What follows belongs to an exercise in optimizing a design on an open flow for small area; a production flow would make more cautious choices. The RTL was checked by simulation tests, not by an equivalence proof against the original design. The series may have gaps, and a smaller design here may also do less where the tests do not look.

==> design/flow/design.v <==
module Fx3HostInterface
  (
   input wire 	     ifclk,
   input wire 	     resetb,
   input wire 	     fx3_hics_b,
   input 	     fx3_dma_rdy_b,
   output reg 	     fx3_sloe_b,
   output reg 	     fx3_slrd_b,
   output reg 	     fx3_slwr_b,
   output reg 	     fx3_pktend_b,
   output reg [1:0]  fx3_fifo_addr,
   input [31:0]      fx3_fd_in,
   output reg [31:0] fx3_fd_out,
   output 	     fx3_fd_oe,
   output [15:0]     di_term_addr,
   output reg [31:0] di_reg_addr,
   output [31:0]     di_len,
   output reg 	     di_read_mode,
   output reg 	     di_read_req,
   output reg 	     di_read,
   input wire 	     di_read_rdy,
   input [31:0]      di_reg_datao,
   output reg 	     di_write,
   input wire 	     di_write_rdy,
   output reg 	     di_write_mode,
   output [31:0]     di_reg_datai,
   input [15:0]      di_transfer_status
   );
   reg 	      slrd_b_internal;
   wire [31:0] transfer_len;
   reg  cmd_start;
   reg 	dma_rdy_b;
   wire dma_rdy = !dma_rdy_b;
   reg [31:0] fd_in, fd_out;
   reg [31:0] cmd_buf[0:3];
   reg 	      sloe_b_internal;
   assign fx3_fd_oe = sloe_b_internal;
   always @(posedge ifclk or negedge resetb) begin
      if(!resetb) begin
         dma_rdy_b <= 0;
         fd_in <= 0;
         cmd_start <= 1;
      end else begin
         dma_rdy_b <= fx3_dma_rdy_b;
         fd_in <= fx3_fd_in;
         cmd_start <= fx3_hics_b;
      end
   end
   parameter [1:0] WRITE_EP = 3;
   parameter [1:0] CMD_EP   = 2;
   parameter [1:0] READ_EP  = 0;
   parameter 
     IDLE          = 0,
     RCV_CMD       = 1,
     PROCESS_CMD   = 2,
     SEND_ACK      = 3;
   reg [1:0] state;
   reg [31:0] tcount;  
   wire [31:0] next_tcount = tcount + 4;
   reg [15:0] bcount;  
   wire [15:0] next_bcount = bcount + 4;
   parameter [15:0] READ_CMD = 16'hC301;
   parameter [15:0] WRITE_CMD= 16'hC302;
   wire [31:0] di_starting_reg_addr;
   wire [15:0] cmd             = cmd_buf[0][15:0];
   wire [15:0] buffer_length   = cmd_buf[0][31:16];
   assign di_term_addr         = cmd_buf[1][15:0];
   assign di_starting_reg_addr = cmd_buf[2];
   assign di_len               = cmd_buf[3];
   reg [15:0] checksum, status;
   reg 	      slrd_b_s, slrd_b_ss, slrd_b_sss;
   wire       write_in_process =  !fx3_slrd_b || !slrd_b_s || !slrd_b_ss || !slrd_b_sss || di_write;
   wire       latch_fd_in = !slrd_b_sss;
   wire [31:0] fifo_rdata;
   wire        fifo_full, fifo_empty;
   reg 	       pktend;
   reg 	       first_write;
   reg         di_read_s;
   always @(posedge ifclk or negedge resetb) begin
      if(!resetb) begin
         state            <= IDLE;
         di_read_mode     <= 0;
         di_write_mode    <= 0;
         di_write         <= 0;
         di_read          <= 0;
         di_read_req      <= 0;
         tcount           <= 0;
         bcount           <= 0;
	 di_reg_addr      <= 0;
         fx3_sloe_b       <= 0;  
         sloe_b_internal  <= 0;  
         fx3_slrd_b       <= 1;  
         slrd_b_internal  <= 1;  
         fx3_slwr_b       <= 1;  
         fx3_pktend_b     <= 1;
         pktend           <= 0;
         fx3_fifo_addr    <= 2'b11;
         fd_out           <= 0;
         fx3_fd_out       <= 0;
         checksum         <= 0;
         status           <= 0;
	 cmd_buf[0] <= 0;
	 cmd_buf[1] <= 0;
	 cmd_buf[2] <= 0;
	 cmd_buf[3] <= 0;
	 slrd_b_s   <= 1;
	 slrd_b_ss  <= 1;
	 slrd_b_sss <= 1;
	 first_write <= 1;
         di_read_s <= 0;
      end else begin
         di_read_s        <= di_read;
         di_read_mode     <= ((state == PROCESS_CMD) || (state == SEND_ACK)) && (cmd == READ_CMD);
         di_write_mode    <= ((state == PROCESS_CMD) || (state == SEND_ACK)) && (cmd == WRITE_CMD);
         status           <= di_transfer_status;
	 slrd_b_s  <= slrd_b_internal;
	 slrd_b_ss <= slrd_b_s;
	 slrd_b_sss <= slrd_b_ss;
         if(cmd_start) begin
            state         <= RCV_CMD;
            tcount        <= 0;
            bcount        <= 0;
            fx3_sloe_b    <= 0; 
            sloe_b_internal <= 0; 
            fx3_slrd_b    <= 1;  
            slrd_b_internal<= 1;  
            fx3_slwr_b    <= 1;  
            fx3_pktend_b  <= 1; 
            pktend        <= 0; 
            fx3_fifo_addr <= CMD_EP;
            checksum      <= 0;
            di_read_mode  <= 0;
            di_write_mode <= 0;
            di_write      <= 0;
            di_read       <= 0;
            di_read_req   <= 0;
	    di_reg_addr   <= 0;
            fd_out        <= 0;
            fx3_fd_out    <= 0;
	    cmd_buf[0]    <= 0;
	    cmd_buf[1]    <= 0;
	    cmd_buf[2]    <= 0;
	    cmd_buf[3]    <= 0;
            first_write   <= 1;
         end else begin
            case(state)
              IDLE: begin
                 fx3_sloe_b    <= 0;  
                 sloe_b_internal <= 0;  
                 fx3_slrd_b    <= 1;  
                 slrd_b_internal<= 1;  
                 fx3_slwr_b    <= 1;  
                 fx3_pktend_b  <= 1;  
                 pktend        <= 0;  
                 fx3_fifo_addr <= CMD_EP;
                 tcount        <= 0;
		 bcount        <= 0;
                 checksum      <= 0;
              end
              RCV_CMD: begin
                 if(tcount >= 16) begin  
		    if(!dma_rdy) begin  
                       state  <= PROCESS_CMD;
                       tcount <= 0;
		       bcount <= 0;
		       di_reg_addr <= di_starting_reg_addr;
		       if (cmd == WRITE_CMD) begin
			  fx3_fifo_addr  <= WRITE_EP;
		       end else begin
			  fx3_fifo_addr  <= READ_EP;
		       end
		    end
                 end else begin
                    if(dma_rdy && (bcount < 16)) begin
                       fx3_slrd_b <= 0;          
                       slrd_b_internal <= 0;          
		       bcount <= next_bcount;
                    end else begin
		       fx3_slrd_b <= 1;
		       slrd_b_internal <= 1;
		    end
                    if(latch_fd_in) begin
                       cmd_buf[tcount[3:2]] <= fd_in;  
                       tcount <= next_tcount;       
		    end
		 end
              end
              SEND_ACK: begin  
                 fx3_sloe_b    <= 1;  
                 sloe_b_internal <= 1;  
                 if (dma_rdy || (|tcount[1:0])) begin
                    fx3_slwr_b <= 0;  
                    tcount     <= tcount + 1;
                    case(tcount)
		      0: begin
			 fd_out <= { checksum, 16'hA50F };
			 fx3_fd_out <= { checksum, 16'hA50F };
		      end
		      1: begin
			 fd_out <= { 16'h0001, status   };
			 fx3_fd_out <= { 16'h0001, status   };
			 state        <= IDLE;
			 fx3_pktend_b <= 0;  
		      end
		      default:begin
			 fd_out <= 0;
			 fx3_fd_out <= 0;
		      end
                    endcase
		 end else begin  
                    fx3_slwr_b <= 1;
		 end
              end
              PROCESS_CMD: begin
                 case(cmd)
                    READ_CMD: begin
                       fx3_sloe_b     <= 1;      
                       sloe_b_internal <= 1;      
                       fx3_slwr_b     <= !di_read;                       
		       fx3_pktend_b   <= !pktend;
                       if(di_read) begin
                          fd_out      <= di_reg_datao;
                          fx3_fd_out  <= di_reg_datao;
                       end
                       if(di_read_s) begin
                          checksum <= checksum + fd_out[15:0] + fd_out[31:16];
                       end
                       if(!di_read_mode) begin  
                          di_read_req <= 1;
                          di_read     <= 0;
                       end else if(tcount >= di_len) begin  
                          di_read      <= 0;
                          di_read_req  <= 0;
			  pktend       <= 0;
			  if(!dma_rdy) begin
			     state  <= SEND_ACK;
			     bcount <= 0;
			     tcount <= 0;
			  end
                       end else begin
			  if(dma_rdy && (bcount < buffer_length) && di_read_rdy) begin
			     di_read <= 1;
			     bcount <= next_bcount;
			     tcount <= next_tcount;
                             di_reg_addr       <= di_reg_addr + 1;
                             di_read_req       <= (next_tcount < di_len) && (next_bcount < buffer_length);
			     if (next_tcount >= di_len && next_bcount < buffer_length) begin
				pktend <= 1;  
			     end
			  end else begin
			     di_read_req <= 0;
			     di_read     <= 0;
			     if(!dma_rdy) begin
				bcount <= 0;
			     end
			  end
                       end
                    end
                   WRITE_CMD: begin
                      fx3_sloe_b    <= 0;  
                      sloe_b_internal    <= 0;  
		      if(tcount >= di_len) begin
			 fx3_slrd_b <= 1;
			 slrd_b_internal <= 1;
			 if(fifo_empty && !dma_rdy && !write_in_process && di_write_rdy) begin
			    fx3_fifo_addr <= READ_EP;
			    state <= SEND_ACK;
			    tcount <= 0;
			    bcount <= 0;
			 end
		      end else if(dma_rdy && (bcount < buffer_length) && !fifo_full) begin
			 fx3_slrd_b <= 0;
			 slrd_b_internal <= 0;
			 bcount <= next_bcount;
			 tcount <= next_tcount;
                      end else begin
			 fx3_slrd_b <= 1;
			 slrd_b_internal <= 1;
			 if(!dma_rdy) begin
			    bcount <= 0;
			 end
		      end
		      if(latch_fd_in) begin
                         checksum <= checksum + fd_in[15:0];  
		      end
		      if(!fifo_empty && di_write_rdy) begin
			 di_write     <= 1;
			 if(!first_write) begin
			    di_reg_addr  <= di_reg_addr + 1;
			 end
			 first_write <= 0;
		      end else begin
			 di_write <= 0;
		      end
                   end
                   default: begin
                      state <= IDLE;
                   end
                 endcase
              end
            endcase
         end
      end
   end
   wire fifo_we = di_write_mode && latch_fd_in;
   fx3_fifo fx3_fifo
     (.clk   (ifclk),
      .resetb(di_write_mode),
      .we    (fifo_we),
      .wdata (fd_in),
      .re    (di_write),
      .rdata (di_reg_datai),  
      .full  (fifo_full),
      .empty (fifo_empty)
      );
endmodule
module fx3_fifo
  #(parameter LOG2_DEPTH=3)
  (
   input clk,
   input resetb,
   input we,
   input [31:0] wdata,
   input re,
   output [31:0] rdata,
   output full,
   output empty
   );
   reg [31:0] data[0:(1<<LOG2_DEPTH)-1];
   reg [LOG2_DEPTH-1:0] waddr, raddr, count;
   wire [LOG2_DEPTH-1:0] next_waddr = waddr + 1;
   wire [LOG2_DEPTH-1:0] next_raddr = raddr + 1;
   assign rdata = data[raddr];
   assign full = count > 1;
   assign empty = ((count == 0) || (count == 1 && re)) && !we;
   always@(posedge clk) begin
      if(!resetb) begin
	 waddr <= 0;
	 raddr <= 0;
	 count <= 0;
      end else begin
	 if(we) begin
	    data[waddr] <= wdata;
	       waddr <= next_waddr;
	 end
	 if(re) begin
	       raddr <= next_raddr;
	 end
	 if(we || re) begin
	    if(we && re) begin
	    end else if(re) begin
	       count <= count - 1;
	    end else begin
	       count <= count + 1;
	    end
	 end
      end
   end  
endmodule
==> design/flow/run.sh <==
#!/bin/bash
# synth_recipe.tcl (not shown) runs the flow's synth.tcl, then flattens the netlist and writes it again
# the make line also repeats each setting of config.mk as NAME=value (left out here)
make -C /OpenROAD-flow-scripts/flow DESIGN_CONFIG=/design/flow/config.mk WORK_HOME=/design/flow/orfs CLKGATE_MAP_FILE= SYNTH_SCRIPT=/design/flow/synth_recipe.tcl finish
==> design/flow/config.mk <==
export PLATFORM = sky130hd
export DESIGN_NAME = Fx3HostInterface
export DESIGN_NICKNAME = Fx3HostInterface
export VERILOG_FILES = /design/flow/design.v
export SDC_FILE = /design/flow/constraint.sdc
export NUM_CORES = 4
export LEC_CHECK = 0
export CAP_MARGIN = 20
export CORE_MARGIN = 2
export CORE_UTILIZATION = 40
export SLEW_MARGIN = 20
==> design/flow/constraint.sdc <==
create_clock -name core_clock -period 10.0 [get_ports {ifclk}]
set_input_delay 2.0000 -clock core_clock [delete_from_list [all_inputs] [get_ports {ifclk}]]
set_output_delay 2.0000 -clock core_clock [all_outputs]
set_load 0.01 [all_outputs]
### Sequential cells grouped by signal name, run 1

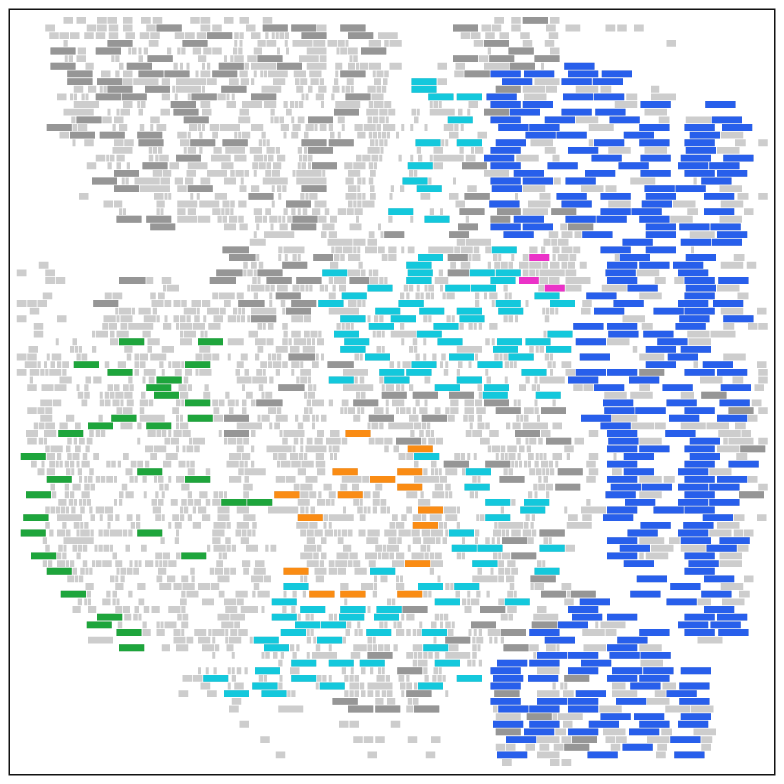
| color | name in the netlist | sequential cells |
|---|---|---|
| blue | fx3_fifo.data | 256 |
| magenta | fx3_fifo.waddr | 3 |
| green | tcount | 32 |
| cyan | cmd_buf | 112 |
| orange | bcount | 16 |
not colored: 158

### Metal 1, run 1

Supply wires on this layer in gray.
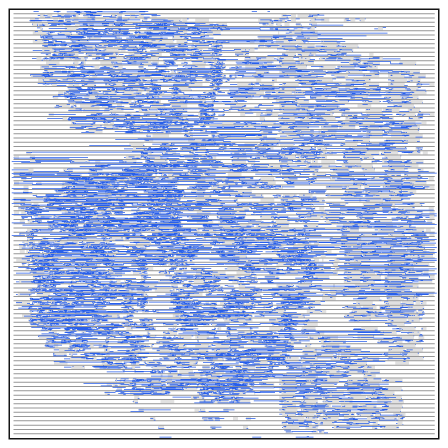
nets with wire on the layer: 2780
wire length on this layer: 39.6 mm
share of all routed wire: 45%

### Supply network, run 1

Bar = 100 um. Pins as bars on the die edge.
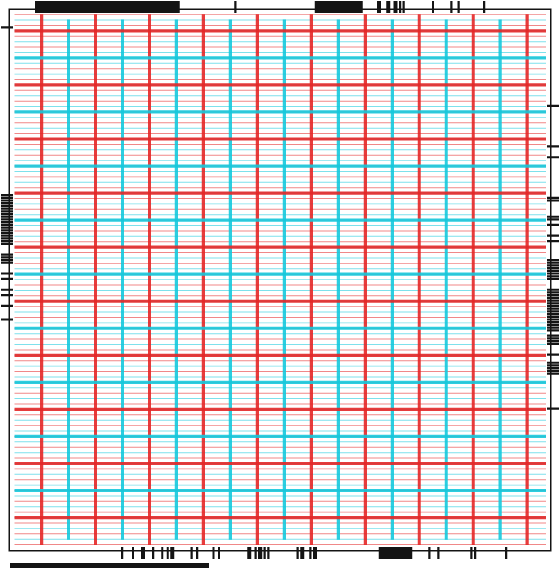
| color | net |
|---|---|
| cyan | VDD |
| red | VSS |
rows: 98
signal pins: 242
met1 rails: 99
met5 straps: 19
met4 straps: 19

==> qor.yml, run 1 <==
cts_hold_buf: 0
synth_xor_area_share_pct: 2.26
r2r-start: "tcount[2]"
syn_nets: 2749
area_growth_pct: 19.6
drive_gt1_share_pct: 11.1
tns_ns: 0
setup_viol: 0
min_period_ns: 5.45
biggestRegsByFlops: "fx3_fifo.data (256), cmd_buf (112)"
yosysMostFrequentCell: "dfrtp_1"
r2r_cells: 17
post-route-period-util_pct: 54.5
nets: 2955
worstReg2RegEnd: "pktend"
num_rows: 98
chipHeight_um: 272
yosysTopAreaCell: "edfxtp_1"
max_slew_margin_pct: 29.1
rsz0062_at_grt: "false"
crit_arrival_ns: 3.45
hold_start: "slrd_b_s"
start_kind: "flip-flop"
initial_core_util_pct: 40.2
grt_pass1_wl_um: 133000
yosysSeqAreaShare_pct: 54.7
drc: 0
crit_type: "reg2out"
clk_pin_slew_ns: 0.06
vias: 21100
min_to: "slrd_b_ss"
postCtsSetupBuffers: 0
cts-root-buf: "clkbuf_16"
antenna_found_initial: 3
status: "timing/DRC/antenna clean"
routedWlPerCell_um: 23.6
drtIter0Drc: 2120
ios: 242
synthMuxAreaShare_pct: 6.65
yosys_warnings: 3
holdWs_ns: 0.371
hold_class: "reg2reg"
[run 1: how the worst max path moves through the flow]
stage,start,to,slack (ns)
final,flip-flop,di_reg_datai[26],4.55
after global routing,flip-flop,di_reg_datai[31],4.32
after CTS,flip-flop,di_reg_datai[26],4.44
after detailed placement,tcount[3],pktend,4.92
after global placement,tcount[3],di_read_req,5.08
after floorplan,tcount[3],di_read_req,5.87
[run 1: area by class of cell]
cell class	count	area [um2]	share of cell area (%)
Clock buffer	75	1650	4.81
Sequential cell	577	15700	45.7
Inverter	82	308	0.898
Clock inverter	41	484	1.41
Timing Repair Buffer	277	2690	7.84
Tap cell	950	1190	3.47
Multi-Input combinational cell	1714	12300	35.8
Antenna cell	2	5.00	0.0146
[run 1: stage by stage]
| stage | setup slack, ns | std cells | util, % |
|---|---|---|---|
| final | 4.55 | 3718 | 48.1 |
| after global routing | 4.32 | 3718 | 48.1 |
| after CTS | 4.44 | 3716 | 48.1 |
| after detailed placement | 4.92 | 3600 | 45.1 |
| after global placement | 5.08 | 3600 | 45.1 |
| after floorplan | 5.87 | 2507 | - |
[run 1: critical path, stage by stage (launching register included)]
cell and delay [ns]:
dfxtp_4 0.53, buf_4 0.79, mux4_2 0.60, mux2_2 0.29, clkdlybuf4s50_1 0.49
[run 1: layout by cell type (no fill, tap or decap), types with 17 or more instances in the layout]
cell type / netlist / routed
nor2_1: 182 / 174
a21oi_1: 139 / 134
inv_1: 80 / 79
nand2_1: 293 / 293
mux4_2: 64 / 64
a221oi_1: 30 / 30
nand3_1: 72 / 72
nor4_1: 19 / 17
a31oi_1: 18 / 17
clkdlybuf4s50_1: 0 / 240
nand4_1: 29 / 29
o31ai_1: 19 / 19
clkbuf_16: 0 / 61
fa_1: 17 / 17
a21o_1: 30 / 30
xnor2_1: 46 / 46
buf_4: 3 / 36
mux2_2: 34 / 34
clkinv_2: 0 / 19
and3_1: 26 / 26
a22o_1: 20 / 20
dfrtp_1: 299 / 299
edfxtp_1: 256 / 256
ha_1: 139 / 139
and2_1: 24 / 24
o21ai_0: 222 / 222
nor3_1: 33 / 31
xor2_1: 28 / 28
[run 1: layer usage]
layer  global-route usage, %  vias to the layer above  wire length [um]
met1                    33.7                    10500             39600
met4                    6.03                        2              2050
met3                    4.17                      134              5590
met5                       0                        -                13
met2                    37.1                      735             40700
li1                        -                     9699                 -
### The clock tree on the layout, run 1

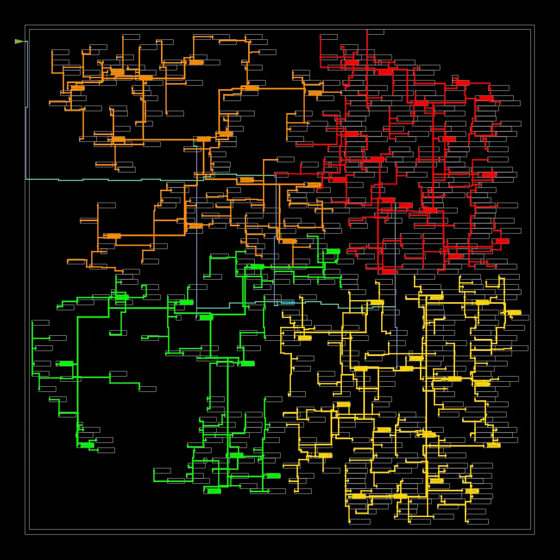

## Run 2: files that changed since run 1, shown whole
removed: design/flow/run.sh
==> design/flow/design.v <==
module Fx3HostInterface
  (
   input wire 	     ifclk,
   input wire 	     resetb,
   input wire 	     fx3_hics_b,
   input 	     fx3_dma_rdy_b,
   output reg 	     fx3_sloe_b,
   output reg 	     fx3_slrd_b,
   output reg 	     fx3_slwr_b,
   output reg 	     fx3_pktend_b,
   output reg [1:0]  fx3_fifo_addr,
   input [31:0]      fx3_fd_in,
   output reg [31:0] fx3_fd_out,
   output 	     fx3_fd_oe,
   output reg [15:0] di_term_addr,
   output reg [31:0] di_reg_addr,
   output reg [31:0] di_len,
   output reg 	     di_read_mode,
   output reg 	     di_read_req,
   output reg 	     di_read,
   input wire 	     di_read_rdy,
   input [31:0]      di_reg_datao,
   output reg 	     di_write,
   input wire 	     di_write_rdy,
   output reg 	     di_write_mode,
   output [31:0]     di_reg_datai,
   input [15:0]      di_transfer_status
   );
   localparam [2:0] IDLE = 3'd0, RCV_CMD = 3'd1, PROC = 3'd2, ACK0 = 3'd3, ACK1 = 3'd4;
   localparam [1:0] WRITE_EP = 3, CMD_EP = 2, READ_EP = 0;
   localparam [15:0] READ_CMD = 16'hC301, WRITE_CMD = 16'hC302;
   reg        cmd_start, dma_rdy_b;
   reg [2:0]  state;
   reg [29:0] tw;           
   reg [13:0] bw;           
   reg        is_rd, is_wr;  
   reg [15:0] blen;         
   reg [15:0] checksum;     
   reg        slrd_b_s, slrd_b_ss, slrd_b_sss;
   reg        pktend, first_write, di_read_s;
   reg        t_ge;         
   reg        b_lt;         
   reg [31:0] fdata [0:5];
   reg [2:0]  wp;           
   reg [2:0]  rp, cnt;
   wire dma_rdy = !dma_rdy_b;
   wire latch = !slrd_b_sss;
   wire [31:0] tcount = {tw, 2'b00};
   wire [15:0] bcount = {bw, 2'b00};
   wire [31:0] next_tcount = tcount + 32'd4;
   wire [15:0] next_bcount = bcount + 16'd4;
   wire [31:0] reg_addr_inc = di_reg_addr + 32'd1;
   assign fx3_fd_oe = fx3_sloe_b;
   assign di_reg_datai = fdata[rp];
   wire fifo_we = di_write_mode && latch;
   wire fifo_re = di_write;
   wire fifo_full = cnt > 3'd1;
   wire fifo_empty = ((cnt == 3'd0) || (cnt == 3'd1 && fifo_re)) && !fifo_we;
   wire write_in_process = !fx3_slrd_b || !slrd_b_s || !slrd_b_ss || !slrd_b_sss || di_write;
   wire cmd_we = (state == RCV_CMD) && !tw[2] && latch;
   reg [2:0]  state_n;
   reg [29:0] tw_n;
   reg [13:0] bw_n;
   reg        sloe_n, slrd_n, slwr_n, pktend_b_n, pktend_n, first_write_n;
   reg [1:0]  fifo_addr_n;
   reg        rmode_n, wmode_n, dwrite_n, dread_n, dreq_n;
   reg [31:0] reg_addr_n, fd_out_n, len_n;
   reg [15:0] term_n, cks_base;
   reg        cks_add;
   reg [31:0] t_cmp_a;
   reg [15:0] b_cmp_a;
   wire [15:0] cks_sum = checksum + (is_wr ? fx3_fd_in[15:0] : fx3_fd_out[15:0])
                                  + (is_wr ? 16'd0 : fx3_fd_out[31:16]);
   wire t_ge_n = {tw_n, 2'b00} >= len_n;
   wire b_lt_n = {bw_n, 2'b00} < blen_n;
   reg [15:0] blen_n;
   always @* begin
      state_n = state;
      tw_n = tw;
      bw_n = bw;
      sloe_n = fx3_sloe_b;
      slrd_n = fx3_slrd_b;
      slwr_n = fx3_slwr_b;
      pktend_b_n = fx3_pktend_b;
      pktend_n = pktend;
      first_write_n = first_write;
      fifo_addr_n = fx3_fifo_addr;
      rmode_n = ((state == PROC) || (state == ACK0) || (state == ACK1)) && is_rd;
      wmode_n = ((state == PROC) || (state == ACK0) || (state == ACK1)) && is_wr;
      dwrite_n = di_write;
      dread_n = di_read;
      dreq_n = di_read_req;
      reg_addr_n = di_reg_addr;
      fd_out_n = fx3_fd_out;
      len_n = di_len;
      term_n = di_term_addr;
      cks_base = checksum;
      cks_add = 1'b0;
      if (cmd_start) begin
         state_n = RCV_CMD;
         tw_n = 0;
         bw_n = 0;
         sloe_n = 0;
         slrd_n = 1;
         slwr_n = 1;
         pktend_b_n = 1;
         pktend_n = 0;
         fifo_addr_n = CMD_EP;
         cks_base = 0;
         rmode_n = 0;
         wmode_n = 0;
         dwrite_n = 0;
         dread_n = 0;
         dreq_n = 0;
         reg_addr_n = 0;
         fd_out_n = 0;
         len_n = 0;
         term_n = 0;
         first_write_n = 1;
      end else begin
         case (state)
           IDLE: begin
              sloe_n = 0;
              slrd_n = 1;
              slwr_n = 1;
              pktend_b_n = 1;
              pktend_n = 0;
              fifo_addr_n = CMD_EP;
              tw_n = 0;
              bw_n = 0;
              cks_base = 0;
           end
           RCV_CMD: begin
              if (tw[2]) begin
                 if (!dma_rdy) begin
                    state_n = PROC;
                    tw_n = 0;
                    bw_n = 0;
                    reg_addr_n = fdata[2];
                    fifo_addr_n = is_wr ? WRITE_EP : READ_EP;
                 end
              end else begin
                 if (dma_rdy && !bw[2]) begin
                    slrd_n = 0;
                    bw_n = bw + 14'd1;
                 end else begin
                    slrd_n = 1;
                 end
                 if (latch) begin
                    tw_n = tw + 30'd1;
                    if (tw[1:0] == 2'd1) term_n = fdata[1][15:0];
                    if (tw[1:0] == 2'd3) len_n = fdata[3];
                 end
              end
           end
           ACK0: begin
              sloe_n = 1;
              if (dma_rdy) begin
                 slwr_n = 0;
                 fd_out_n = {checksum, 16'hA50F};
                 cks_base = di_transfer_status;
                 state_n = ACK1;
              end else begin
                 slwr_n = 1;
              end
           end
           ACK1: begin
              sloe_n = 1;
              slwr_n = 0;
              fd_out_n = {16'h0001, checksum};
              state_n = IDLE;
              pktend_b_n = 0;
           end
           PROC: begin
              if (is_rd) begin
                 sloe_n = 1;
                 slwr_n = !di_read;
                 pktend_b_n = !pktend;
                 if (di_read) fd_out_n = di_reg_datao;
                 if (di_read_s) cks_add = 1'b1;
                 if (!di_read_mode) begin
                    dreq_n = 1;
                    dread_n = 0;
                 end else if (t_ge) begin
                    dread_n = 0;
                    dreq_n = 0;
                    pktend_n = 0;
                    if (!dma_rdy) begin
                       state_n = ACK0;
                       bw_n = 0;
                       tw_n = 0;
                    end
                 end else begin
                    if (dma_rdy && b_lt && di_read_rdy) begin
                       dread_n = 1;
                       bw_n = bw + 14'd1;
                       tw_n = tw + 30'd1;
                       reg_addr_n = reg_addr_inc;
                       dreq_n = !t_ge_n && b_lt_n;
                       if (t_ge_n && b_lt_n) pktend_n = 1;
                    end else begin
                       dreq_n = 0;
                       dread_n = 0;
                       if (!dma_rdy) bw_n = 0;
                    end
                 end
              end else if (is_wr) begin
                 sloe_n = 0;
                 if (t_ge) begin
                    slrd_n = 1;
                    if (fifo_empty && !dma_rdy && !write_in_process && di_write_rdy) begin
                       fifo_addr_n = READ_EP;
                       state_n = ACK0;
                       tw_n = 0;
                       bw_n = 0;
                    end
                 end else if (dma_rdy && b_lt && !fifo_full) begin
                    slrd_n = 0;
                    bw_n = bw + 14'd1;
                    tw_n = tw + 30'd1;
                 end else begin
                    slrd_n = 1;
                    if (!dma_rdy) bw_n = 0;
                 end
                 if (!fifo_empty && di_write_rdy) begin
                    dwrite_n = 1;
                    if (!first_write) reg_addr_n = reg_addr_inc;
                    first_write_n = 0;
                 end else begin
                    dwrite_n = 0;
                 end
              end else begin
                 state_n = IDLE;
              end
           end
           default: ;
         endcase
      end
   end
   wire latch_n   = !slrd_b_ss;
   wire early_cmd = !fx3_hics_b && (state_n == RCV_CMD) && !tw_n[2] && latch_n;
   wire early_fifo = wmode_n && latch_n;
   wire early_cks = !fx3_hics_b && (state_n == PROC) && is_wr && latch_n;
   wire [1:0] early_idx = tw_n[1:0];
   always @* begin
      blen_n = blen;
      if (early_cmd && early_idx == 2'd0) blen_n = fx3_fd_in[31:16];
   end
   wire [15:0] cks_n = (early_cks || cks_add) ? cks_sum : cks_base;
   wire [2:0] wp_n = !wmode_n ? 3'd0 : (latch_n ? ((wp == 3'd5) ? 3'd0 : wp + 3'd1) : wp);
   wire [2:0] rp_inc = (rp == 3'd5) ? 3'd0 : rp + 3'd1;
   integer i;
   always @(posedge ifclk) begin
      for (i = 0; i < 6; i = i + 1)
        if ((early_fifo && wp == i) || (early_cmd && early_idx == i))
          fdata[i] <= fx3_fd_in;
      if (early_cmd && early_idx == 2'd0) begin
         is_rd <= fx3_fd_in[15:0] == READ_CMD;
         is_wr <= fx3_fd_in[15:0] == WRITE_CMD;
      end
      blen <= blen_n;
      tw <= tw_n;
      bw <= bw_n;
      checksum <= cks_n;
      t_ge <= t_ge_n;
      b_lt <= b_lt_n;
      di_read_s <= di_read;
      first_write <= first_write_n;
      wp <= wp_n;
      rp <= !di_write_mode ? 3'd0 : (fifo_re ? rp_inc : rp);
      cnt <= !di_write_mode ? 3'd0 : (cnt + {2'b00, fifo_we} - {2'b00, fifo_re});
   end
   always @(posedge ifclk or negedge resetb) begin
      if (!resetb) begin
         dma_rdy_b <= 0;
         cmd_start <= 1;
         state <= IDLE;
         di_read_mode <= 0;
         di_write_mode <= 0;
         di_write <= 0;
         di_read <= 0;
         di_read_req <= 0;
         di_reg_addr <= 0;
         fx3_sloe_b <= 0;
         fx3_slrd_b <= 1;
         fx3_slwr_b <= 1;
         fx3_pktend_b <= 1;
         pktend <= 0;
         fx3_fifo_addr <= 2'b11;
         fx3_fd_out <= 0;
         di_len <= 0;
         di_term_addr <= 0;
         slrd_b_s <= 1;
         slrd_b_ss <= 1;
         slrd_b_sss <= 1;
      end else begin
         dma_rdy_b <= fx3_dma_rdy_b;
         cmd_start <= fx3_hics_b;
         state <= state_n;
         di_read_mode <= rmode_n;
         di_write_mode <= wmode_n;
         di_write <= dwrite_n;
         di_read <= dread_n;
         di_read_req <= dreq_n;
         di_reg_addr <= reg_addr_n;
         fx3_sloe_b <= sloe_n;
         fx3_slrd_b <= slrd_n;
         fx3_slwr_b <= slwr_n;
         fx3_pktend_b <= pktend_b_n;
         pktend <= pktend_n;
         fx3_fifo_addr <= fifo_addr_n;
         fx3_fd_out <= fd_out_n;
         di_len <= len_n;
         di_term_addr <= term_n;
         slrd_b_s <= fx3_slrd_b;
         slrd_b_ss <= slrd_b_s;
         slrd_b_sss <= slrd_b_ss;
      end
   end
endmodule
==> design/flow/flow/run.sh <==
#!/bin/bash
set -uo pipefail
bash standard.sh \
  "BUFFER_PORTS_ARGS=-buffer_cell sky130_fd_sc_hd__buf_1" \
  "CTS_ARGS=-sink_clustering_enable -repair_clock_nets -dont_use_dummy_load -buf_list {sky130_fd_sc_hd__clkbuf_4 sky130_fd_sc_hd__clkbuf_8}" \
  finish > flow.log 2>&1
==> design/flow/standard.sh <==
#!/bin/bash
# synth_recipe.tcl (not shown) runs the flow's synth.tcl, then flattens the netlist and writes it again
# the make line also repeats each setting of config.mk as NAME=value (left out here)
make -C /OpenROAD-flow-scripts/flow DESIGN_CONFIG=/design/flow/config.mk WORK_HOME=/design/flow/orfs CLKGATE_MAP_FILE= SYNTH_SCRIPT=/design/flow/synth_recipe.tcl "${@:-finish}"
==> design/flow/config.mk <==
export PLATFORM = sky130hd
export DESIGN_NAME = Fx3HostInterface
export DESIGN_NICKNAME = Fx3HostInterface
export VERILOG_FILES = /design/flow/design.v
export SDC_FILE = /design/flow/constraint.sdc
export NUM_CORES = 4
export LEC_CHECK = 0
export CAP_MARGIN = 0
export CORE_MARGIN = 2
export CORE_UTILIZATION = 60
export SLEW_MARGIN = 0
### The clock tree on the layout, run 2

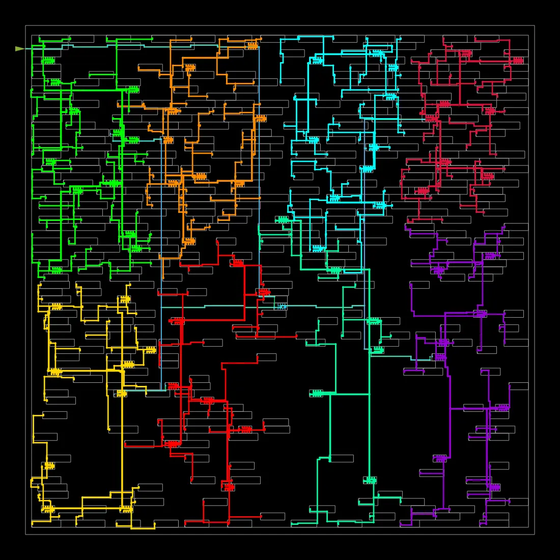
CTS Buf Count: 71
Sink Count: 415
sequential cell count: 415
htree depth: 3

### Clock distribution, run 2

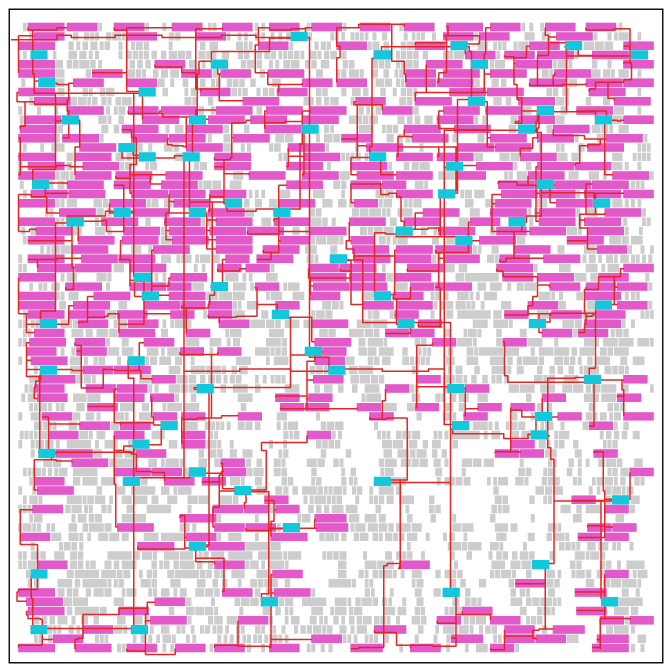
[magenta] flip-flops | count: 415
[red] clock wires | length: 5350 um
[cyan] cells driving clock nets | count: 71
flops lie: all over the die

==> qor.yml, run 2 <==
status: "timing/DRC/antenna clean"
synth.area.top_cells: "edfxtp_1 (30%), dfrtp_1 (15%), dfxtp_1 (6.9%), ha_1 (4.0%), nor2_1 (3.8%)"
drt.antenna.violating_nets: 0
cts-root-buf: "clkbuf_8"
max_stage_delay_ns: 1.02
routedWlPerCell_um: 24.8
cts_hold_buf: 0
area_growth_pct: 11.1
num_rows: 68
crit_chain: "nor3b_1 > nand2_1 > nand2_1 > nor3_1 > a311oi_1 > ha_1 > a21oi_1 > nor2_1 > o221ai_1 > a21oi_1 > nor4_1 > o31ai_1 > nor3_1 > o211ai_2 > a211oi_1"
postCtsSetupBuffers: 0
initial_core_util_pct: 61.0
regMostFlops: "fdata"
yosysTopAreaCell: "edfxtp_1"
drc: 0
worst_path_max_delay_cell: "nor3b_1"
max_slew_margin_pct: 18.0
synthFlopType: "edfxtp_1"
post-route-period-util_pct: 60.0
synth_area_um2: 21100
antenna_cells: 0
crit_arrival_ns: 6.51
cp-end-kind: "flip-flop"
antenna_found_initial: 0
syn_nets: 2248
rsz0062_at_grt: "false"
start_kind: "flip-flop"
yosysSeqAreaShare_pct: 52.6
synthTopCellsByCount: "nor2_1 (214), edfxtp_1 (210), nand2_1 (181), o21ai_0 (150), a21oi_1 (139)"
final_common_cell: "buf_1"
yosys_warnings: 2
cp.required_ns: 10.51
hold_class: "reg2reg"
clk_pin_slew_ns: 0.06
tns_ns: 0
crit_type: "reg2reg"
worst_pin_slew_ns: 1.22
mostFrequentLayoutCells: "buf_1 (240), nor2_1 (213), edfxtp_1 (210), nand2_1 (181), o21ai_0 (150)"
detail_route.vias_per_cell: 6.67
dr.pass1.iters: 7
min_period_ns: 6.00
grt_pass1_wl_um: 103000
chipHeight_um: 191
crit_path_max_fanout: 17
drive_gt1_share_pct: 8.89
ios: 242
dp_hpwl_um: 48300
grt_usage_pct: 37.3
yosysMostFrequentCell: "nor2_1"
nets: 2477
setup_viol: 0
drtIter0Drc: 2069
synth.ff_latch_count: 415
largest_register_ffs: 192
### Metal 1, run 2

Supply wires on this layer in gray.
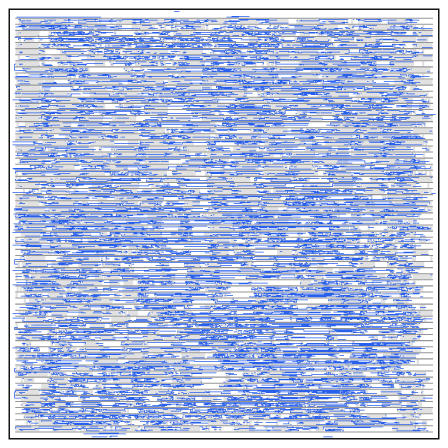
met1 Use GR: 53.6%
via count: 18.4k

### Supply network, run 2

Bar = 50 um. Pins as bars on the die edge.
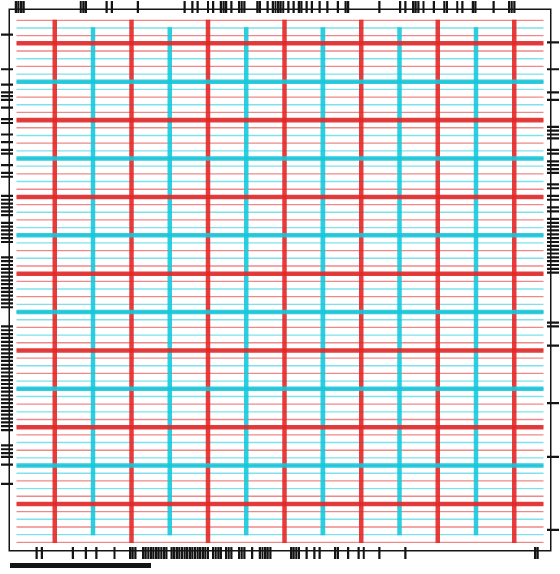
core area: 34500 um2

[run 2: changes by cell type in the layout (fill, tap and decap cells not counted), moves of 72 or more]
cell | previous run | this run
buf_1 | 0 | 240
clkdlybuf4s50_1 | 240 | 0
dfrtp_1 | 299 | 123
ha_1 | 139 | 67
nand2_1 | 293 | 181
o21ai_0 | 222 | 150
[run 2: cell type report]
type	count	area (um2)	area share, %
well taps	455	569	2.43
repair buffers	274	1160	4.94
clock buffers	71	977	4.18
inverters	89	334	1.43
flip-flops and latches	415	11100	47.4
multi-input cells	1456	9280	39.6
[run 2: cells by family (layout without fill, tap and decap cells)]
logic type	count (synthesis)	in the layout	share of synthesized area [%]
and+or+nand+nor	680	680	15.2
AOI/OAI and AO/OA	602	602	18.5
DFF	415	415	52.6
buffers and inverters	207	434	3.82
adders and majority gates	84	84	5.60
muxes	68	68	3.35
xor gates and xnor gates	22	22	0.915
[run 2: worst paths after layout]
path,start,endpoint,depth (start not counted)
max in group asynchronous,resetb,di_len[2],2
worst min register to register,slrd_b_s,slrd_b_ss,0
min in group asynchronous,resetb,di_write_mode,1
worst min-delay path,slrd_b_s,slrd_b_ss,0
worst max-delay path,state[0],di_read_req,15
worst max register to register,state[0],di_read_req,15
[run 2: critical path: cells and delay by family, from the launching register on]
| family | cells | cell delay, ns |
|---|---|---|
| compound gates | 7 | 1.63 |
| fa+ha+maj | 1 | 0.34 |
| flops | 1 | 0.74 |
| simple gates | 7 | 3.18 |
[run 2: per-stage QoR]
step / hold slack [ns] / instances / setup WS, ns / utilization (%)
floorplan: 0.351 / 2078 / 4.35 / -
global placement: 0.353 / 2689 / 3.96 / 64.9
detailed placement: 0.360 / 2689 / 3.77 / 64.9
CTS: 0.366 / 2760 / 4.25 / 67.7
global route: 0.374 / 2760 / 3.87 / 67.7
finish: 0.366 / 2760 / 4.00 / 67.7
[run 2: layer usage]
layer	part of all wire [%]	track usage [%]
met1	41	53.6
met2	44	56.7
met3	9.7	5.58
met4	4.4	15.8
met5	0	0
### Sequential cells grouped by signal name, run 2

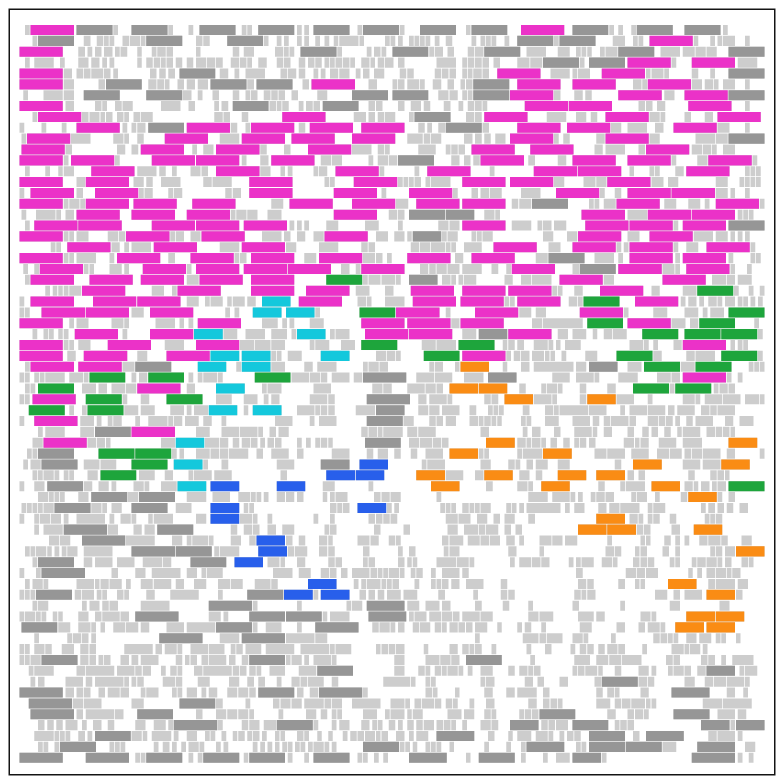

--- run 3 (diff from run 2) ---
==> design/flow/run.sh (new file) <==
#!/bin/bash
# synth_recipe.tcl (not shown) runs the flow's synth.tcl, then flattens the netlist and writes it again
# the make line also repeats each setting of config.mk as NAME=value (left out here)
make -C /OpenROAD-flow-scripts/flow DESIGN_CONFIG=/design/flow/config.mk WORK_HOME=/design/flow/orfs CLKGATE_MAP_FILE= SYNTH_SCRIPT=/design/flow/synth_recipe.tcl finish
==> design/flow/config.mk (replaced) <==
export PLATFORM = sky130hd
export DESIGN_NAME = Fx3HostInterface
export DESIGN_NICKNAME = Fx3HostInterface
export VERILOG_FILES = /design/flow/design.v
export SDC_FILE = /design/flow/constraint.sdc
export NUM_CORES = 4
export LEC_CHECK = 0
export CAP_MARGIN = 20
export CORE_MARGIN = 2
export CORE_UTILIZATION = 40
export SLEW_MARGIN = 20
removed: design/flow/flow/run.sh
removed: design/flow/standard.sh
### Sequential cells grouped by signal name, run 3

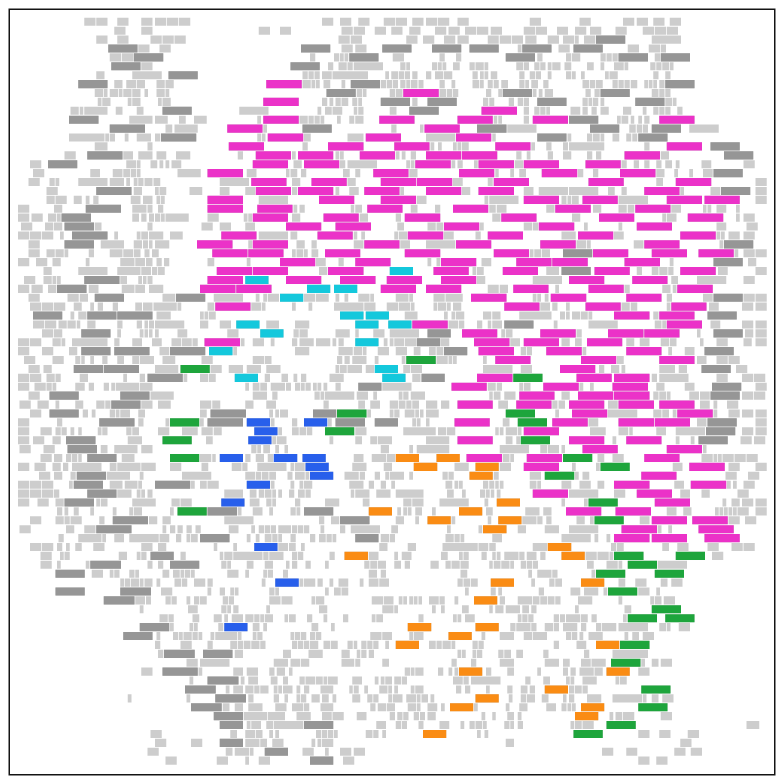
sequential standard cell area: 11100 um2

### Metal 1, run 3

Supply wires on this layer in gray.
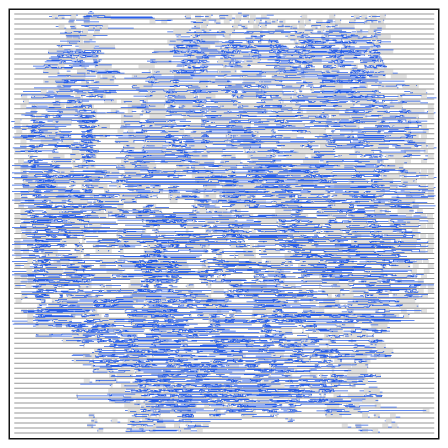
met1 Use GR: 36.4%
via count: 17.9k
routed wire length: 74800 um

==> qor.yml, run 3 <==
status: "timing/DRC/antenna clean"
post-route-period-util_pct: 63.8
area_growth_pct: 23.1
top_layer: "met5"
antenna_found_initial: 1
wl_met2_um: 35200
worst_pin_slew_ns: 1.04
synth.area.top_cells: "edfxtp_1 (30%), dfrtp_1 (15%), dfxtp_1 (6.9%), ha_1 (4.0%), nor2_1 (3.8%)"
tns_ns: 0
clk_pin_slew_ns: 0.06
yosysMostFrequentCell: "nor2_1"
crit_arrival_ns: 4.38
yosysTopAreaCell: "edfxtp_1"
crit_path_max_fanout: 66
routedWlPerCell_um: 24.7
worstReg2RegEnd: "di_read_req"
num_rows: 84
syn_nets: 2248
setup_viol: 0
hold_start: "slrd_b_s"
dp_hpwl_um: 53200
core_area_um2: 52300
worst_path_max_delay_cell: "nor3_2"
synth_area_um2: 21100
clock_sinks: 415
### The clock tree on the layout, run 3

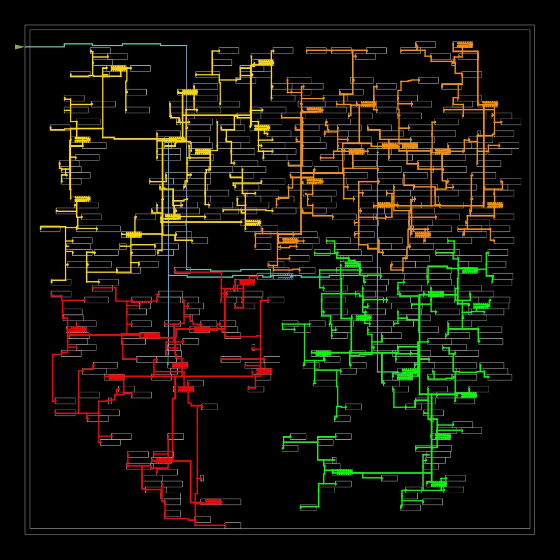
CTS Buf Count: 47
htree depth: 2
CTS root buf: clkbuf_16

### Supply network, run 3

Bar = 50 um. Pins as bars on the die edge.
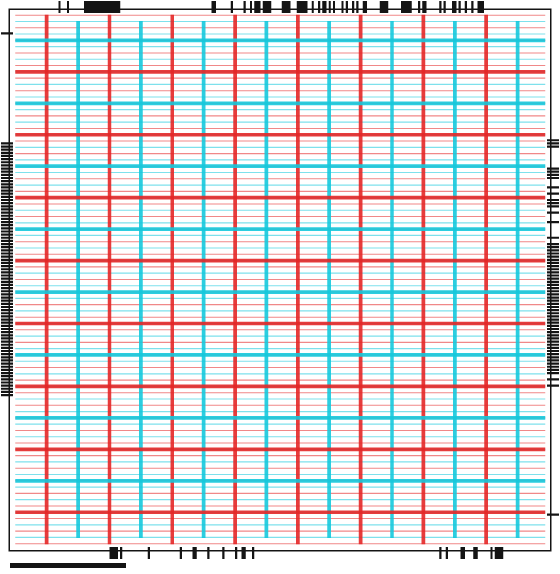
| color | net |
|---|---|
| red | VSS |
| cyan | VDD |
met5 straps: 16
signal pins: 242
rows: 84

-- run 3: cell counts after synthesis --
No cell type changed its count.
-- run 3: through the flow --
step	setup slack (ns)	instances	cell area (um2)	utilization (%)	hold slack [ns]
finish	3.62	3022	25900	49.5	0.364
global route	3.36	3020	25900	49.5	0.370
CTS	3.78	3019	25900	49.5	0.362
detailed placement	3.24	2931	24300	46.4	0.363
global placement	3.42	2931	24300	46.4	0.367
floorplan	4.35	2078	21100	-	0.351
-- run 3: cells by family (layout without fill, tap and decap cells) --
group / Yosys count / in the layout / synth area share (%)
AOI/OAI and AO/OA: 602 / 602 / 18.5
xor gates and xnor gates: 22 / 22 / 0.915
buffers and inverters: 207 / 461 / 3.82
muxes: 68 / 68 / 3.35
DFF: 415 / 415 / 52.6
other: 0 / 2 / 0
adders and majority gates: 84 / 84 / 5.60
and+or+nand+nor: 680 / 680 / 15.2
-- run 3: how the worst max path moves through the flow --
stage / from / to / slack, ns / cells after the start
after floorplan: di_write_rdy / fdata[0][0] / 4.35 / 7
after global placement: di_read_rdy / di_read_req / 3.42 / 19
after detailed placement: di_read_rdy / di_read_req / 3.24 / 19
after CTS: rp[0] / di_reg_datai[2] / 3.78 / 7
after global routing: di_read_rdy / di_read_req / 3.36 / 19
final: rp[2] / di_reg_datai[2] / 3.62 / 6
-- run 3: final cells by class --
| class | count | area (um2) | area share (%) |
|---|---|---|---|
| multi-input cells | 1456 | 9280 | 35.8 |
| diodes | 2 | 5.00 | 0.0193 |
| clock inverters | 22 | 279 | 1.08 |
| flip-flops and latches | 415 | 11100 | 42.7 |
| inverters | 89 | 335 | 1.29 |
| repair buffers | 284 | 2760 | 10.6 |
| well taps | 688 | 861 | 3.32 |
| clock buffers | 66 | 1330 | 5.13 |
-- run 3: routing by layer --
layer	GRT usage [%]	vias to the layer above
met5	0	-
li1	-	8135
met3	5.09	125
met1	36.4	8829
met4	8.94	2
met2	44.5	805
### Clock distribution, run 3

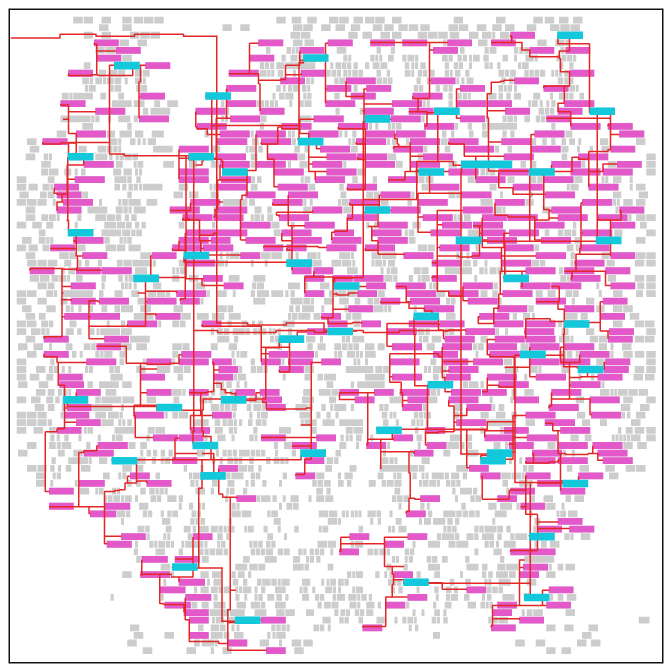

## Run 4: files that changed since run 3, shown whole
removed: design/flow/run.sh
==> design/flow/design.v <==
module Fx3HostInterface
  (
   input wire 	     ifclk,
   input wire 	     resetb,
   input wire 	     fx3_hics_b,
   input 	     fx3_dma_rdy_b,
   output reg 	     fx3_sloe_b,
   output reg 	     fx3_slrd_b,
   output reg 	     fx3_slwr_b,
   output reg 	     fx3_pktend_b,
   output reg [1:0]  fx3_fifo_addr,
   input [31:0]      fx3_fd_in,
   output reg [31:0] fx3_fd_out,
   output 	     fx3_fd_oe,
   output reg [15:0] di_term_addr,
   output reg [31:0] di_reg_addr,
   output reg [31:0] di_len,
   output reg 	     di_read_mode,
   output reg 	     di_read_req,
   output reg 	     di_read,
   input wire 	     di_read_rdy,
   input [31:0]      di_reg_datao,
   output reg 	     di_write,
   input wire 	     di_write_rdy,
   output reg 	     di_write_mode,
   output [31:0]     di_reg_datai,
   input [15:0]      di_transfer_status
   );
   localparam [2:0] IDLE = 3'd0, RCV_CMD = 3'd1, PROC = 3'd2, ACK0 = 3'd3, ACK1 = 3'd4;
   localparam [1:0] WRITE_EP = 3, CMD_EP = 2, READ_EP = 0;
   localparam [15:0] READ_CMD = 16'hC301, WRITE_CMD = 16'hC302;
   reg        cmd_start, dma_rdy_b;
   reg [2:0]  state;
   reg [32:2] tleft;
   reg [16:2] bleft;
   reg        is_rd, is_wr;  
   reg [15:0] blen;         
   reg [15:0] checksum;     
   reg        slrd_b_s, slrd_b_ss, slrd_b_sss;
   reg        pktend, first_write, di_read_s;
   reg [31:0] fdata [0:5];
   reg [5:0]  wp;           
   reg [5:0]  rp;           
   reg [2:0]  cnt;
   wire dma_rdy = !dma_rdy_b;
   wire latch = !slrd_b_sss;
   assign fx3_fd_oe = fx3_sloe_b;
   assign di_reg_datai = ({32{rp[0]}} & fdata[0]) | ({32{rp[1]}} & fdata[1]) |
                         ({32{rp[2]}} & fdata[2]) | ({32{rp[3]}} & fdata[3]) |
                         ({32{rp[4]}} & fdata[4]) | ({32{rp[5]}} & fdata[5]);
   wire fifo_we = di_write_mode && latch;
   wire fifo_re = di_write;
   wire fifo_full = cnt > 3'd1;
   wire fifo_empty = ((cnt == 3'd0) || (cnt == 3'd1 && fifo_re)) && !fifo_we;
   wire write_in_process = !fx3_slrd_b || !slrd_b_s || !slrd_b_ss || !slrd_b_sss || di_write;
   reg         t_16, t_len, t_dec, b_16, b_len, b_dec;
   reg [32:2] tleft_dec;
   reg [16:2] bleft_dec;
   reg [31:0] reg_addr_inc;
   reg        ripple_c;
   integer    k;
   always @* begin
      ripple_c = t_dec;
      for (k = 2; k <= 32; k = k + 1) begin
         tleft_dec[k] = tleft[k] ^ ripple_c;
         ripple_c = ripple_c & !tleft[k];
      end
   end
   reg        ripple_b;
   always @* begin
      ripple_b = b_dec;
      for (k = 2; k <= 16; k = k + 1) begin
         bleft_dec[k] = bleft[k] ^ ripple_b;
         ripple_b = ripple_b & !bleft[k];
      end
   end
   reg        ripple_a;
   always @* begin
      ripple_a = ra_inc;
      for (k = 0; k < 32; k = k + 1) begin
         reg_addr_inc[k] = di_reg_addr[k] ^ ripple_a;
         ripple_a = ripple_a & di_reg_addr[k];
      end
   end
   wire len_huge  = (&di_len[31:2]) && (|di_len[1:0]);   
   wire blen_huge = (&blen[15:2]) && (|blen[1:0]);       
   wire rcv_done = !(|tleft[4:2]);                       
   wire rcv_room = |bleft[4:2];                          
   wire t_small = tleft[31:3] == 29'd0;
   wire t_ge  = !len_huge && (tleft[32] || (t_small && !tleft[2] && di_len[1:0] == 2'd0));  
   wire nt_ge = !len_huge && (tleft[32] || (t_small && (!tleft[2] || di_len[1:0] == 2'd0)));  
   wire b_small = bleft[15:3] == 13'd0;
   wire b_lt  = blen_huge || !(bleft[16] || (b_small && !bleft[2] && blen[1:0] == 2'd0));    
   wire nb_lt = blen_huge || !(bleft[16] || (b_small && (!bleft[2] || blen[1:0] == 2'd0)));  
   reg [2:0]  state_n;
   reg        ra_inc, ra_load, rd_issue;
   reg        sloe_n, slrd_n, slwr_n, pktend_b_n, pktend_n, first_write_n;
   reg [1:0]  fifo_addr_n;
   reg        rmode_n, wmode_n, dwrite_n, dread_n, dreq_n;
   reg [31:0] fd_out_n, len_n;
   reg [15:0] term_n, cks_base;
   reg        cks_add;
   always @* begin
      state_n = state;
      t_16 = 0; t_len = 0; t_dec = 0;
      b_16 = 0; b_len = 0; b_dec = 0;
      sloe_n = fx3_sloe_b;
      slrd_n = fx3_slrd_b;
      slwr_n = fx3_slwr_b;
      pktend_b_n = fx3_pktend_b;
      pktend_n = pktend;
      first_write_n = first_write;
      fifo_addr_n = fx3_fifo_addr;
      rmode_n = ((state == PROC) || (state == ACK0) || (state == ACK1)) && is_rd;
      wmode_n = ((state == PROC) || (state == ACK0) || (state == ACK1)) && is_wr;
      dwrite_n = di_write;
      dread_n = di_read;
      dreq_n = di_read_req;
      fd_out_n = fx3_fd_out;
      len_n = di_len;
      term_n = di_term_addr;
      cks_base = checksum;
      cks_add = 1'b0;
      ra_inc = 1'b0;
      ra_load = 1'b0;
      rd_issue = 1'b0;
      if (cmd_start) begin
         state_n = RCV_CMD;
         t_16 = 1;
         b_16 = 1;
         sloe_n = 0;
         slrd_n = 1;
         slwr_n = 1;
         pktend_b_n = 1;
         pktend_n = 0;
         fifo_addr_n = CMD_EP;
         cks_base = 0;
         rmode_n = 0;
         wmode_n = 0;
         dwrite_n = 0;
         dread_n = 0;
         dreq_n = 0;
         fd_out_n = 0;
         len_n = 0;
         term_n = 0;
         first_write_n = 1;
      end else begin
         case (state)
           IDLE: begin
              sloe_n = 0;
              slrd_n = 1;
              slwr_n = 1;
              pktend_b_n = 1;
              pktend_n = 0;
              fifo_addr_n = CMD_EP;
              cks_base = 0;
           end
           RCV_CMD: begin
              if (rcv_done) begin
                 if (!dma_rdy) begin
                    state_n = PROC;
                    t_len = 1;
                    b_len = 1;
                    ra_load = 1'b1;
                    fifo_addr_n = is_wr ? WRITE_EP : READ_EP;
                 end
              end else begin
                 if (dma_rdy && rcv_room) begin
                    slrd_n = 0;
                    b_dec = 1;
                 end else begin
                    slrd_n = 1;
                 end
                 if (latch) begin
                    t_dec = 1;
                    if (tleft[3:2] == 2'd3) term_n = fdata[3][15:0];
                    if (tleft[3:2] == 2'd1) len_n = fdata[1];
                 end
              end
           end
           ACK0: begin
              sloe_n = 1;
              if (dma_rdy) begin
                 slwr_n = 0;
                 fd_out_n = {checksum, 16'hA50F};
                 cks_base = di_transfer_status;
                 state_n = ACK1;
              end else begin
                 slwr_n = 1;
              end
           end
           ACK1: begin
              sloe_n = 1;
              slwr_n = 0;
              fd_out_n = {16'h0001, checksum};
              state_n = IDLE;
              pktend_b_n = 0;
           end
           PROC: begin
              if (is_rd) begin
                 sloe_n = 1;
                 slwr_n = !di_read;
                 pktend_b_n = !pktend;
                 if (di_read) fd_out_n = di_reg_datao;
                 if (di_read_s) cks_add = 1'b1;
                 if (!di_read_mode) begin
                    dreq_n = 1;
                    dread_n = 0;
                 end else if (t_ge) begin
                    dread_n = 0;
                    dreq_n = 0;
                    pktend_n = 0;
                    if (!dma_rdy) state_n = ACK0;
                 end else begin
                    if (dma_rdy && b_lt && di_read_rdy) begin
                       dread_n = 1;
                       b_dec = 1;
                       t_dec = 1;
                       ra_inc = 1'b1;
                       rd_issue = 1'b1;    
                    end else begin
                       dreq_n = 0;
                       dread_n = 0;
                       if (!dma_rdy) b_len = 1;
                    end
                 end
              end else if (is_wr) begin
                 sloe_n = 0;
                 if (t_ge) begin
                    slrd_n = 1;
                    if (fifo_empty && !dma_rdy && !write_in_process && di_write_rdy) begin
                       fifo_addr_n = READ_EP;
                       state_n = ACK0;
                    end
                 end else if (dma_rdy && b_lt && !fifo_full) begin
                    slrd_n = 0;
                    b_dec = 1;
                    t_dec = 1;
                 end else begin
                    slrd_n = 1;
                    if (!dma_rdy) b_len = 1;
                 end
                 if (!fifo_empty && di_write_rdy) begin
                    dwrite_n = 1;
                    if (!first_write) ra_inc = 1'b1;
                    first_write_n = 0;
                 end else begin
                    dwrite_n = 0;
                 end
              end else begin
                 state_n = IDLE;
              end
           end
           default: ;
         endcase
      end
   end
   wire [32:2] tleft_n = t_16 ? 31'd4 : t_len ? {1'b0, di_len[31:2]} : tleft_dec;
   wire [16:2] bleft_n = b_16 ? 15'd4 : b_len ? {1'b0, blen[15:2]} : bleft_dec;
   wire [31:0] reg_addr_n = cmd_start ? 32'd0 : ra_load ? fdata[2] : reg_addr_inc;
   wire dreq_f   = rd_issue ? (!nt_ge && nb_lt) : dreq_n;
   wire pktend_f = (rd_issue && nt_ge && nb_lt) || pktend_n;
   wire latch_n    = !slrd_b_ss;
   wire early_cmd  = !fx3_hics_b && (state_n == RCV_CMD) && (|tleft_n[4:2]) && latch_n;
   wire early_fifo = wmode_n && latch_n;
   wire early_cks  = !fx3_hics_b && (state_n == PROC) && is_wr && latch_n;
   wire [1:0] early_idx = tleft_n[3:2];
   wire early_w0   = early_cmd && (tleft_n[4] == 1'b1);    
   wire [15:0] cks_a = fx3_fd_out[15:0] | ({16{is_wr}} & fx3_fd_in[15:0]);
   wire [15:0] cks_b = fx3_fd_out[31:16];
   reg  [15:0] cks_sum, cs_s, cs_c;
   reg         cks_c;
   always @* begin
      cs_s = checksum ^ cks_a ^ cks_b;
      cs_c = {(checksum[14:0] & cks_a[14:0]) | (checksum[14:0] & cks_b[14:0]) | (cks_a[14:0] & cks_b[14:0]), 1'b0};
      cks_c = 1'b0;
      for (k = 0; k < 16; k = k + 1) begin
         cks_sum[k] = cs_s[k] ^ cs_c[k] ^ cks_c;
         cks_c = (cs_s[k] & cs_c[k]) | (cs_s[k] & cks_c) | (cs_c[k] & cks_c);
      end
   end
   wire [15:0] cks_n = (early_cks || cks_add) ? cks_sum : cks_base;
   wire [5:0] wp_n = !wmode_n ? 6'd1 : (latch_n ? {wp[4:0], wp[5]} : wp);
   integer i;
   always @(posedge ifclk) begin
      for (i = 0; i < 6; i = i + 1)
        if ((early_fifo && wp[i]) || (early_cmd && !early_w0 && early_idx == i))
          fdata[i] <= fx3_fd_in;
      if (early_w0) begin
         blen  <= fx3_fd_in[31:16];
         is_rd <= fx3_fd_in[15:0] == READ_CMD;
         is_wr <= fx3_fd_in[15:0] == WRITE_CMD;
      end
      tleft <= tleft_n;
      bleft <= bleft_n;
      checksum <= cks_n;
      di_read_s <= di_read;
      first_write <= first_write_n;
      wp <= wp_n;
      rp <= !di_write_mode ? 6'd1 : (fifo_re ? {rp[4:0], rp[5]} : rp);
      cnt <= !di_write_mode ? 3'd0 : (cnt + {2'b00, fifo_we} - {2'b00, fifo_re});
   end
   always @(posedge ifclk or negedge resetb) begin
      if (!resetb) begin
         dma_rdy_b <= 0;
         cmd_start <= 1;
         state <= IDLE;
         di_read_mode <= 0;
         di_write_mode <= 0;
         di_write <= 0;
         di_read <= 0;
         di_read_req <= 0;
         di_reg_addr <= 0;
         fx3_sloe_b <= 0;
         fx3_slrd_b <= 1;
         fx3_slwr_b <= 1;
         fx3_pktend_b <= 1;
         pktend <= 0;
         fx3_fifo_addr <= 2'b11;
         fx3_fd_out <= 0;
         di_len <= 0;
         di_term_addr <= 0;
         slrd_b_s <= 1;
         slrd_b_ss <= 1;
         slrd_b_sss <= 1;
      end else begin
         dma_rdy_b <= fx3_dma_rdy_b;
         cmd_start <= fx3_hics_b;
         state <= state_n;
         di_read_mode <= rmode_n;
         di_write_mode <= wmode_n;
         di_write <= dwrite_n;
         di_read <= dread_n;
         di_read_req <= dreq_f;
         di_reg_addr <= reg_addr_n;
         fx3_sloe_b <= sloe_n;
         fx3_slrd_b <= slrd_n;
         fx3_slwr_b <= slwr_n;
         fx3_pktend_b <= pktend_b_n;
         pktend <= pktend_f;
         fx3_fifo_addr <= fifo_addr_n;
         fx3_fd_out <= fd_out_n;
         di_len <= len_n;
         di_term_addr <= term_n;
         slrd_b_s <= fx3_slrd_b;
         slrd_b_ss <= slrd_b_s;
         slrd_b_sss <= slrd_b_ss;
      end
   end
endmodule
==> design/flow/flow/run.sh <==
#!/bin/bash
set -uo pipefail
bash standard.sh \
  "BUFFER_PORTS_ARGS=-buffer_cell sky130_fd_sc_hd__buf_1" \
  "CTS_ARGS=-sink_clustering_enable -repair_clock_nets -dont_use_dummy_load -buf_list {sky130_fd_sc_hd__clkbuf_4 sky130_fd_sc_hd__clkbuf_8} -sink_clustering_buffer sky130_fd_sc_hd__clkbuf_8 -root_buf sky130_fd_sc_hd__clkbuf_4 -tree_buf sky130_fd_sc_hd__clkbuf_4 -sink_clustering_size 16 -sink_clustering_max_diameter 50" \
  finish > flow.log 2>&1
==> design/flow/standard.sh <==
#!/bin/bash
# synth_recipe.tcl (not shown) runs the flow's synth.tcl, then flattens the netlist and writes it again
# the make line also repeats each setting of config.mk as NAME=value (left out here)
make -C /OpenROAD-flow-scripts/flow DESIGN_CONFIG=/design/flow/config.mk WORK_HOME=/design/flow/orfs CLKGATE_MAP_FILE= SYNTH_SCRIPT=/design/flow/synth_recipe.tcl "${@:-finish}"
==> design/flow/config.mk <==
export PLATFORM = sky130hd
export DESIGN_NAME = Fx3HostInterface
export DESIGN_NICKNAME = Fx3HostInterface
export VERILOG_FILES = /design/flow/design.v
export SDC_FILE = /design/flow/constraint.sdc
export NUM_CORES = 4
export LEC_CHECK = 0
export CAP_MARGIN = 0
export CORE_MARGIN = 2
export CORE_UTILIZATION = 65
export SLEW_MARGIN = 0
### Clock distribution, run 4

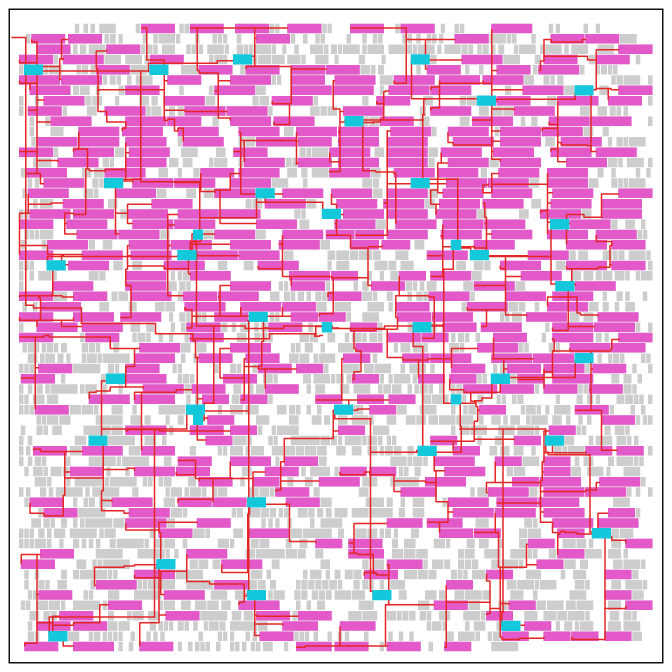
clock latency on the worst-skew pair: 0.75 ns

### Sequential cells grouped by signal name, run 4

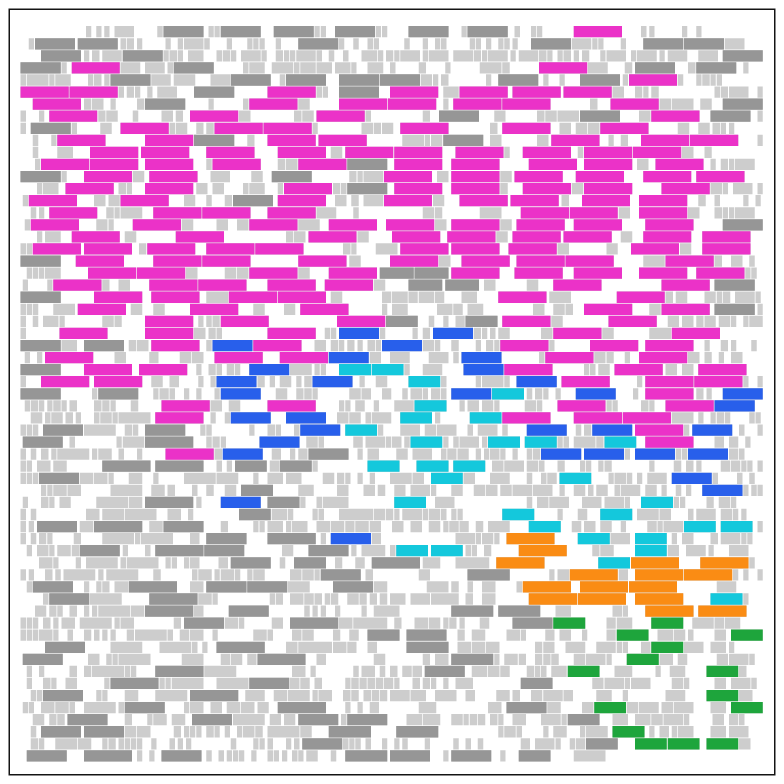
sequential standard cell area: 11400 um2
sequential share of cell area: 56.4%
post-layout util: 72.5%

==> qor.yml, run 4 <==
status: "timing/DRC/antenna clean"
cp_top_family: "adder cells"
clk_pin_slew_ns: 0.07
start_kind: "input pin"
final_common_cell: "buf_1"
rsz0062_at_grt: "false"
max_slew_margin_pct: 13.3
multi_input_area_um2: 6310
place_inst: 2055
r2r_cells: 36
grt_pass1_wl_um: 71600
cts_max_level: 2
synth_area_um2: 18400
nets: 1911
top_layer: "met5"
crit_chain: "buf_1 > a21o_1 > fa_1 > ha_1 > fa_1 > fa_1 > fa_1 > fa_1 > fa_1 > fa_1 > fa_1 > fa_1 > fa_1 > fa_1 > fa_1 > fa_1 > fa_1 > xnor2_1 > xnor2_1 > xnor2_1 > a22o_1"
yosysTopAreaCell: "edfxtp_1"
dp_hpwl_um: 32100
routedWlPerCell_um: 22.6
worst_pin_slew_ns: 1.30
min_period_ns: 9.14
num_rows: 61
drt.antenna.violating_nets: 0
yosysMostFrequentCell: "edfxtp_1"
r2r-start: "cmd_start"
setup_viol: 0
post-route-period-util_pct: 91.4
wl_um: 47300
hold_start: "slrd_b_s"
drive_gt1_share_pct: 5.83
preCtsSetupSlack_ns: 0.123
max_stage_delay_ns: 0.47
wl_met3_um: 3650
grt.met3_usage_pct: 4.94
### The clock tree on the layout, run 4

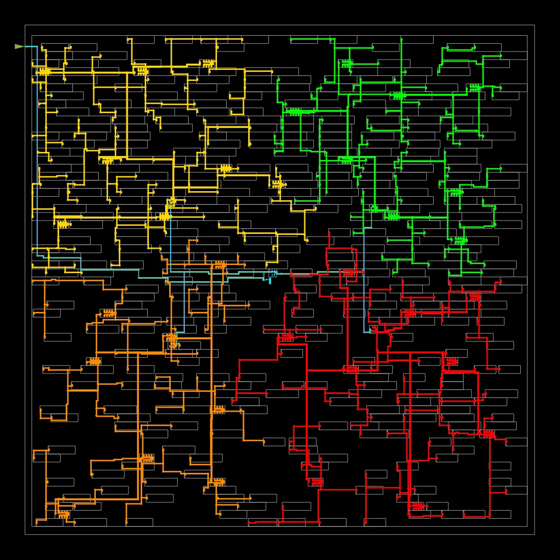
Sink Count: 421
CTS Buf Count: 38
CTS root buf: clkbuf_4

### Supply network, run 4

Bar = 50 um. Pins as bars on the die edge.
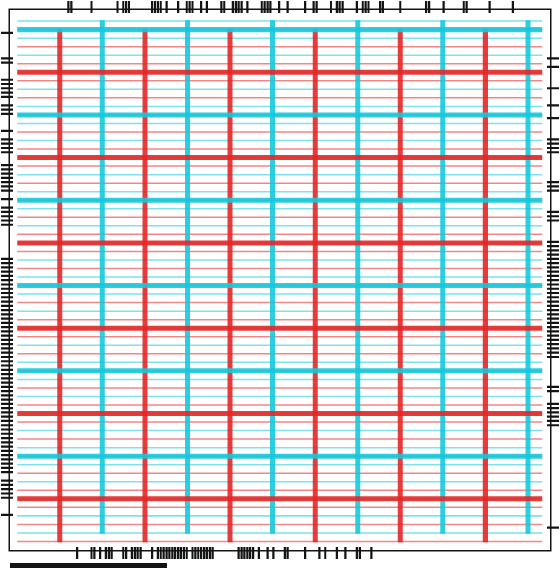
| color | net |
|---|---|
| cyan | VDD |
| red | VSS |
met5 straps: 12
rows: 61
met4 straps: 12
signal pins: 242
met1 rails: 62

[run 4: cell types whose count changed after synthesis, sizes merged, moves of 27 or more]
cell / previous run / this run
o21ai: 153 / 27
a31oi: 48 / 1
nor2: 214 / 76
or2: 33 / 0
a22oi: 48 / 108
clkbuf: 104 / 77
a21oi: 140 / 102
nor3: 56 / 13
[run 4: worst max-delay path by stage]
stage | from | end | slack (ns) | cells past startpoint
finish | fx3_fd_in[1] | checksum[15] | 0.86 | 21
global route | fx3_fd_in[1] | checksum[15] | 0.55 | 21
CTS | fx3_fd_in[1] | checksum[15] | 0.83 | 21
detailed placement | fx3_fd_in[1] | checksum[15] | 0.12 | 21
global placement | fx3_fd_in[1] | checksum[15] | 0.26 | 21
floorplan | fx3_fd_in[1] | checksum[15] | 0.51 | 20
[run 4: cells by family (layout without fill, tap and decap cells)]
| logic type | Yosys count | after routing | share of synthesized area (%) |
|---|---|---|---|
| DFF | 421 | 421 | 61.8 |
| AOI/OAI and AO/OA | 372 | 372 | 14.1 |
| muxes | 33 | 33 | 1.82 |
| xor gates and xnor gates | 8 | 8 | 0.381 |
| adders and majority gates | 108 | 108 | 8.53 |
| and+or+nand+nor | 361 | 361 | 9.18 |
| other | 0 | 1 | 0 |
| buffers and inverters | 200 | 412 | 4.21 |
[run 4: cell type report]
class	instances	area share (%)
Multi-Input combinational cell	882	31.3
Clock buffer	38	2.44
Antenna cell	1	0.0124
Sequential cell	421	56.4
Timing Repair Buffer	267	5.48
Inverter	107	1.99
Tap cell	378	2.35
[run 4: worst reg2reg max path: cells and delay by family (launching register included)]
family / cells / cell delay [ns]
flip-flops: 1 / 1.05
XOR/XNOR: 1 / 0.13
AND/OR/NAND/NOR: 1 / 0.37
adder cells (fa/ha/maj): 31 / 5.83
AO/OA/AOI/OAI: 2 / 0.55
buffers and inverters: 1 / 0.64
[run 4: through the flow]
step | hold slack, ns
after floorplan | 0.353
after global placement | 0.355
after detailed placement | 0.359
after CTS | 0.377
after global routing | 0.376
final | 0.376
### Metal 1, run 4

Supply wires on this layer in gray.
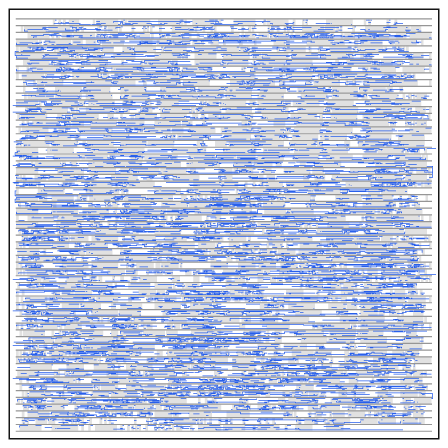

--- run 5 (diff from run 4) ---
--- a/design/flow/design.v
+++ b/design/flow/design.v
@@ -26,7 +26,7 @@
    output [31:0]     di_reg_datai,
    input [15:0]      di_transfer_status
    );
-   localparam [2:0] IDLE = 3'd0, RCV_CMD = 3'd1, PROC = 3'd2, ACK0 = 3'd3, ACK1 = 3'd4;
+   localparam [2:0] IDLE = 3'd0, RCV_CMD = 3'd4, PROC = 3'd2, ACK0 = 3'd3, ACK1 = 3'd1;
    localparam [1:0] WRITE_EP = 3, CMD_EP = 2, READ_EP = 0;
    localparam [15:0] READ_CMD = 16'hC301, WRITE_CMD = 16'hC302;
    reg        cmd_start, dma_rdy_b;
### Metal 1, run 5

Supply wires on this layer in gray.
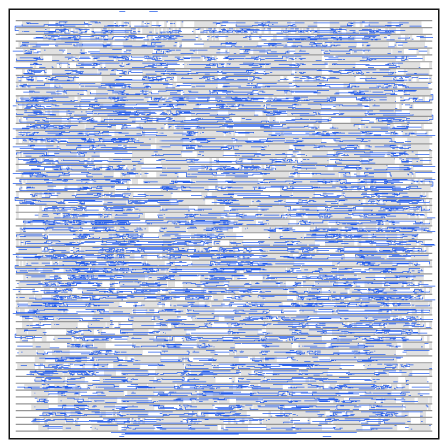
share of all routed wire: 42%
longest straight run: 97.5 um
main direction: horizontal

### Clock distribution, run 5

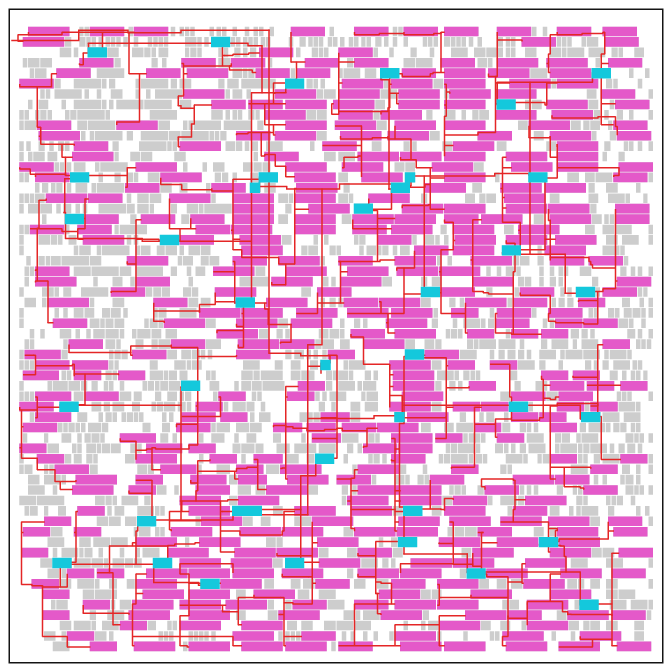
[cyan] cells driving clock nets | count: 39
[magenta] flip-flops | count: 421
[red] clock wires | length: 4430 um
routed clock nets: 40
flops lie: all over the die

==> qor.yml, run 5 <==
yosysTopAreaCell: "edfxtp_1"
synth_fa_ha_area_share_pct: 8.74
regMostFlops: "fdata"
critPathCapture: "checksum[15]"
cts_max_level: 2
status: "timing/DRC/antenna clean"
drive_gt1_share_pct: 5.71
yosysMostFrequentCell: "edfxtp_1"
rsz0062_at_grt: "false"
initial_core_util_pct: 66.4
mostFrequentLayoutCells: "buf_1 (240), edfxtp_1 (226), nand2_1 (167), dfrtp_1 (123)"
num_rows: 60
post-route-period-util_pct: 91.0
r2r_cells: 37
drt.antenna.violating_nets: 0
cp.required_ns: 10.45
setup_viol: 0
synth_top_family_by_area: "compound AO/OA/AOI/OAI gates"
final_util_pct: 72.9
cp-end-kind: "flip-flop"
synthFlopType: "edfxtp_1"
crit_type: "in2reg"
synth_xor_area_share_pct: 0.439
crit_start: "fx3_fd_in[1]"
grt_usage_pct: 32.7
wl_um: 46600
crit_arrival_ns: 9.56
worstReg2RegEnd: "di_reg_addr[30]"
### The clock tree on the layout, run 5

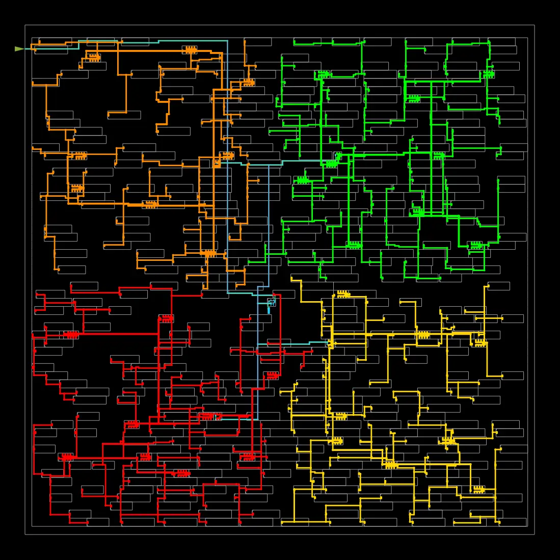
sequential cell count: 421
CTS Buf Count: 39

### Sequential cells grouped by signal name, run 5

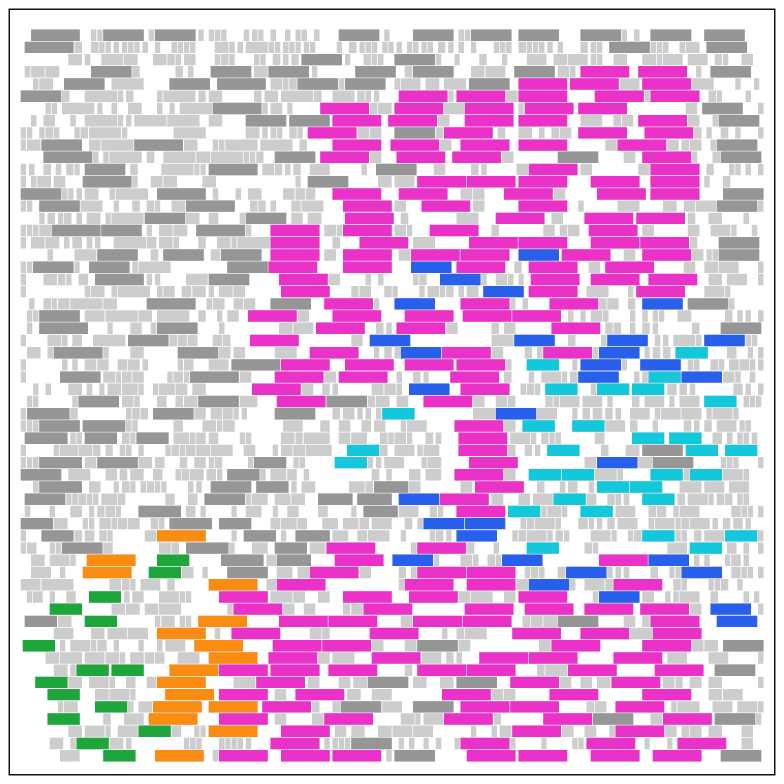
| color | name in the netlist | sequential cells |
|---|---|---|
| orange | blen | 16 |
| green | bleft | 15 |
| cyan | tleft | 31 |
| magenta | fdata | 192 |
| blue | di_len | 32 |

-- run 5: changes by cell type after synthesis, sizes merged, moves of 13 or more --
cell	change
mux2i	-18
clkbuf	-13
o21ai	+22
a21oi	-16
a22o	+29
nor2	-31
a211oi	-30
-- run 5: how the worst min path moves through the flow --
stage / endpoint / depth (start not counted)
global placement: slrd_b_ss / 0
finish: slrd_b_ss / 0
global route: slrd_b_ss / 0
CTS: slrd_b_ss / 0
floorplan: slrd_b_sss / 0
detailed placement: slrd_b_ss / 0
-- run 5: cell families after synthesis --
| kind of cell | Yosys count |
|---|---|
| and+or+nand+nor | 330 |
| buffers and inverters | 191 |
| adders and majority gates | 108 |
| muxes | 13 |
| xor gates and xnor gates | 9 |
| AOI/OAI and AO/OA | 370 |
| DFF | 421 |
-- run 5: critical path: stages --
cell and delay, ns:
buf_1 0.09, a21o_1 0.19, fa_1 0.43, ha_1 0.21, fa_1 0.45, fa_1 0.47, fa_1 0.47, fa_1 0.47
fa_1 0.46, fa_1 0.46, fa_1 0.47, fa_1 0.47, fa_1 0.46, fa_1 0.46, fa_1 0.46, fa_1 0.46
fa_1 0.44, xnor2_1 0.18, xnor2_1 0.15, xnor2_1 0.10, a22o_1 0.20
-- run 5: per-stage QoR --
stage	hold WS [ns]	worst slack, ns	std cells
6_report	0.373	0.898	2007
5_1_grt	0.381	0.635	2006
4_1_cts	0.373	0.857	2005
3_5_place_dp	0.359	0.103	1966
3_3_place_gp	0.356	0.159	1966
2_1_floorplan	0.352	0.496	1442
-- run 5: layout make-up --
type                       count  area [um2]  area share [%]
antenna                        2        5.00          0.0254
clock buffer                  39         505            2.57
inverter                     108         405            2.06
multi-input combinational    830        5890            29.9
sequential                   421       11400            57.7
tap                          341         427            2.17
timing repair buffer         266        1100            5.57
-- run 5: per-layer routing --
layer | global-route usage, % | share of wire [%]
met5 | 0 | 0
met2 | 49.8 | 46
met1 | 48.4 | 42
met3 | 6.58 | 10
met4 | 9.48 | 2.0
### Supply network, run 5

Bar = 50 um. Pins as bars on the die edge.
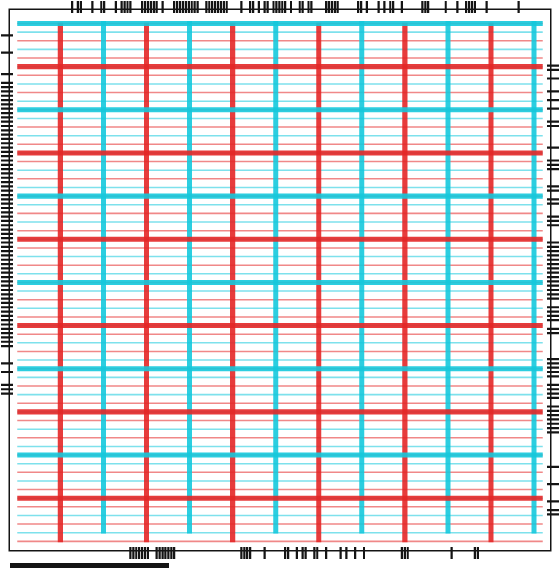

--- run 6 (diff from run 5) ---
==> design/flow/flow/run.sh (replaced) <==
#!/bin/bash
set -uo pipefail
HERE=$(pwd)
mkdir -p "$HERE/rst"
python3 "$HERE/flow/filter_lib.py" "$FLOW_HOME/platforms/sky130hd/lib/sky130_fd_sc_hd__tt_025C_1v80.lib" "$HERE/rst/cells.lib" > "$HERE/filter_lib.log" 2>&1
export RST_LIB="$HERE/rst/cells.lib"
export RST_DIR="$HERE/rst"
export PATH="$PATH:/OpenROAD-flow-scripts/tools/install/yosys/bin"
bash standard.sh \
  "POST_FLOORPLAN_TCL=$HERE/flow/restructure.tcl" \
  "BUFFER_PORTS_ARGS=-buffer_cell sky130_fd_sc_hd__buf_1" \
  "CTS_ARGS=-sink_clustering_enable -repair_clock_nets -dont_use_dummy_load -buf_list {sky130_fd_sc_hd__clkbuf_4 sky130_fd_sc_hd__clkbuf_8} -sink_clustering_buffer sky130_fd_sc_hd__clkbuf_8 -root_buf sky130_fd_sc_hd__clkbuf_4 -tree_buf sky130_fd_sc_hd__clkbuf_4 -sink_clustering_size 16 -sink_clustering_max_diameter 50" \
  finish > flow.log 2>&1
==> design/flow/flow/filter_lib.py (new file) <==
#!/usr/bin/env python3
# Copy a liberty file without the cells the platform marks don't-use (and
# without fill/tap/decap/diode cells), so that ABC inside OpenROAD's
# restructure cannot pick them.  usage: filter_lib.py IN OUT
import re, sys
drop = re.compile(r'sky130_fd_sc_hd__(lpflow_|probe|fill_|tap|decap|diode|clkdlybuf|dlygate|dlymetal|conb)')
src = open(sys.argv[1]).read()
out = []
i = 0
pat = re.compile(r'\n\s*cell\s*\(\s*"?([A-Za-z0-9_]+)"?\s*\)\s*\{')
while True:
    m = pat.search(src, i)
    if not m:
        out.append(src[i:])
        break
    # find the matching close brace of this cell group
    depth = 0
    j = m.end() - 1
    while True:
        c = src[j]
        if c == '{':
            depth += 1
        elif c == '}':
            depth -= 1
            if depth == 0:
                break
        j += 1
    out.append(src[i:m.start()])
    if not drop.match(m.group(1)):
        out.append(src[m.start():j + 1])
    i = j + 1
open(sys.argv[2], 'w').write(''.join(out))
==> design/flow/flow/restructure.tcl (new file) <==
# POST_FLOORPLAN hook: drop the buffers ABC put in during synthesis, then
# re-map the combinational logic for area with OpenROAD's restructure (ABC).
# Registers are not touched.
remove_buffers
report_design_area
restructure -liberty_file $::env(RST_LIB) -target area \
  -tiehi_port {sky130_fd_sc_hd__conb_1 HI} -tielo_port {sky130_fd_sc_hd__conb_1 LO} \
  -work_dir $::env(RST_DIR) -abc_logfile $::env(RST_DIR)/abc.log
report_design_area
### Supply network, run 6

Bar = 50 um. Pins as bars on the die edge.
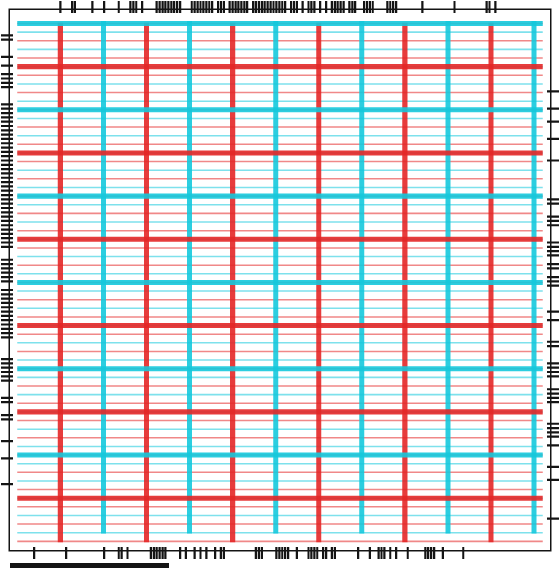
| color | net |
|---|---|
| cyan | VDD |
| red | VSS |
signal pins: 242
rows: 60
met5 straps: 12
met4 straps: 12

### Metal 1, run 6

Supply wires on this layer in gray.
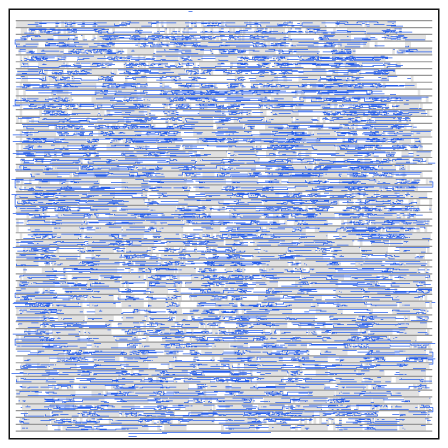
main direction: horizontal
longest straight run: 43.2 um

==> qor.yml, run 6 <==
min_to: "slrd_b_ss"
clk_pin_slew_ns: 0.10
routedWlPerCell_um: 23.2
grt_pass1_wl_um: 76400
worst_path_max_delay_cell: "or4_1"
vias: 14300
crit_type: "reg2reg"
drtIter0Drc: 1817
chipHeight_um: 170
synth_fa_ha_area_share_pct: 8.74
cp-end-kind: "flip-flop"
dr.pass1.iters: 9
cts-root-buf: "clkbuf_4"
numCtsBuffers: 39
num_rows: 60
synth-simple-area-share_pct: 8.39
area_growth_pct: 9.42
status: "timing/DRC/antenna clean"
syn_nets: 1636
worst_pin_slew_ns: 1.20
worstReg2RegEnd: "tleft[32]"
synth.area.top_cells: "edfxtp_1 (38%), dfrtp_1 (17%), dfxtp_1 (7.0%), ha_1 (5.5%), a22oi_1 (4.5%)"
synth-compound-area-share_pct: 14.3
rsz0062_at_grt: "false"
synth_top_family_by_area: "compound AO/OA/AOI/OAI gates"
hold_class: "reg2reg"
multi_input_area_um2: 5420
synthFlopType: "edfxtp_1"
regMostFlops: "fdata"
clock_sinks: 421
cts_max_level: 2
yosysSeqAreaShare_pct: 63.3
detail_route.vias_per_cell: 6.53
placed_area_um2: 19100
synthMuxAreaShare_pct: 0.732
### The clock tree on the layout, run 6

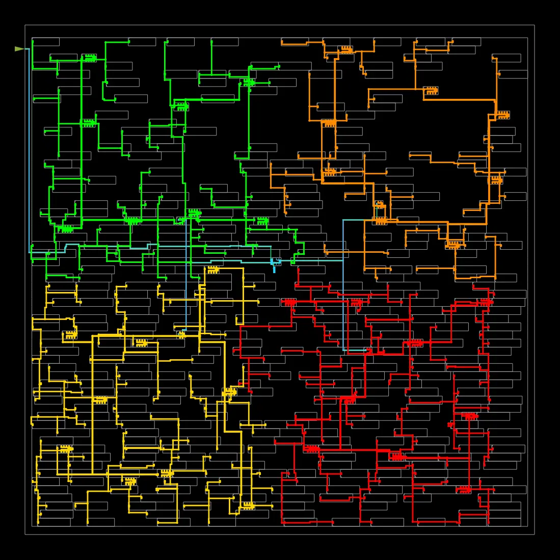

### Sequential cells grouped by signal name, run 6

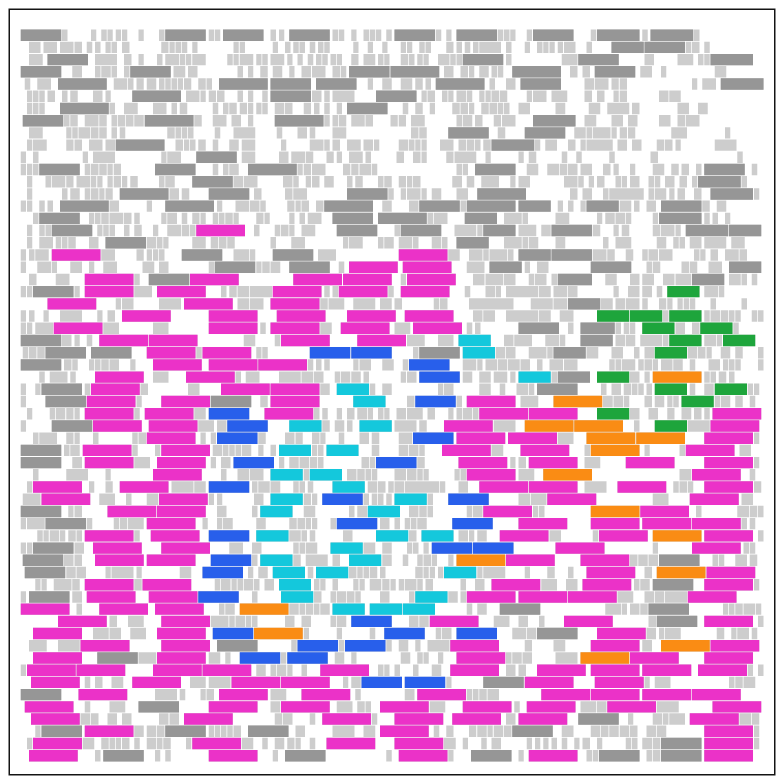
| color | name in the netlist | sequential cells |
|---|---|---|
| green | bleft | 15 |
| blue | di_len | 32 |
| cyan | tleft | 31 |
| magenta | fdata | 192 |
| orange | blen | 16 |
not colored: 135

[run 6: cell types whose count changed in the layout (fill, tap and decap cells not counted), moves of 26 or more]
cell	previous run	this run
a222oi_1	0	31
a22o_1	48	1
a22oi_1	108	37
a2bb2oi_1	0	26
clkinv_1	0	212
fa_1	29	0
ha_1	79	0
inv_1	108	0
nand2_1	167	73
nor2_1	43	174
o21ai_0	44	83
o22ai_1	11	127
[run 6: worst max-delay path, delay by kind of cell (launching register included)]
| family | cells | cell delay, ns |
|---|---|---|
| buffers and inverters | 24 | 2.35 |
| AO/OA/AOI/OAI | 4 | 0.48 |
| AND/OR/NAND/NOR | 33 | 5.38 |
| flip-flops | 1 | 0.41 |
[run 6: stage by stage]
step           setup slack [ns]  instances  utilization [%]
6_report                   1.25       2195             72.7
5_1_grt                  0.0295       2195             72.7
4_1_cts                   0.466       2192             72.4
2_1_floorplan             0.496       1442                -
3_3_place_gp               1.04       2153             70.5
3_5_place_dp              0.446       2153             70.5
[run 6: cell type report]
type / count / share of cell area (%)
Sequential cell: 421 / 57.9
Multi-Input combinational cell: 910 / 27.6
Timing Repair Buffer: 268 / 5.66
Antenna cell: 2 / 0.0255
Tap cell: 341 / 2.17
Inverter: 214 / 4.13
Clock buffer: 39 / 2.57
[run 6: how the worst max path moves through the flow]
stage | depth (start not counted) | slack [ns] | to | start
detailed placement | 60 | 0.45 | tleft[32] | state[1]
CTS | 60 | 0.47 | tleft[32] | state[1]
global placement | 60 | 1.04 | tleft[32] | state[1]
global route | 61 | 0.03 | tleft[32] | di_len[25]
finish | 61 | 1.25 | tleft[32] | di_len[24]
floorplan | 20 | 0.50 | checksum[15] | fx3_fd_in[1]
[run 6: routing by layer]
metal	up-vias	GRT usage [%]	wire length [um]
met5	-	0	0
met1	6937	49.9	20400
li1	6456	-	-
met2	841	54.1	23200
met4	0	12.1	1510
met3	108	7.33	5780
[run 6: what timing repair did]
action / 4_1_cts / 5_1_grt
endpoints found under the hold margin: 0 / 0
setup buffers: 0 / 1
setup endpoints to repair: 0 / 5
resized for setup: 0 / 15
### Clock distribution, run 6

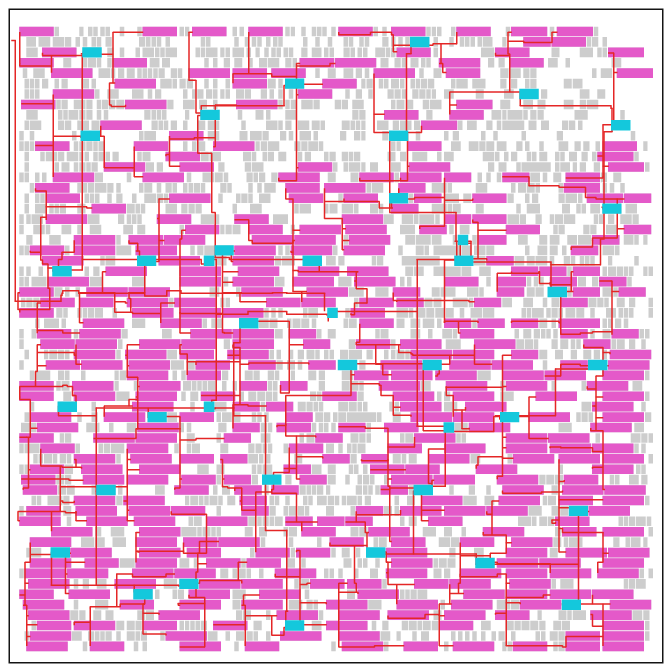

--- run 7 (diff from run 6) ---
--- a/design/flow/design.v
+++ b/design/flow/design.v
@@ -10,7 +10,7 @@
    output reg 	     fx3_pktend_b,
    output reg [1:0]  fx3_fifo_addr,
    input [31:0]      fx3_fd_in,
-   output reg [31:0] fx3_fd_out,
+   output [31:0]     fx3_fd_out,
    output 	     fx3_fd_oe,
    output reg [15:0] di_term_addr,
    output reg [31:0] di_reg_addr,
@@ -45,6 +45,8 @@
    wire dma_rdy = !dma_rdy_b;
    wire latch = !slrd_b_sss;
    assign fx3_fd_oe = fx3_sloe_b;
+   reg        fd_valid;
+   assign fx3_fd_out = {32{fd_valid}} & fdata[0];
    assign di_reg_datai = ({32{rp[0]}} & fdata[0]) | ({32{rp[1]}} & fdata[1]) |
                          ({32{rp[2]}} & fdata[2]) | ({32{rp[3]}} & fdata[3]) |
                          ({32{rp[4]}} & fdata[4]) | ({32{rp[5]}} & fdata[5]);
@@ -97,9 +99,10 @@
    reg        sloe_n, slrd_n, slwr_n, pktend_b_n, pktend_n, first_write_n;
    reg [1:0]  fifo_addr_n;
    reg        rmode_n, wmode_n, dwrite_n, dread_n, dreq_n;
-   reg [31:0] fd_out_n, len_n;
+   reg [31:0] len_n;
+   reg        fo_ack0, fo_ack1, fo_rd;
    reg [15:0] term_n, cks_base;
-   reg        cks_add;
+   reg        cks_add, cks_clr, cks_ld;
    always @* begin
       state_n = state;
       t_16 = 0; t_len = 0; t_dec = 0;
@@ -116,11 +119,15 @@
       dwrite_n = di_write;
       dread_n = di_read;
       dreq_n = di_read_req;
-      fd_out_n = fx3_fd_out;
+      fo_ack0 = 1'b0;
+      fo_ack1 = 1'b0;
+      fo_rd = 1'b0;
       len_n = di_len;
       term_n = di_term_addr;
       cks_base = checksum;
       cks_add = 1'b0;
+      cks_clr = 1'b0;
+      cks_ld = 1'b0;
       ra_inc = 1'b0;
       ra_load = 1'b0;
       rd_issue = 1'b0;
@@ -135,12 +142,12 @@
          pktend_n = 0;
          fifo_addr_n = CMD_EP;
          cks_base = 0;
+         cks_clr = 1'b1;
          rmode_n = 0;
          wmode_n = 0;
          dwrite_n = 0;
          dread_n = 0;
          dreq_n = 0;
-         fd_out_n = 0;
          len_n = 0;
          term_n = 0;
          first_write_n = 1;
@@ -154,6 +161,7 @@
               pktend_n = 0;
               fifo_addr_n = CMD_EP;
               cks_base = 0;
+              cks_clr = 1'b1;
            end
            RCV_CMD: begin
               if (rcv_done) begin
@@ -182,8 +190,9 @@
               sloe_n = 1;
               if (dma_rdy) begin
                  slwr_n = 0;
-                 fd_out_n = {checksum, 16'hA50F};
+                 fo_ack0 = 1'b1;
                  cks_base = di_transfer_status;
+                 cks_ld = 1'b1;
                  state_n = ACK1;
               end else begin
                  slwr_n = 1;
@@ -192,7 +201,7 @@
            ACK1: begin
               sloe_n = 1;
               slwr_n = 0;
-              fd_out_n = {16'h0001, checksum};
+              fo_ack1 = 1'b1;
               state_n = IDLE;
               pktend_b_n = 0;
            end
@@ -201,7 +210,7 @@
                  sloe_n = 1;
                  slwr_n = !di_read;
                  pktend_b_n = !pktend;
-                 if (di_read) fd_out_n = di_reg_datao;
+                 if (di_read) fo_rd = 1'b1;
                  if (di_read_s) cks_add = 1'b1;
                  if (!di_read_mode) begin
                     dreq_n = 1;
@@ -266,8 +275,8 @@
    wire early_cks  = !fx3_hics_b && (state_n == PROC) && is_wr && latch_n;
    wire [1:0] early_idx = tleft_n[3:2];
    wire early_w0   = early_cmd && (tleft_n[4] == 1'b1);    
-   wire [15:0] cks_a = fx3_fd_out[15:0] | ({16{is_wr}} & fx3_fd_in[15:0]);
-   wire [15:0] cks_b = fx3_fd_out[31:16];
+   wire [15:0] cks_a = ({16{cks_add}} & fdata[0][15:0]) | ({16{early_cks}} & fx3_fd_in[15:0]);
+   wire [15:0] cks_b = {16{cks_add}} & fdata[0][31:16];
    reg  [15:0] cks_sum, cs_s, cs_c;
    reg         cks_c;
    always @* begin
@@ -279,13 +288,21 @@
          cks_c = (cs_s[k] & cs_c[k]) | (cs_s[k] & cks_c) | (cs_c[k] & cks_c);
       end
    end
-   wire [15:0] cks_n = (early_cks || cks_add) ? cks_sum : cks_base;
+   wire [15:0] cks_n = cks_clr ? 16'd0 : cks_ld ? di_transfer_status : cks_sum;
    wire [5:0] wp_n = !wmode_n ? 6'd1 : (latch_n ? {wp[4:0], wp[5]} : wp);
    integer i;
    always @(posedge ifclk) begin
-      for (i = 0; i < 6; i = i + 1)
+      for (i = 1; i < 6; i = i + 1)
         if ((early_fifo && wp[i]) || (early_cmd && !early_w0 && early_idx == i))
           fdata[i] <= fx3_fd_in;
+      if (fo_ack0)
+        fdata[0] <= {checksum, 16'hA50F};
+      else if (fo_ack1)
+        fdata[0] <= {16'h0001, checksum};
+      else if (fo_rd)
+        fdata[0] <= di_reg_datao;
+      else if (early_fifo && wp[0])
+        fdata[0] <= fx3_fd_in;
       if (early_w0) begin
          blen  <= fx3_fd_in[31:16];
          is_rd <= fx3_fd_in[15:0] == READ_CMD;
@@ -317,7 +334,7 @@
          fx3_pktend_b <= 1;
          pktend <= 0;
          fx3_fifo_addr <= 2'b11;
-         fx3_fd_out <= 0;
+         fd_valid <= 0;
          di_len <= 0;
          di_term_addr <= 0;
          slrd_b_s <= 1;
@@ -339,7 +356,7 @@
          fx3_pktend_b <= pktend_b_n;
          pktend <= pktend_f;
          fx3_fifo_addr <= fifo_addr_n;
-         fx3_fd_out <= fd_out_n;
+         fd_valid <= !cmd_start && (fd_valid || fo_ack0 || fo_ack1 || fo_rd);
          di_len <= len_n;
          di_term_addr <= term_n;
          slrd_b_s <= fx3_slrd_b;
### Clock distribution, run 7

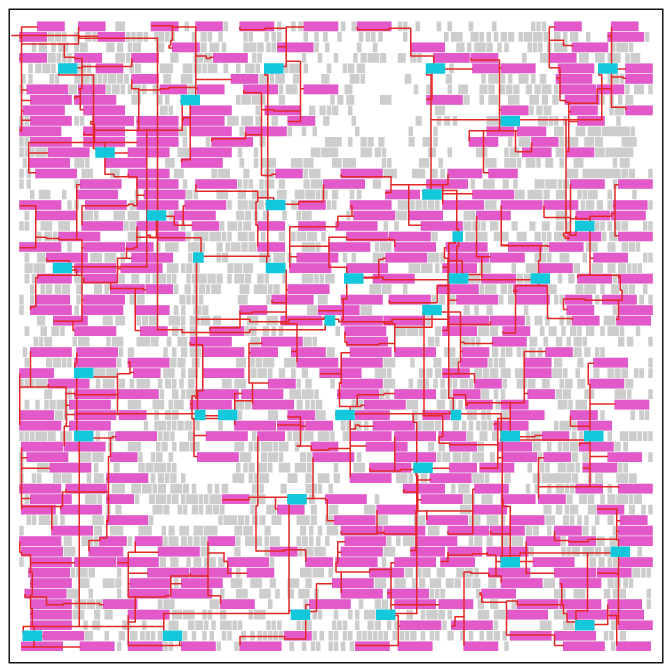
[magenta] flip-flops | count: 390
[red] clock wires | length: 4170 um
[cyan] cells driving clock nets | count: 37
routed clock nets: 38

### The clock tree on the layout, run 7

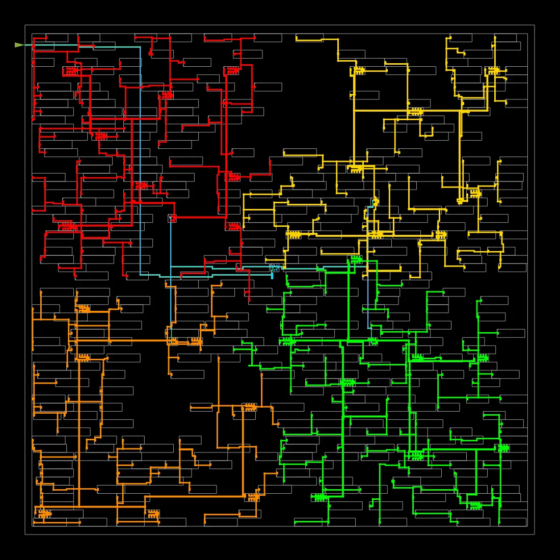
sequential cell count: 390
CTS Buf Count: 37
Sink Count: 390

==> qor.yml, run 7 <==
status: "timing/DRC/antenna clean"
final_util_pct: 71.4
crit_path_max_fanout: 3
detail_route.vias_per_cell: 6.61
biggestRegsByFlops: "fdata (192), di_len (32), di_reg_addr (32)"
ios: 242
yosys_warnings: 2
core_area_um2: 26800
max_slew_margin_pct: 26.6
hold_class: "reg2reg"
syn_nets: 1687
crit_type: "reg2reg"
insertion_delay_ns: 0.74
drc: 0
worst_pin_slew_ns: 1.10
cp-end-kind: "flip-flop"
yosysSeqAreaShare_pct: 58.2
largest_register_ffs: 192
start_kind: "flip-flop"
max_stage_delay_ns: 0.57
crit_arrival_ns: 9.65
post-route-period-util_pct: 89.8
drt.antenna.violating_nets: 0
area_growth_pct: 8.33
synth.area.top_cells: "edfxtp_1 (33%), dfrtp_1 (13%), dfxtp_1 (11%), ha_1 (5.7%), a22oi_1 (4.3%)"
dp_hpwl_um: 38400
synth_area_um2: 17700
### Sequential cells grouped by signal name, run 7

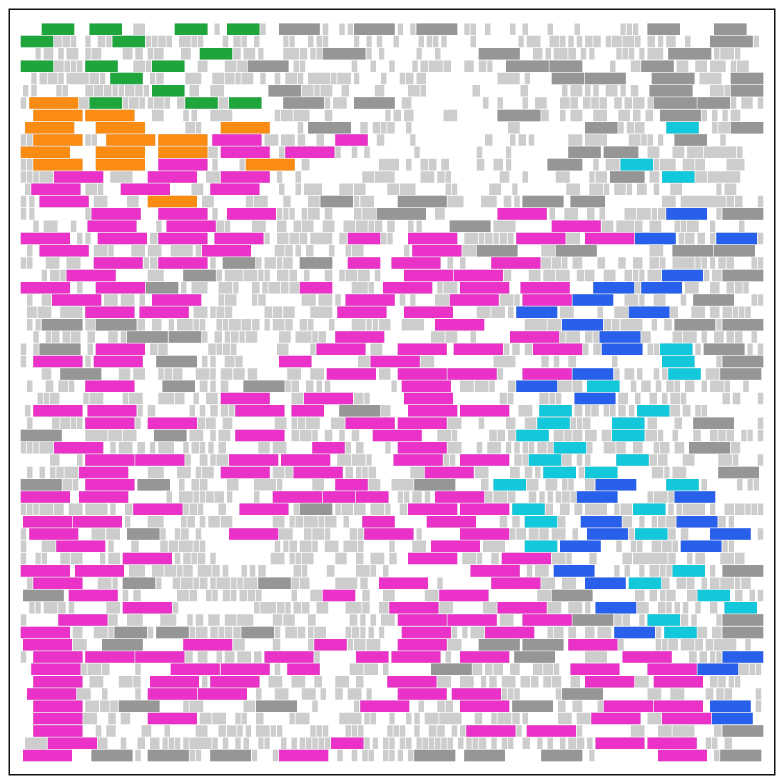
| color | name in the netlist | sequential cells |
|---|---|---|
| cyan | tleft | 31 |
| blue | di_len | 32 |
| magenta | fdata | 192 |
| orange | blen | 16 |
| green | bleft | 15 |

### Metal 1, run 7

Supply wires on this layer in gray.
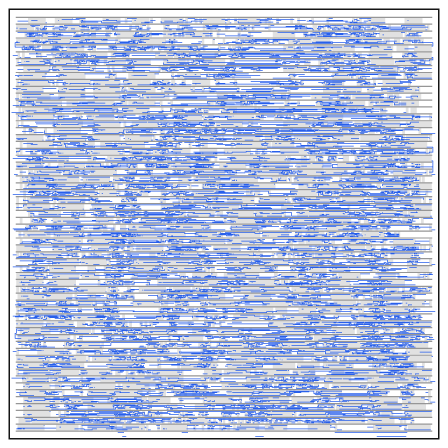
wire length on this layer: 21.6 mm
main direction: horizontal
longest straight run: 83.3 um

## run 7: routing by layer
metal	routed length, um	part of all wire (%)
met5	8	0.014
met4	2320	4.2
met3	7030	13
met2	24700	44
met1	21600	39
## run 7: layout make-up
| type | instances | area (um2) |
|---|---|---|
| repair buffers | 272 | 1140 |
| inverters | 275 | 1030 |
| diodes | 2 | 5.00 |
| fillers | 2029 | 7670 |
| flip-flops and latches | 390 | 10300 |
| multi-input cells | 934 | 5770 |
| clock buffers | 37 | 478 |
| well taps | 341 | 427 |
## run 7: critical path, delay by kind of cell, from the launching register on
family | cells | cell delay [ns]
simple gates | 32 | 5.07
buf+inv | 25 | 2.75
flops | 1 | 0.39
compound gates | 5 | 0.69
## run 7: worst paths after layout
| path | start | cells past startpoint | to | slack (ns) |
|---|---|---|---|---|
| max | di_len[27] | 62 | tleft[32] | 1.02 |
| max in group asynchronous | resetb | 2 | fx3_sloe_b | 7.28 |
| min | slrd_b_s | 0 | slrd_b_ss | 0.38 |
| min in group asynchronous | resetb | 1 | di_reg_addr[10] | 1.40 |
| max reg2reg | di_len[27] | 62 | tleft[32] | 1.02 |
| min reg2reg | slrd_b_s | 0 | slrd_b_ss | 0.38 |
## run 7: what timing repair did
item	CTS	global route
setup buffers	0	2
hold buffers	0	0
setup endpoints to repair	0	6
endpoints found under the hold margin	0	0
gates resized for setup	0	16
## run 7: logic make-up (layout without fill, tap and decap cells)
kind of cell               Yosys count  after routing  share of synthesized area, %
buffers and inverters              158            584                          3.77
DFF                                390            390                          58.2
and+or+nand+nor                    428            339                          12.0
adders and majority gates          109              0                          8.96
xor gates and xnor gates             7              2                         0.347
other                                0              2                             0
muxes                               47              0                          2.66
AOI/OAI and AO/OA                  353            593                          14.1
## run 7: through the flow
step | setup slack, ns | cell area [um2]
2_1_floorplan | 0.0453 | 17700
4_1_cts | 0.541 | 19100
3_5_place_dp | 0.440 | 18600
3_3_place_gp | 0.711 | 18600
6_report | 1.02 | 19100
5_1_grt | -0.0136 | 19100
### Supply network, run 7

Bar = 50 um. Pins as bars on the die edge.
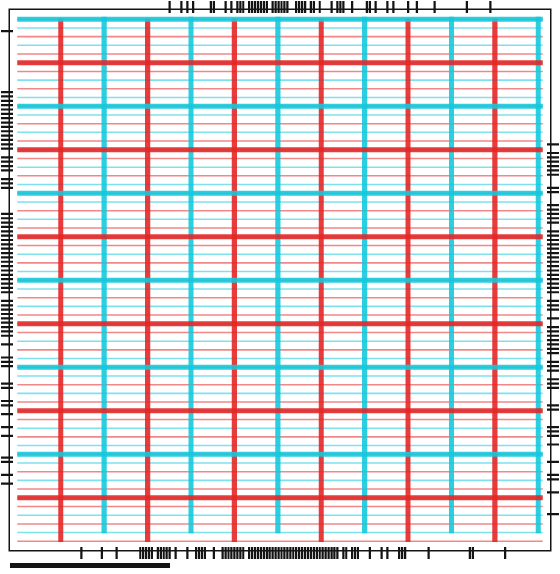

--- run 8 (diff from run 7) ---
--- a/design/flow/design.v
+++ b/design/flow/design.v
@@ -35,7 +35,7 @@
    reg [16:2] bleft;
    reg        is_rd, is_wr;  
    reg [15:0] blen;         
-   reg [15:0] checksum;     
+   reg [15:0] checksum;
    reg        slrd_b_s, slrd_b_ss, slrd_b_sss;
    reg        pktend, first_write, di_read_s;
    reg [31:0] fdata [0:5];
@@ -46,7 +46,7 @@
    wire latch = !slrd_b_sss;
    assign fx3_fd_oe = fx3_sloe_b;
    reg        fd_valid;
-   assign fx3_fd_out = {32{fd_valid}} & fdata[0];
+   assign fx3_fd_out = (state == ACK1) ? {checksum, 16'hA50F} : ({32{fd_valid}} & fdata[0]);
    assign di_reg_datai = ({32{rp[0]}} & fdata[0]) | ({32{rp[1]}} & fdata[1]) |
                          ({32{rp[2]}} & fdata[2]) | ({32{rp[3]}} & fdata[3]) |
                          ({32{rp[4]}} & fdata[4]) | ({32{rp[5]}} & fdata[5]);
@@ -100,9 +100,9 @@
    reg [1:0]  fifo_addr_n;
    reg        rmode_n, wmode_n, dwrite_n, dread_n, dreq_n;
    reg [31:0] len_n;
-   reg        fo_ack0, fo_ack1, fo_rd;
-   reg [15:0] term_n, cks_base;
-   reg        cks_add, cks_clr, cks_ld;
+   reg        fo_ack0, fo_rd;
+   reg [15:0] term_n;
+   reg        cks_add, cks_clr;
    always @* begin
       state_n = state;
       t_16 = 0; t_len = 0; t_dec = 0;
@@ -120,14 +120,11 @@
       dread_n = di_read;
       dreq_n = di_read_req;
       fo_ack0 = 1'b0;
-      fo_ack1 = 1'b0;
       fo_rd = 1'b0;
       len_n = di_len;
       term_n = di_term_addr;
-      cks_base = checksum;
       cks_add = 1'b0;
       cks_clr = 1'b0;
-      cks_ld = 1'b0;
       ra_inc = 1'b0;
       ra_load = 1'b0;
       rd_issue = 1'b0;
@@ -141,7 +138,6 @@
          pktend_b_n = 1;
          pktend_n = 0;
          fifo_addr_n = CMD_EP;
-         cks_base = 0;
          cks_clr = 1'b1;
          rmode_n = 0;
          wmode_n = 0;
@@ -160,8 +156,7 @@
               pktend_b_n = 1;
               pktend_n = 0;
               fifo_addr_n = CMD_EP;
-              cks_base = 0;
-              cks_clr = 1'b1;
+                   cks_clr = 1'b1;
            end
            RCV_CMD: begin
               if (rcv_done) begin
@@ -191,8 +186,6 @@
               if (dma_rdy) begin
                  slwr_n = 0;
                  fo_ack0 = 1'b1;
-                 cks_base = di_transfer_status;
-                 cks_ld = 1'b1;
                  state_n = ACK1;
               end else begin
                  slwr_n = 1;
@@ -201,7 +194,6 @@
            ACK1: begin
               sloe_n = 1;
               slwr_n = 0;
-              fo_ack1 = 1'b1;
               state_n = IDLE;
               pktend_b_n = 0;
            end
@@ -272,7 +264,8 @@
    wire latch_n    = !slrd_b_ss;
    wire early_cmd  = !fx3_hics_b && (state_n == RCV_CMD) && (|tleft_n[4:2]) && latch_n;
    wire early_fifo = wmode_n && latch_n;
-   wire early_cks  = !fx3_hics_b && (state_n == PROC) && is_wr && latch_n;
+   wire early_cks  = !fx3_hics_b && !cmd_start && is_wr && latch_n &&
+                     ((state == PROC) || ((state == RCV_CMD) && rcv_done && !dma_rdy));
    wire [1:0] early_idx = tleft_n[3:2];
    wire early_w0   = early_cmd && (tleft_n[4] == 1'b1);    
    wire [15:0] cks_a = ({16{cks_add}} & fdata[0][15:0]) | ({16{early_cks}} & fx3_fd_in[15:0]);
@@ -288,7 +281,7 @@
          cks_c = (cs_s[k] & cs_c[k]) | (cs_s[k] & cks_c) | (cs_c[k] & cks_c);
       end
    end
-   wire [15:0] cks_n = cks_clr ? 16'd0 : cks_ld ? di_transfer_status : cks_sum;
+   wire [15:0] cks_n = cks_clr ? 16'd0 : cks_sum;
    wire [5:0] wp_n = !wmode_n ? 6'd1 : (latch_n ? {wp[4:0], wp[5]} : wp);
    integer i;
    always @(posedge ifclk) begin
@@ -296,9 +289,7 @@
         if ((early_fifo && wp[i]) || (early_cmd && !early_w0 && early_idx == i))
           fdata[i] <= fx3_fd_in;
       if (fo_ack0)
-        fdata[0] <= {checksum, 16'hA50F};
-      else if (fo_ack1)
-        fdata[0] <= {16'h0001, checksum};
+        fdata[0] <= {16'h0001, di_transfer_status};    
       else if (fo_rd)
         fdata[0] <= di_reg_datao;
       else if (early_fifo && wp[0])
@@ -356,7 +347,7 @@
          fx3_pktend_b <= pktend_b_n;
          pktend <= pktend_f;
          fx3_fifo_addr <= fifo_addr_n;
-         fd_valid <= !cmd_start && (fd_valid || fo_ack0 || fo_ack1 || fo_rd);
+         fd_valid <= !cmd_start && (fd_valid || fo_ack0 || fo_rd);
          di_len <= len_n;
          di_term_addr <= term_n;
          slrd_b_s <= fx3_slrd_b;
### Supply network, run 8

Bar = 50 um. Pins as bars on the die edge.
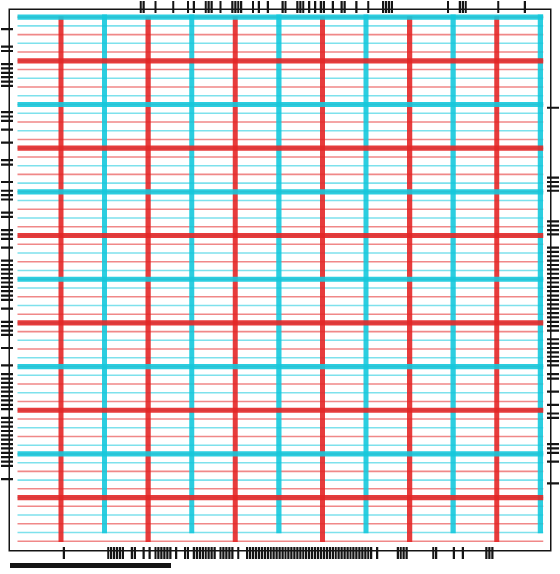
Die Height: 168 um
core area: 26700 um2

### Metal 1, run 8

Supply wires on this layer in gray.
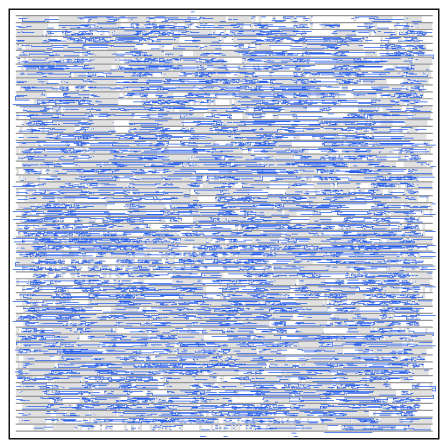
nets with wire on the layer: 1821
main direction: horizontal
longest straight run: 58.0 um
share of all routed wire: 40%
wire length on this layer: 21.2 mm

### Sequential cells grouped by signal name, run 8

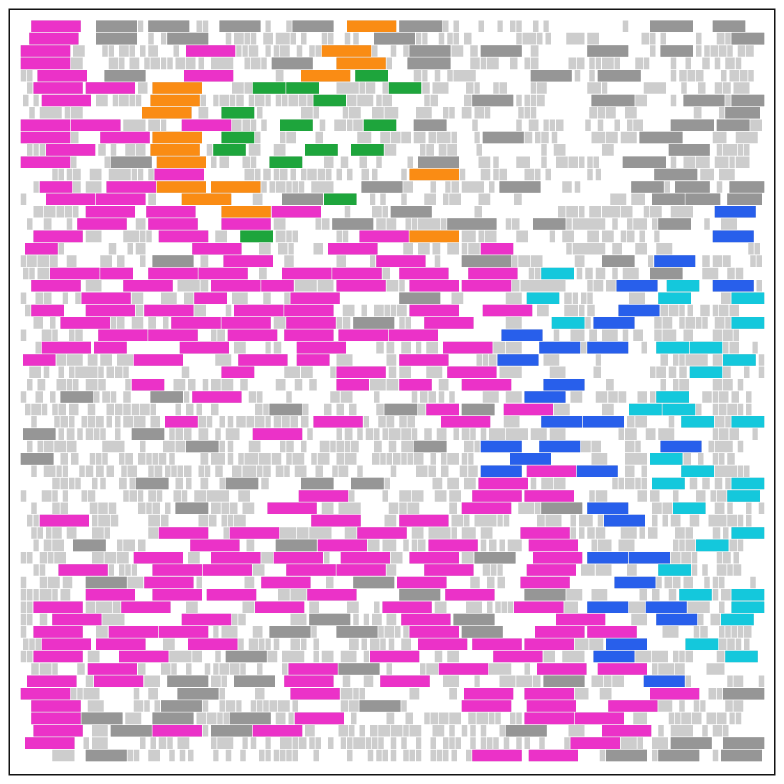
sequential standard cell area: 10300 um2
sequential share of cell area: 54.5%
post-layout util: 70.5%

### The clock tree on the layout, run 8

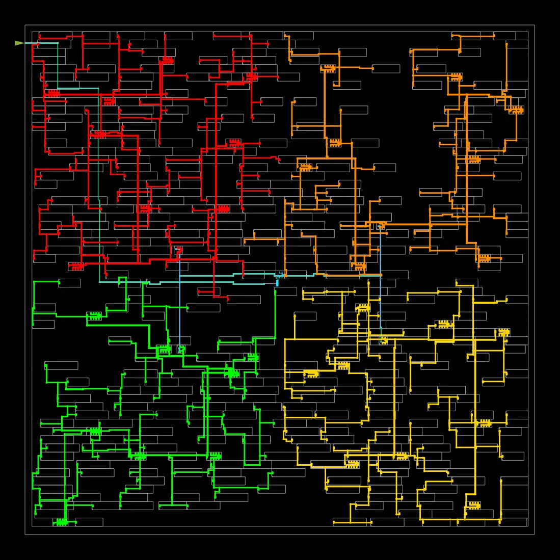
CTS Buf Count: 39

==> qor.yml, run 8 <==
wl_um: 53600
rsz0062_at_grt: "false"
cp.required_ns: 10.54
start_kind: "flip-flop"
cts_max_level: 2
hold_class: "reg2reg"
drc: 0
critPathBufInv: 0
ctsResizeCount: 0
yosysTopAreaCell: "edfxtp_1"
biggestRegsByFlops: "fdata (192), di_len (32), di_reg_addr (32)"
ios: 242
crit_type: "reg2reg"
drtIter0Drc: 2055
final_common_cell: "buf_1"
synth_area_um2: 17500
cts_hold_buf: 0
setup_viol: 0
insertion_delay_ns: 0.71
antenna_found_initial: 2
grt_usage_pct: 37.3
initial_core_util_pct: 65.5
mostFrequentLayoutCells: "buf_1 (240), nor2_1 (228), edfxtp_1 (194), clkinv_1 (138), o21ai_0 (111)"
cp-end-kind: "flip-flop"
drive_gt1_share_pct: 4.68
crit_path_max_fanout: 5
postCtsSetupBuffers: 0
yosys_warnings: 2
clock_sinks: 390
num_rows: 60
status: "timing/DRC/antenna clean"
max_slew_margin_pct: 12.5
worst_pin_slew_ns: 1.31
regMostFlops: "fdata"
grt_pass1_wl_um: 79600
-- run 8: cells by family (layout without fill, tap and decap cells) --
| logic type | after synthesis | count (layout) | synth area share, % |
|---|---|---|---|
| flip-flops | 390 | 390 | 58.6 |
| multiplexers | 44 | 0 | 2.51 |
| other | 0 | 1 | 0 |
| adder cells (fa/ha/maj) | 109 | 0 | 9.03 |
| AND/OR/NAND/NOR | 388 | 525 | 10.8 |
| AO/OA/AOI/OAI | 341 | 522 | 14.3 |
| buffers and inverters | 189 | 443 | 4.34 |
| XOR/XNOR | 8 | 2 | 0.400 |
-- run 8: path summary, 6_finish.rpt --
check / depth (start not counted) / startpoint / endpoint / slack, ns
max: 31 / di_len[15] / tleft[32] / 1.47
min: 0 / slrd_b_s / slrd_b_ss / 0.37
max reg2reg: 31 / di_len[15] / tleft[32] / 1.47
min reg2reg: 0 / slrd_b_s / slrd_b_ss / 0.37
max in group asynchronous: 2 / resetb / dma_rdy_b / 7.21
min in group asynchronous: 1 / resetb / di_reg_addr[15] / 1.31
-- run 8: per-layer routing --
| metal | up-vias | global-route usage, % | routed length [um] | part of all wire (%) |
|---|---|---|---|---|
| met5 | - | 0 | 12 | 0.022 |
| met4 | 2 | 15.4 | 2040 | 3.8 |
| met3 | 135 | 8.16 | 6190 | 12 |
| met2 | 901 | 56.7 | 24200 | 45 |
| met1 | 7195 | 52.6 | 21200 | 40 |
| li1 | 6584 | - | - | - |
-- run 8: layout make-up --
class	count	area, um2	area share (%)
clock buffer	39	505	2.68
antenna	1	2.50	0.0133
multi-input combinational	1049	6020	32.0
timing repair buffer	264	1080	5.74
tap	341	427	2.26
inverter	140	526	2.79
sequential	390	10300	54.5
-- run 8: through the flow --
step	worst slack, ns	instance area (um2)	hold WS (ns)
3_5_place_dp	1.56	18300	0.362
2_1_floorplan	0.552	17500	0.352
6_report	1.47	18800	0.370
5_1_grt	0.772	18800	0.373
4_1_cts	1.53	18800	0.371
3_3_place_gp	1.90	18300	0.358
-- run 8: worst register-to-register path: cells and delay by family (launching register included) --
family           cells  cell delay, ns
AND/OR/NAND/NOR     26            6.78
flip-flops           1            0.40
AO/OA/AOI/OAI        5            1.21

[what the ideal ports hide]
No port has a modelled driver above. Below, the same layouts with a new extraction and two added sets of constraints. Step 1 sets driving cells, clkbuf_16 on the clock port and buf_2 on the other inputs (assumed; they add their load-dependent delay and slew). Step 2 moves the port delays by t, midway between the first and last clock arrival at a register: inputs arrive t later, outputs are due t later. That takes back most of the time a late clock gives input paths. a / b / c = ideal ports / drivers / drivers and shift; a / b = the first two.
run	shift t [ns]	setup WS [ns]	worst hold slack (ns)	latest minus earliest clock arrival (ns)	worst data-port slew with drivers (ns)
run 1	0.699	4.548 / 4.487 / 4.810	0.371 / 0.371 / 0.371	0.038 / 0.038	0.09
run 2	0.656	3.996 / 3.996 / 3.602	0.366 / 0.366 / 0.366	0.059 / 0.058	0.06
run 3	0.637	3.616 / 3.556 / 3.159	0.364 / 0.364 / 0.364	0.025 / 0.025	0.07
run 4	0.741	0.864 / 0.894 / 0.153	0.376 / 0.376 / 0.376	0.115 / 0.116	0.07
run 5	0.734	0.898 / 0.923 / 0.190	0.373 / 0.373 / 0.373	0.057 / 0.057	0.05
run 6	0.734	1.255 / 1.255 / 0.831	0.371 / 0.371 / 0.371	0.073 / 0.073	0.06
run 7	0.735	1.021 / 1.021 / 0.529	0.376 / 0.376 / 0.376	0.099 / 0.099	0.09
run 8	0.721	1.468 / 1.468 / 1.282	0.370 / 0.370 / 0.370	0.077 / 0.077	0.08
After both steps every run listed still meets setup and hold. The setup slack of run 4, which loses most, moves by +0.030 ns with the drivers and by -0.711 ns with both steps.
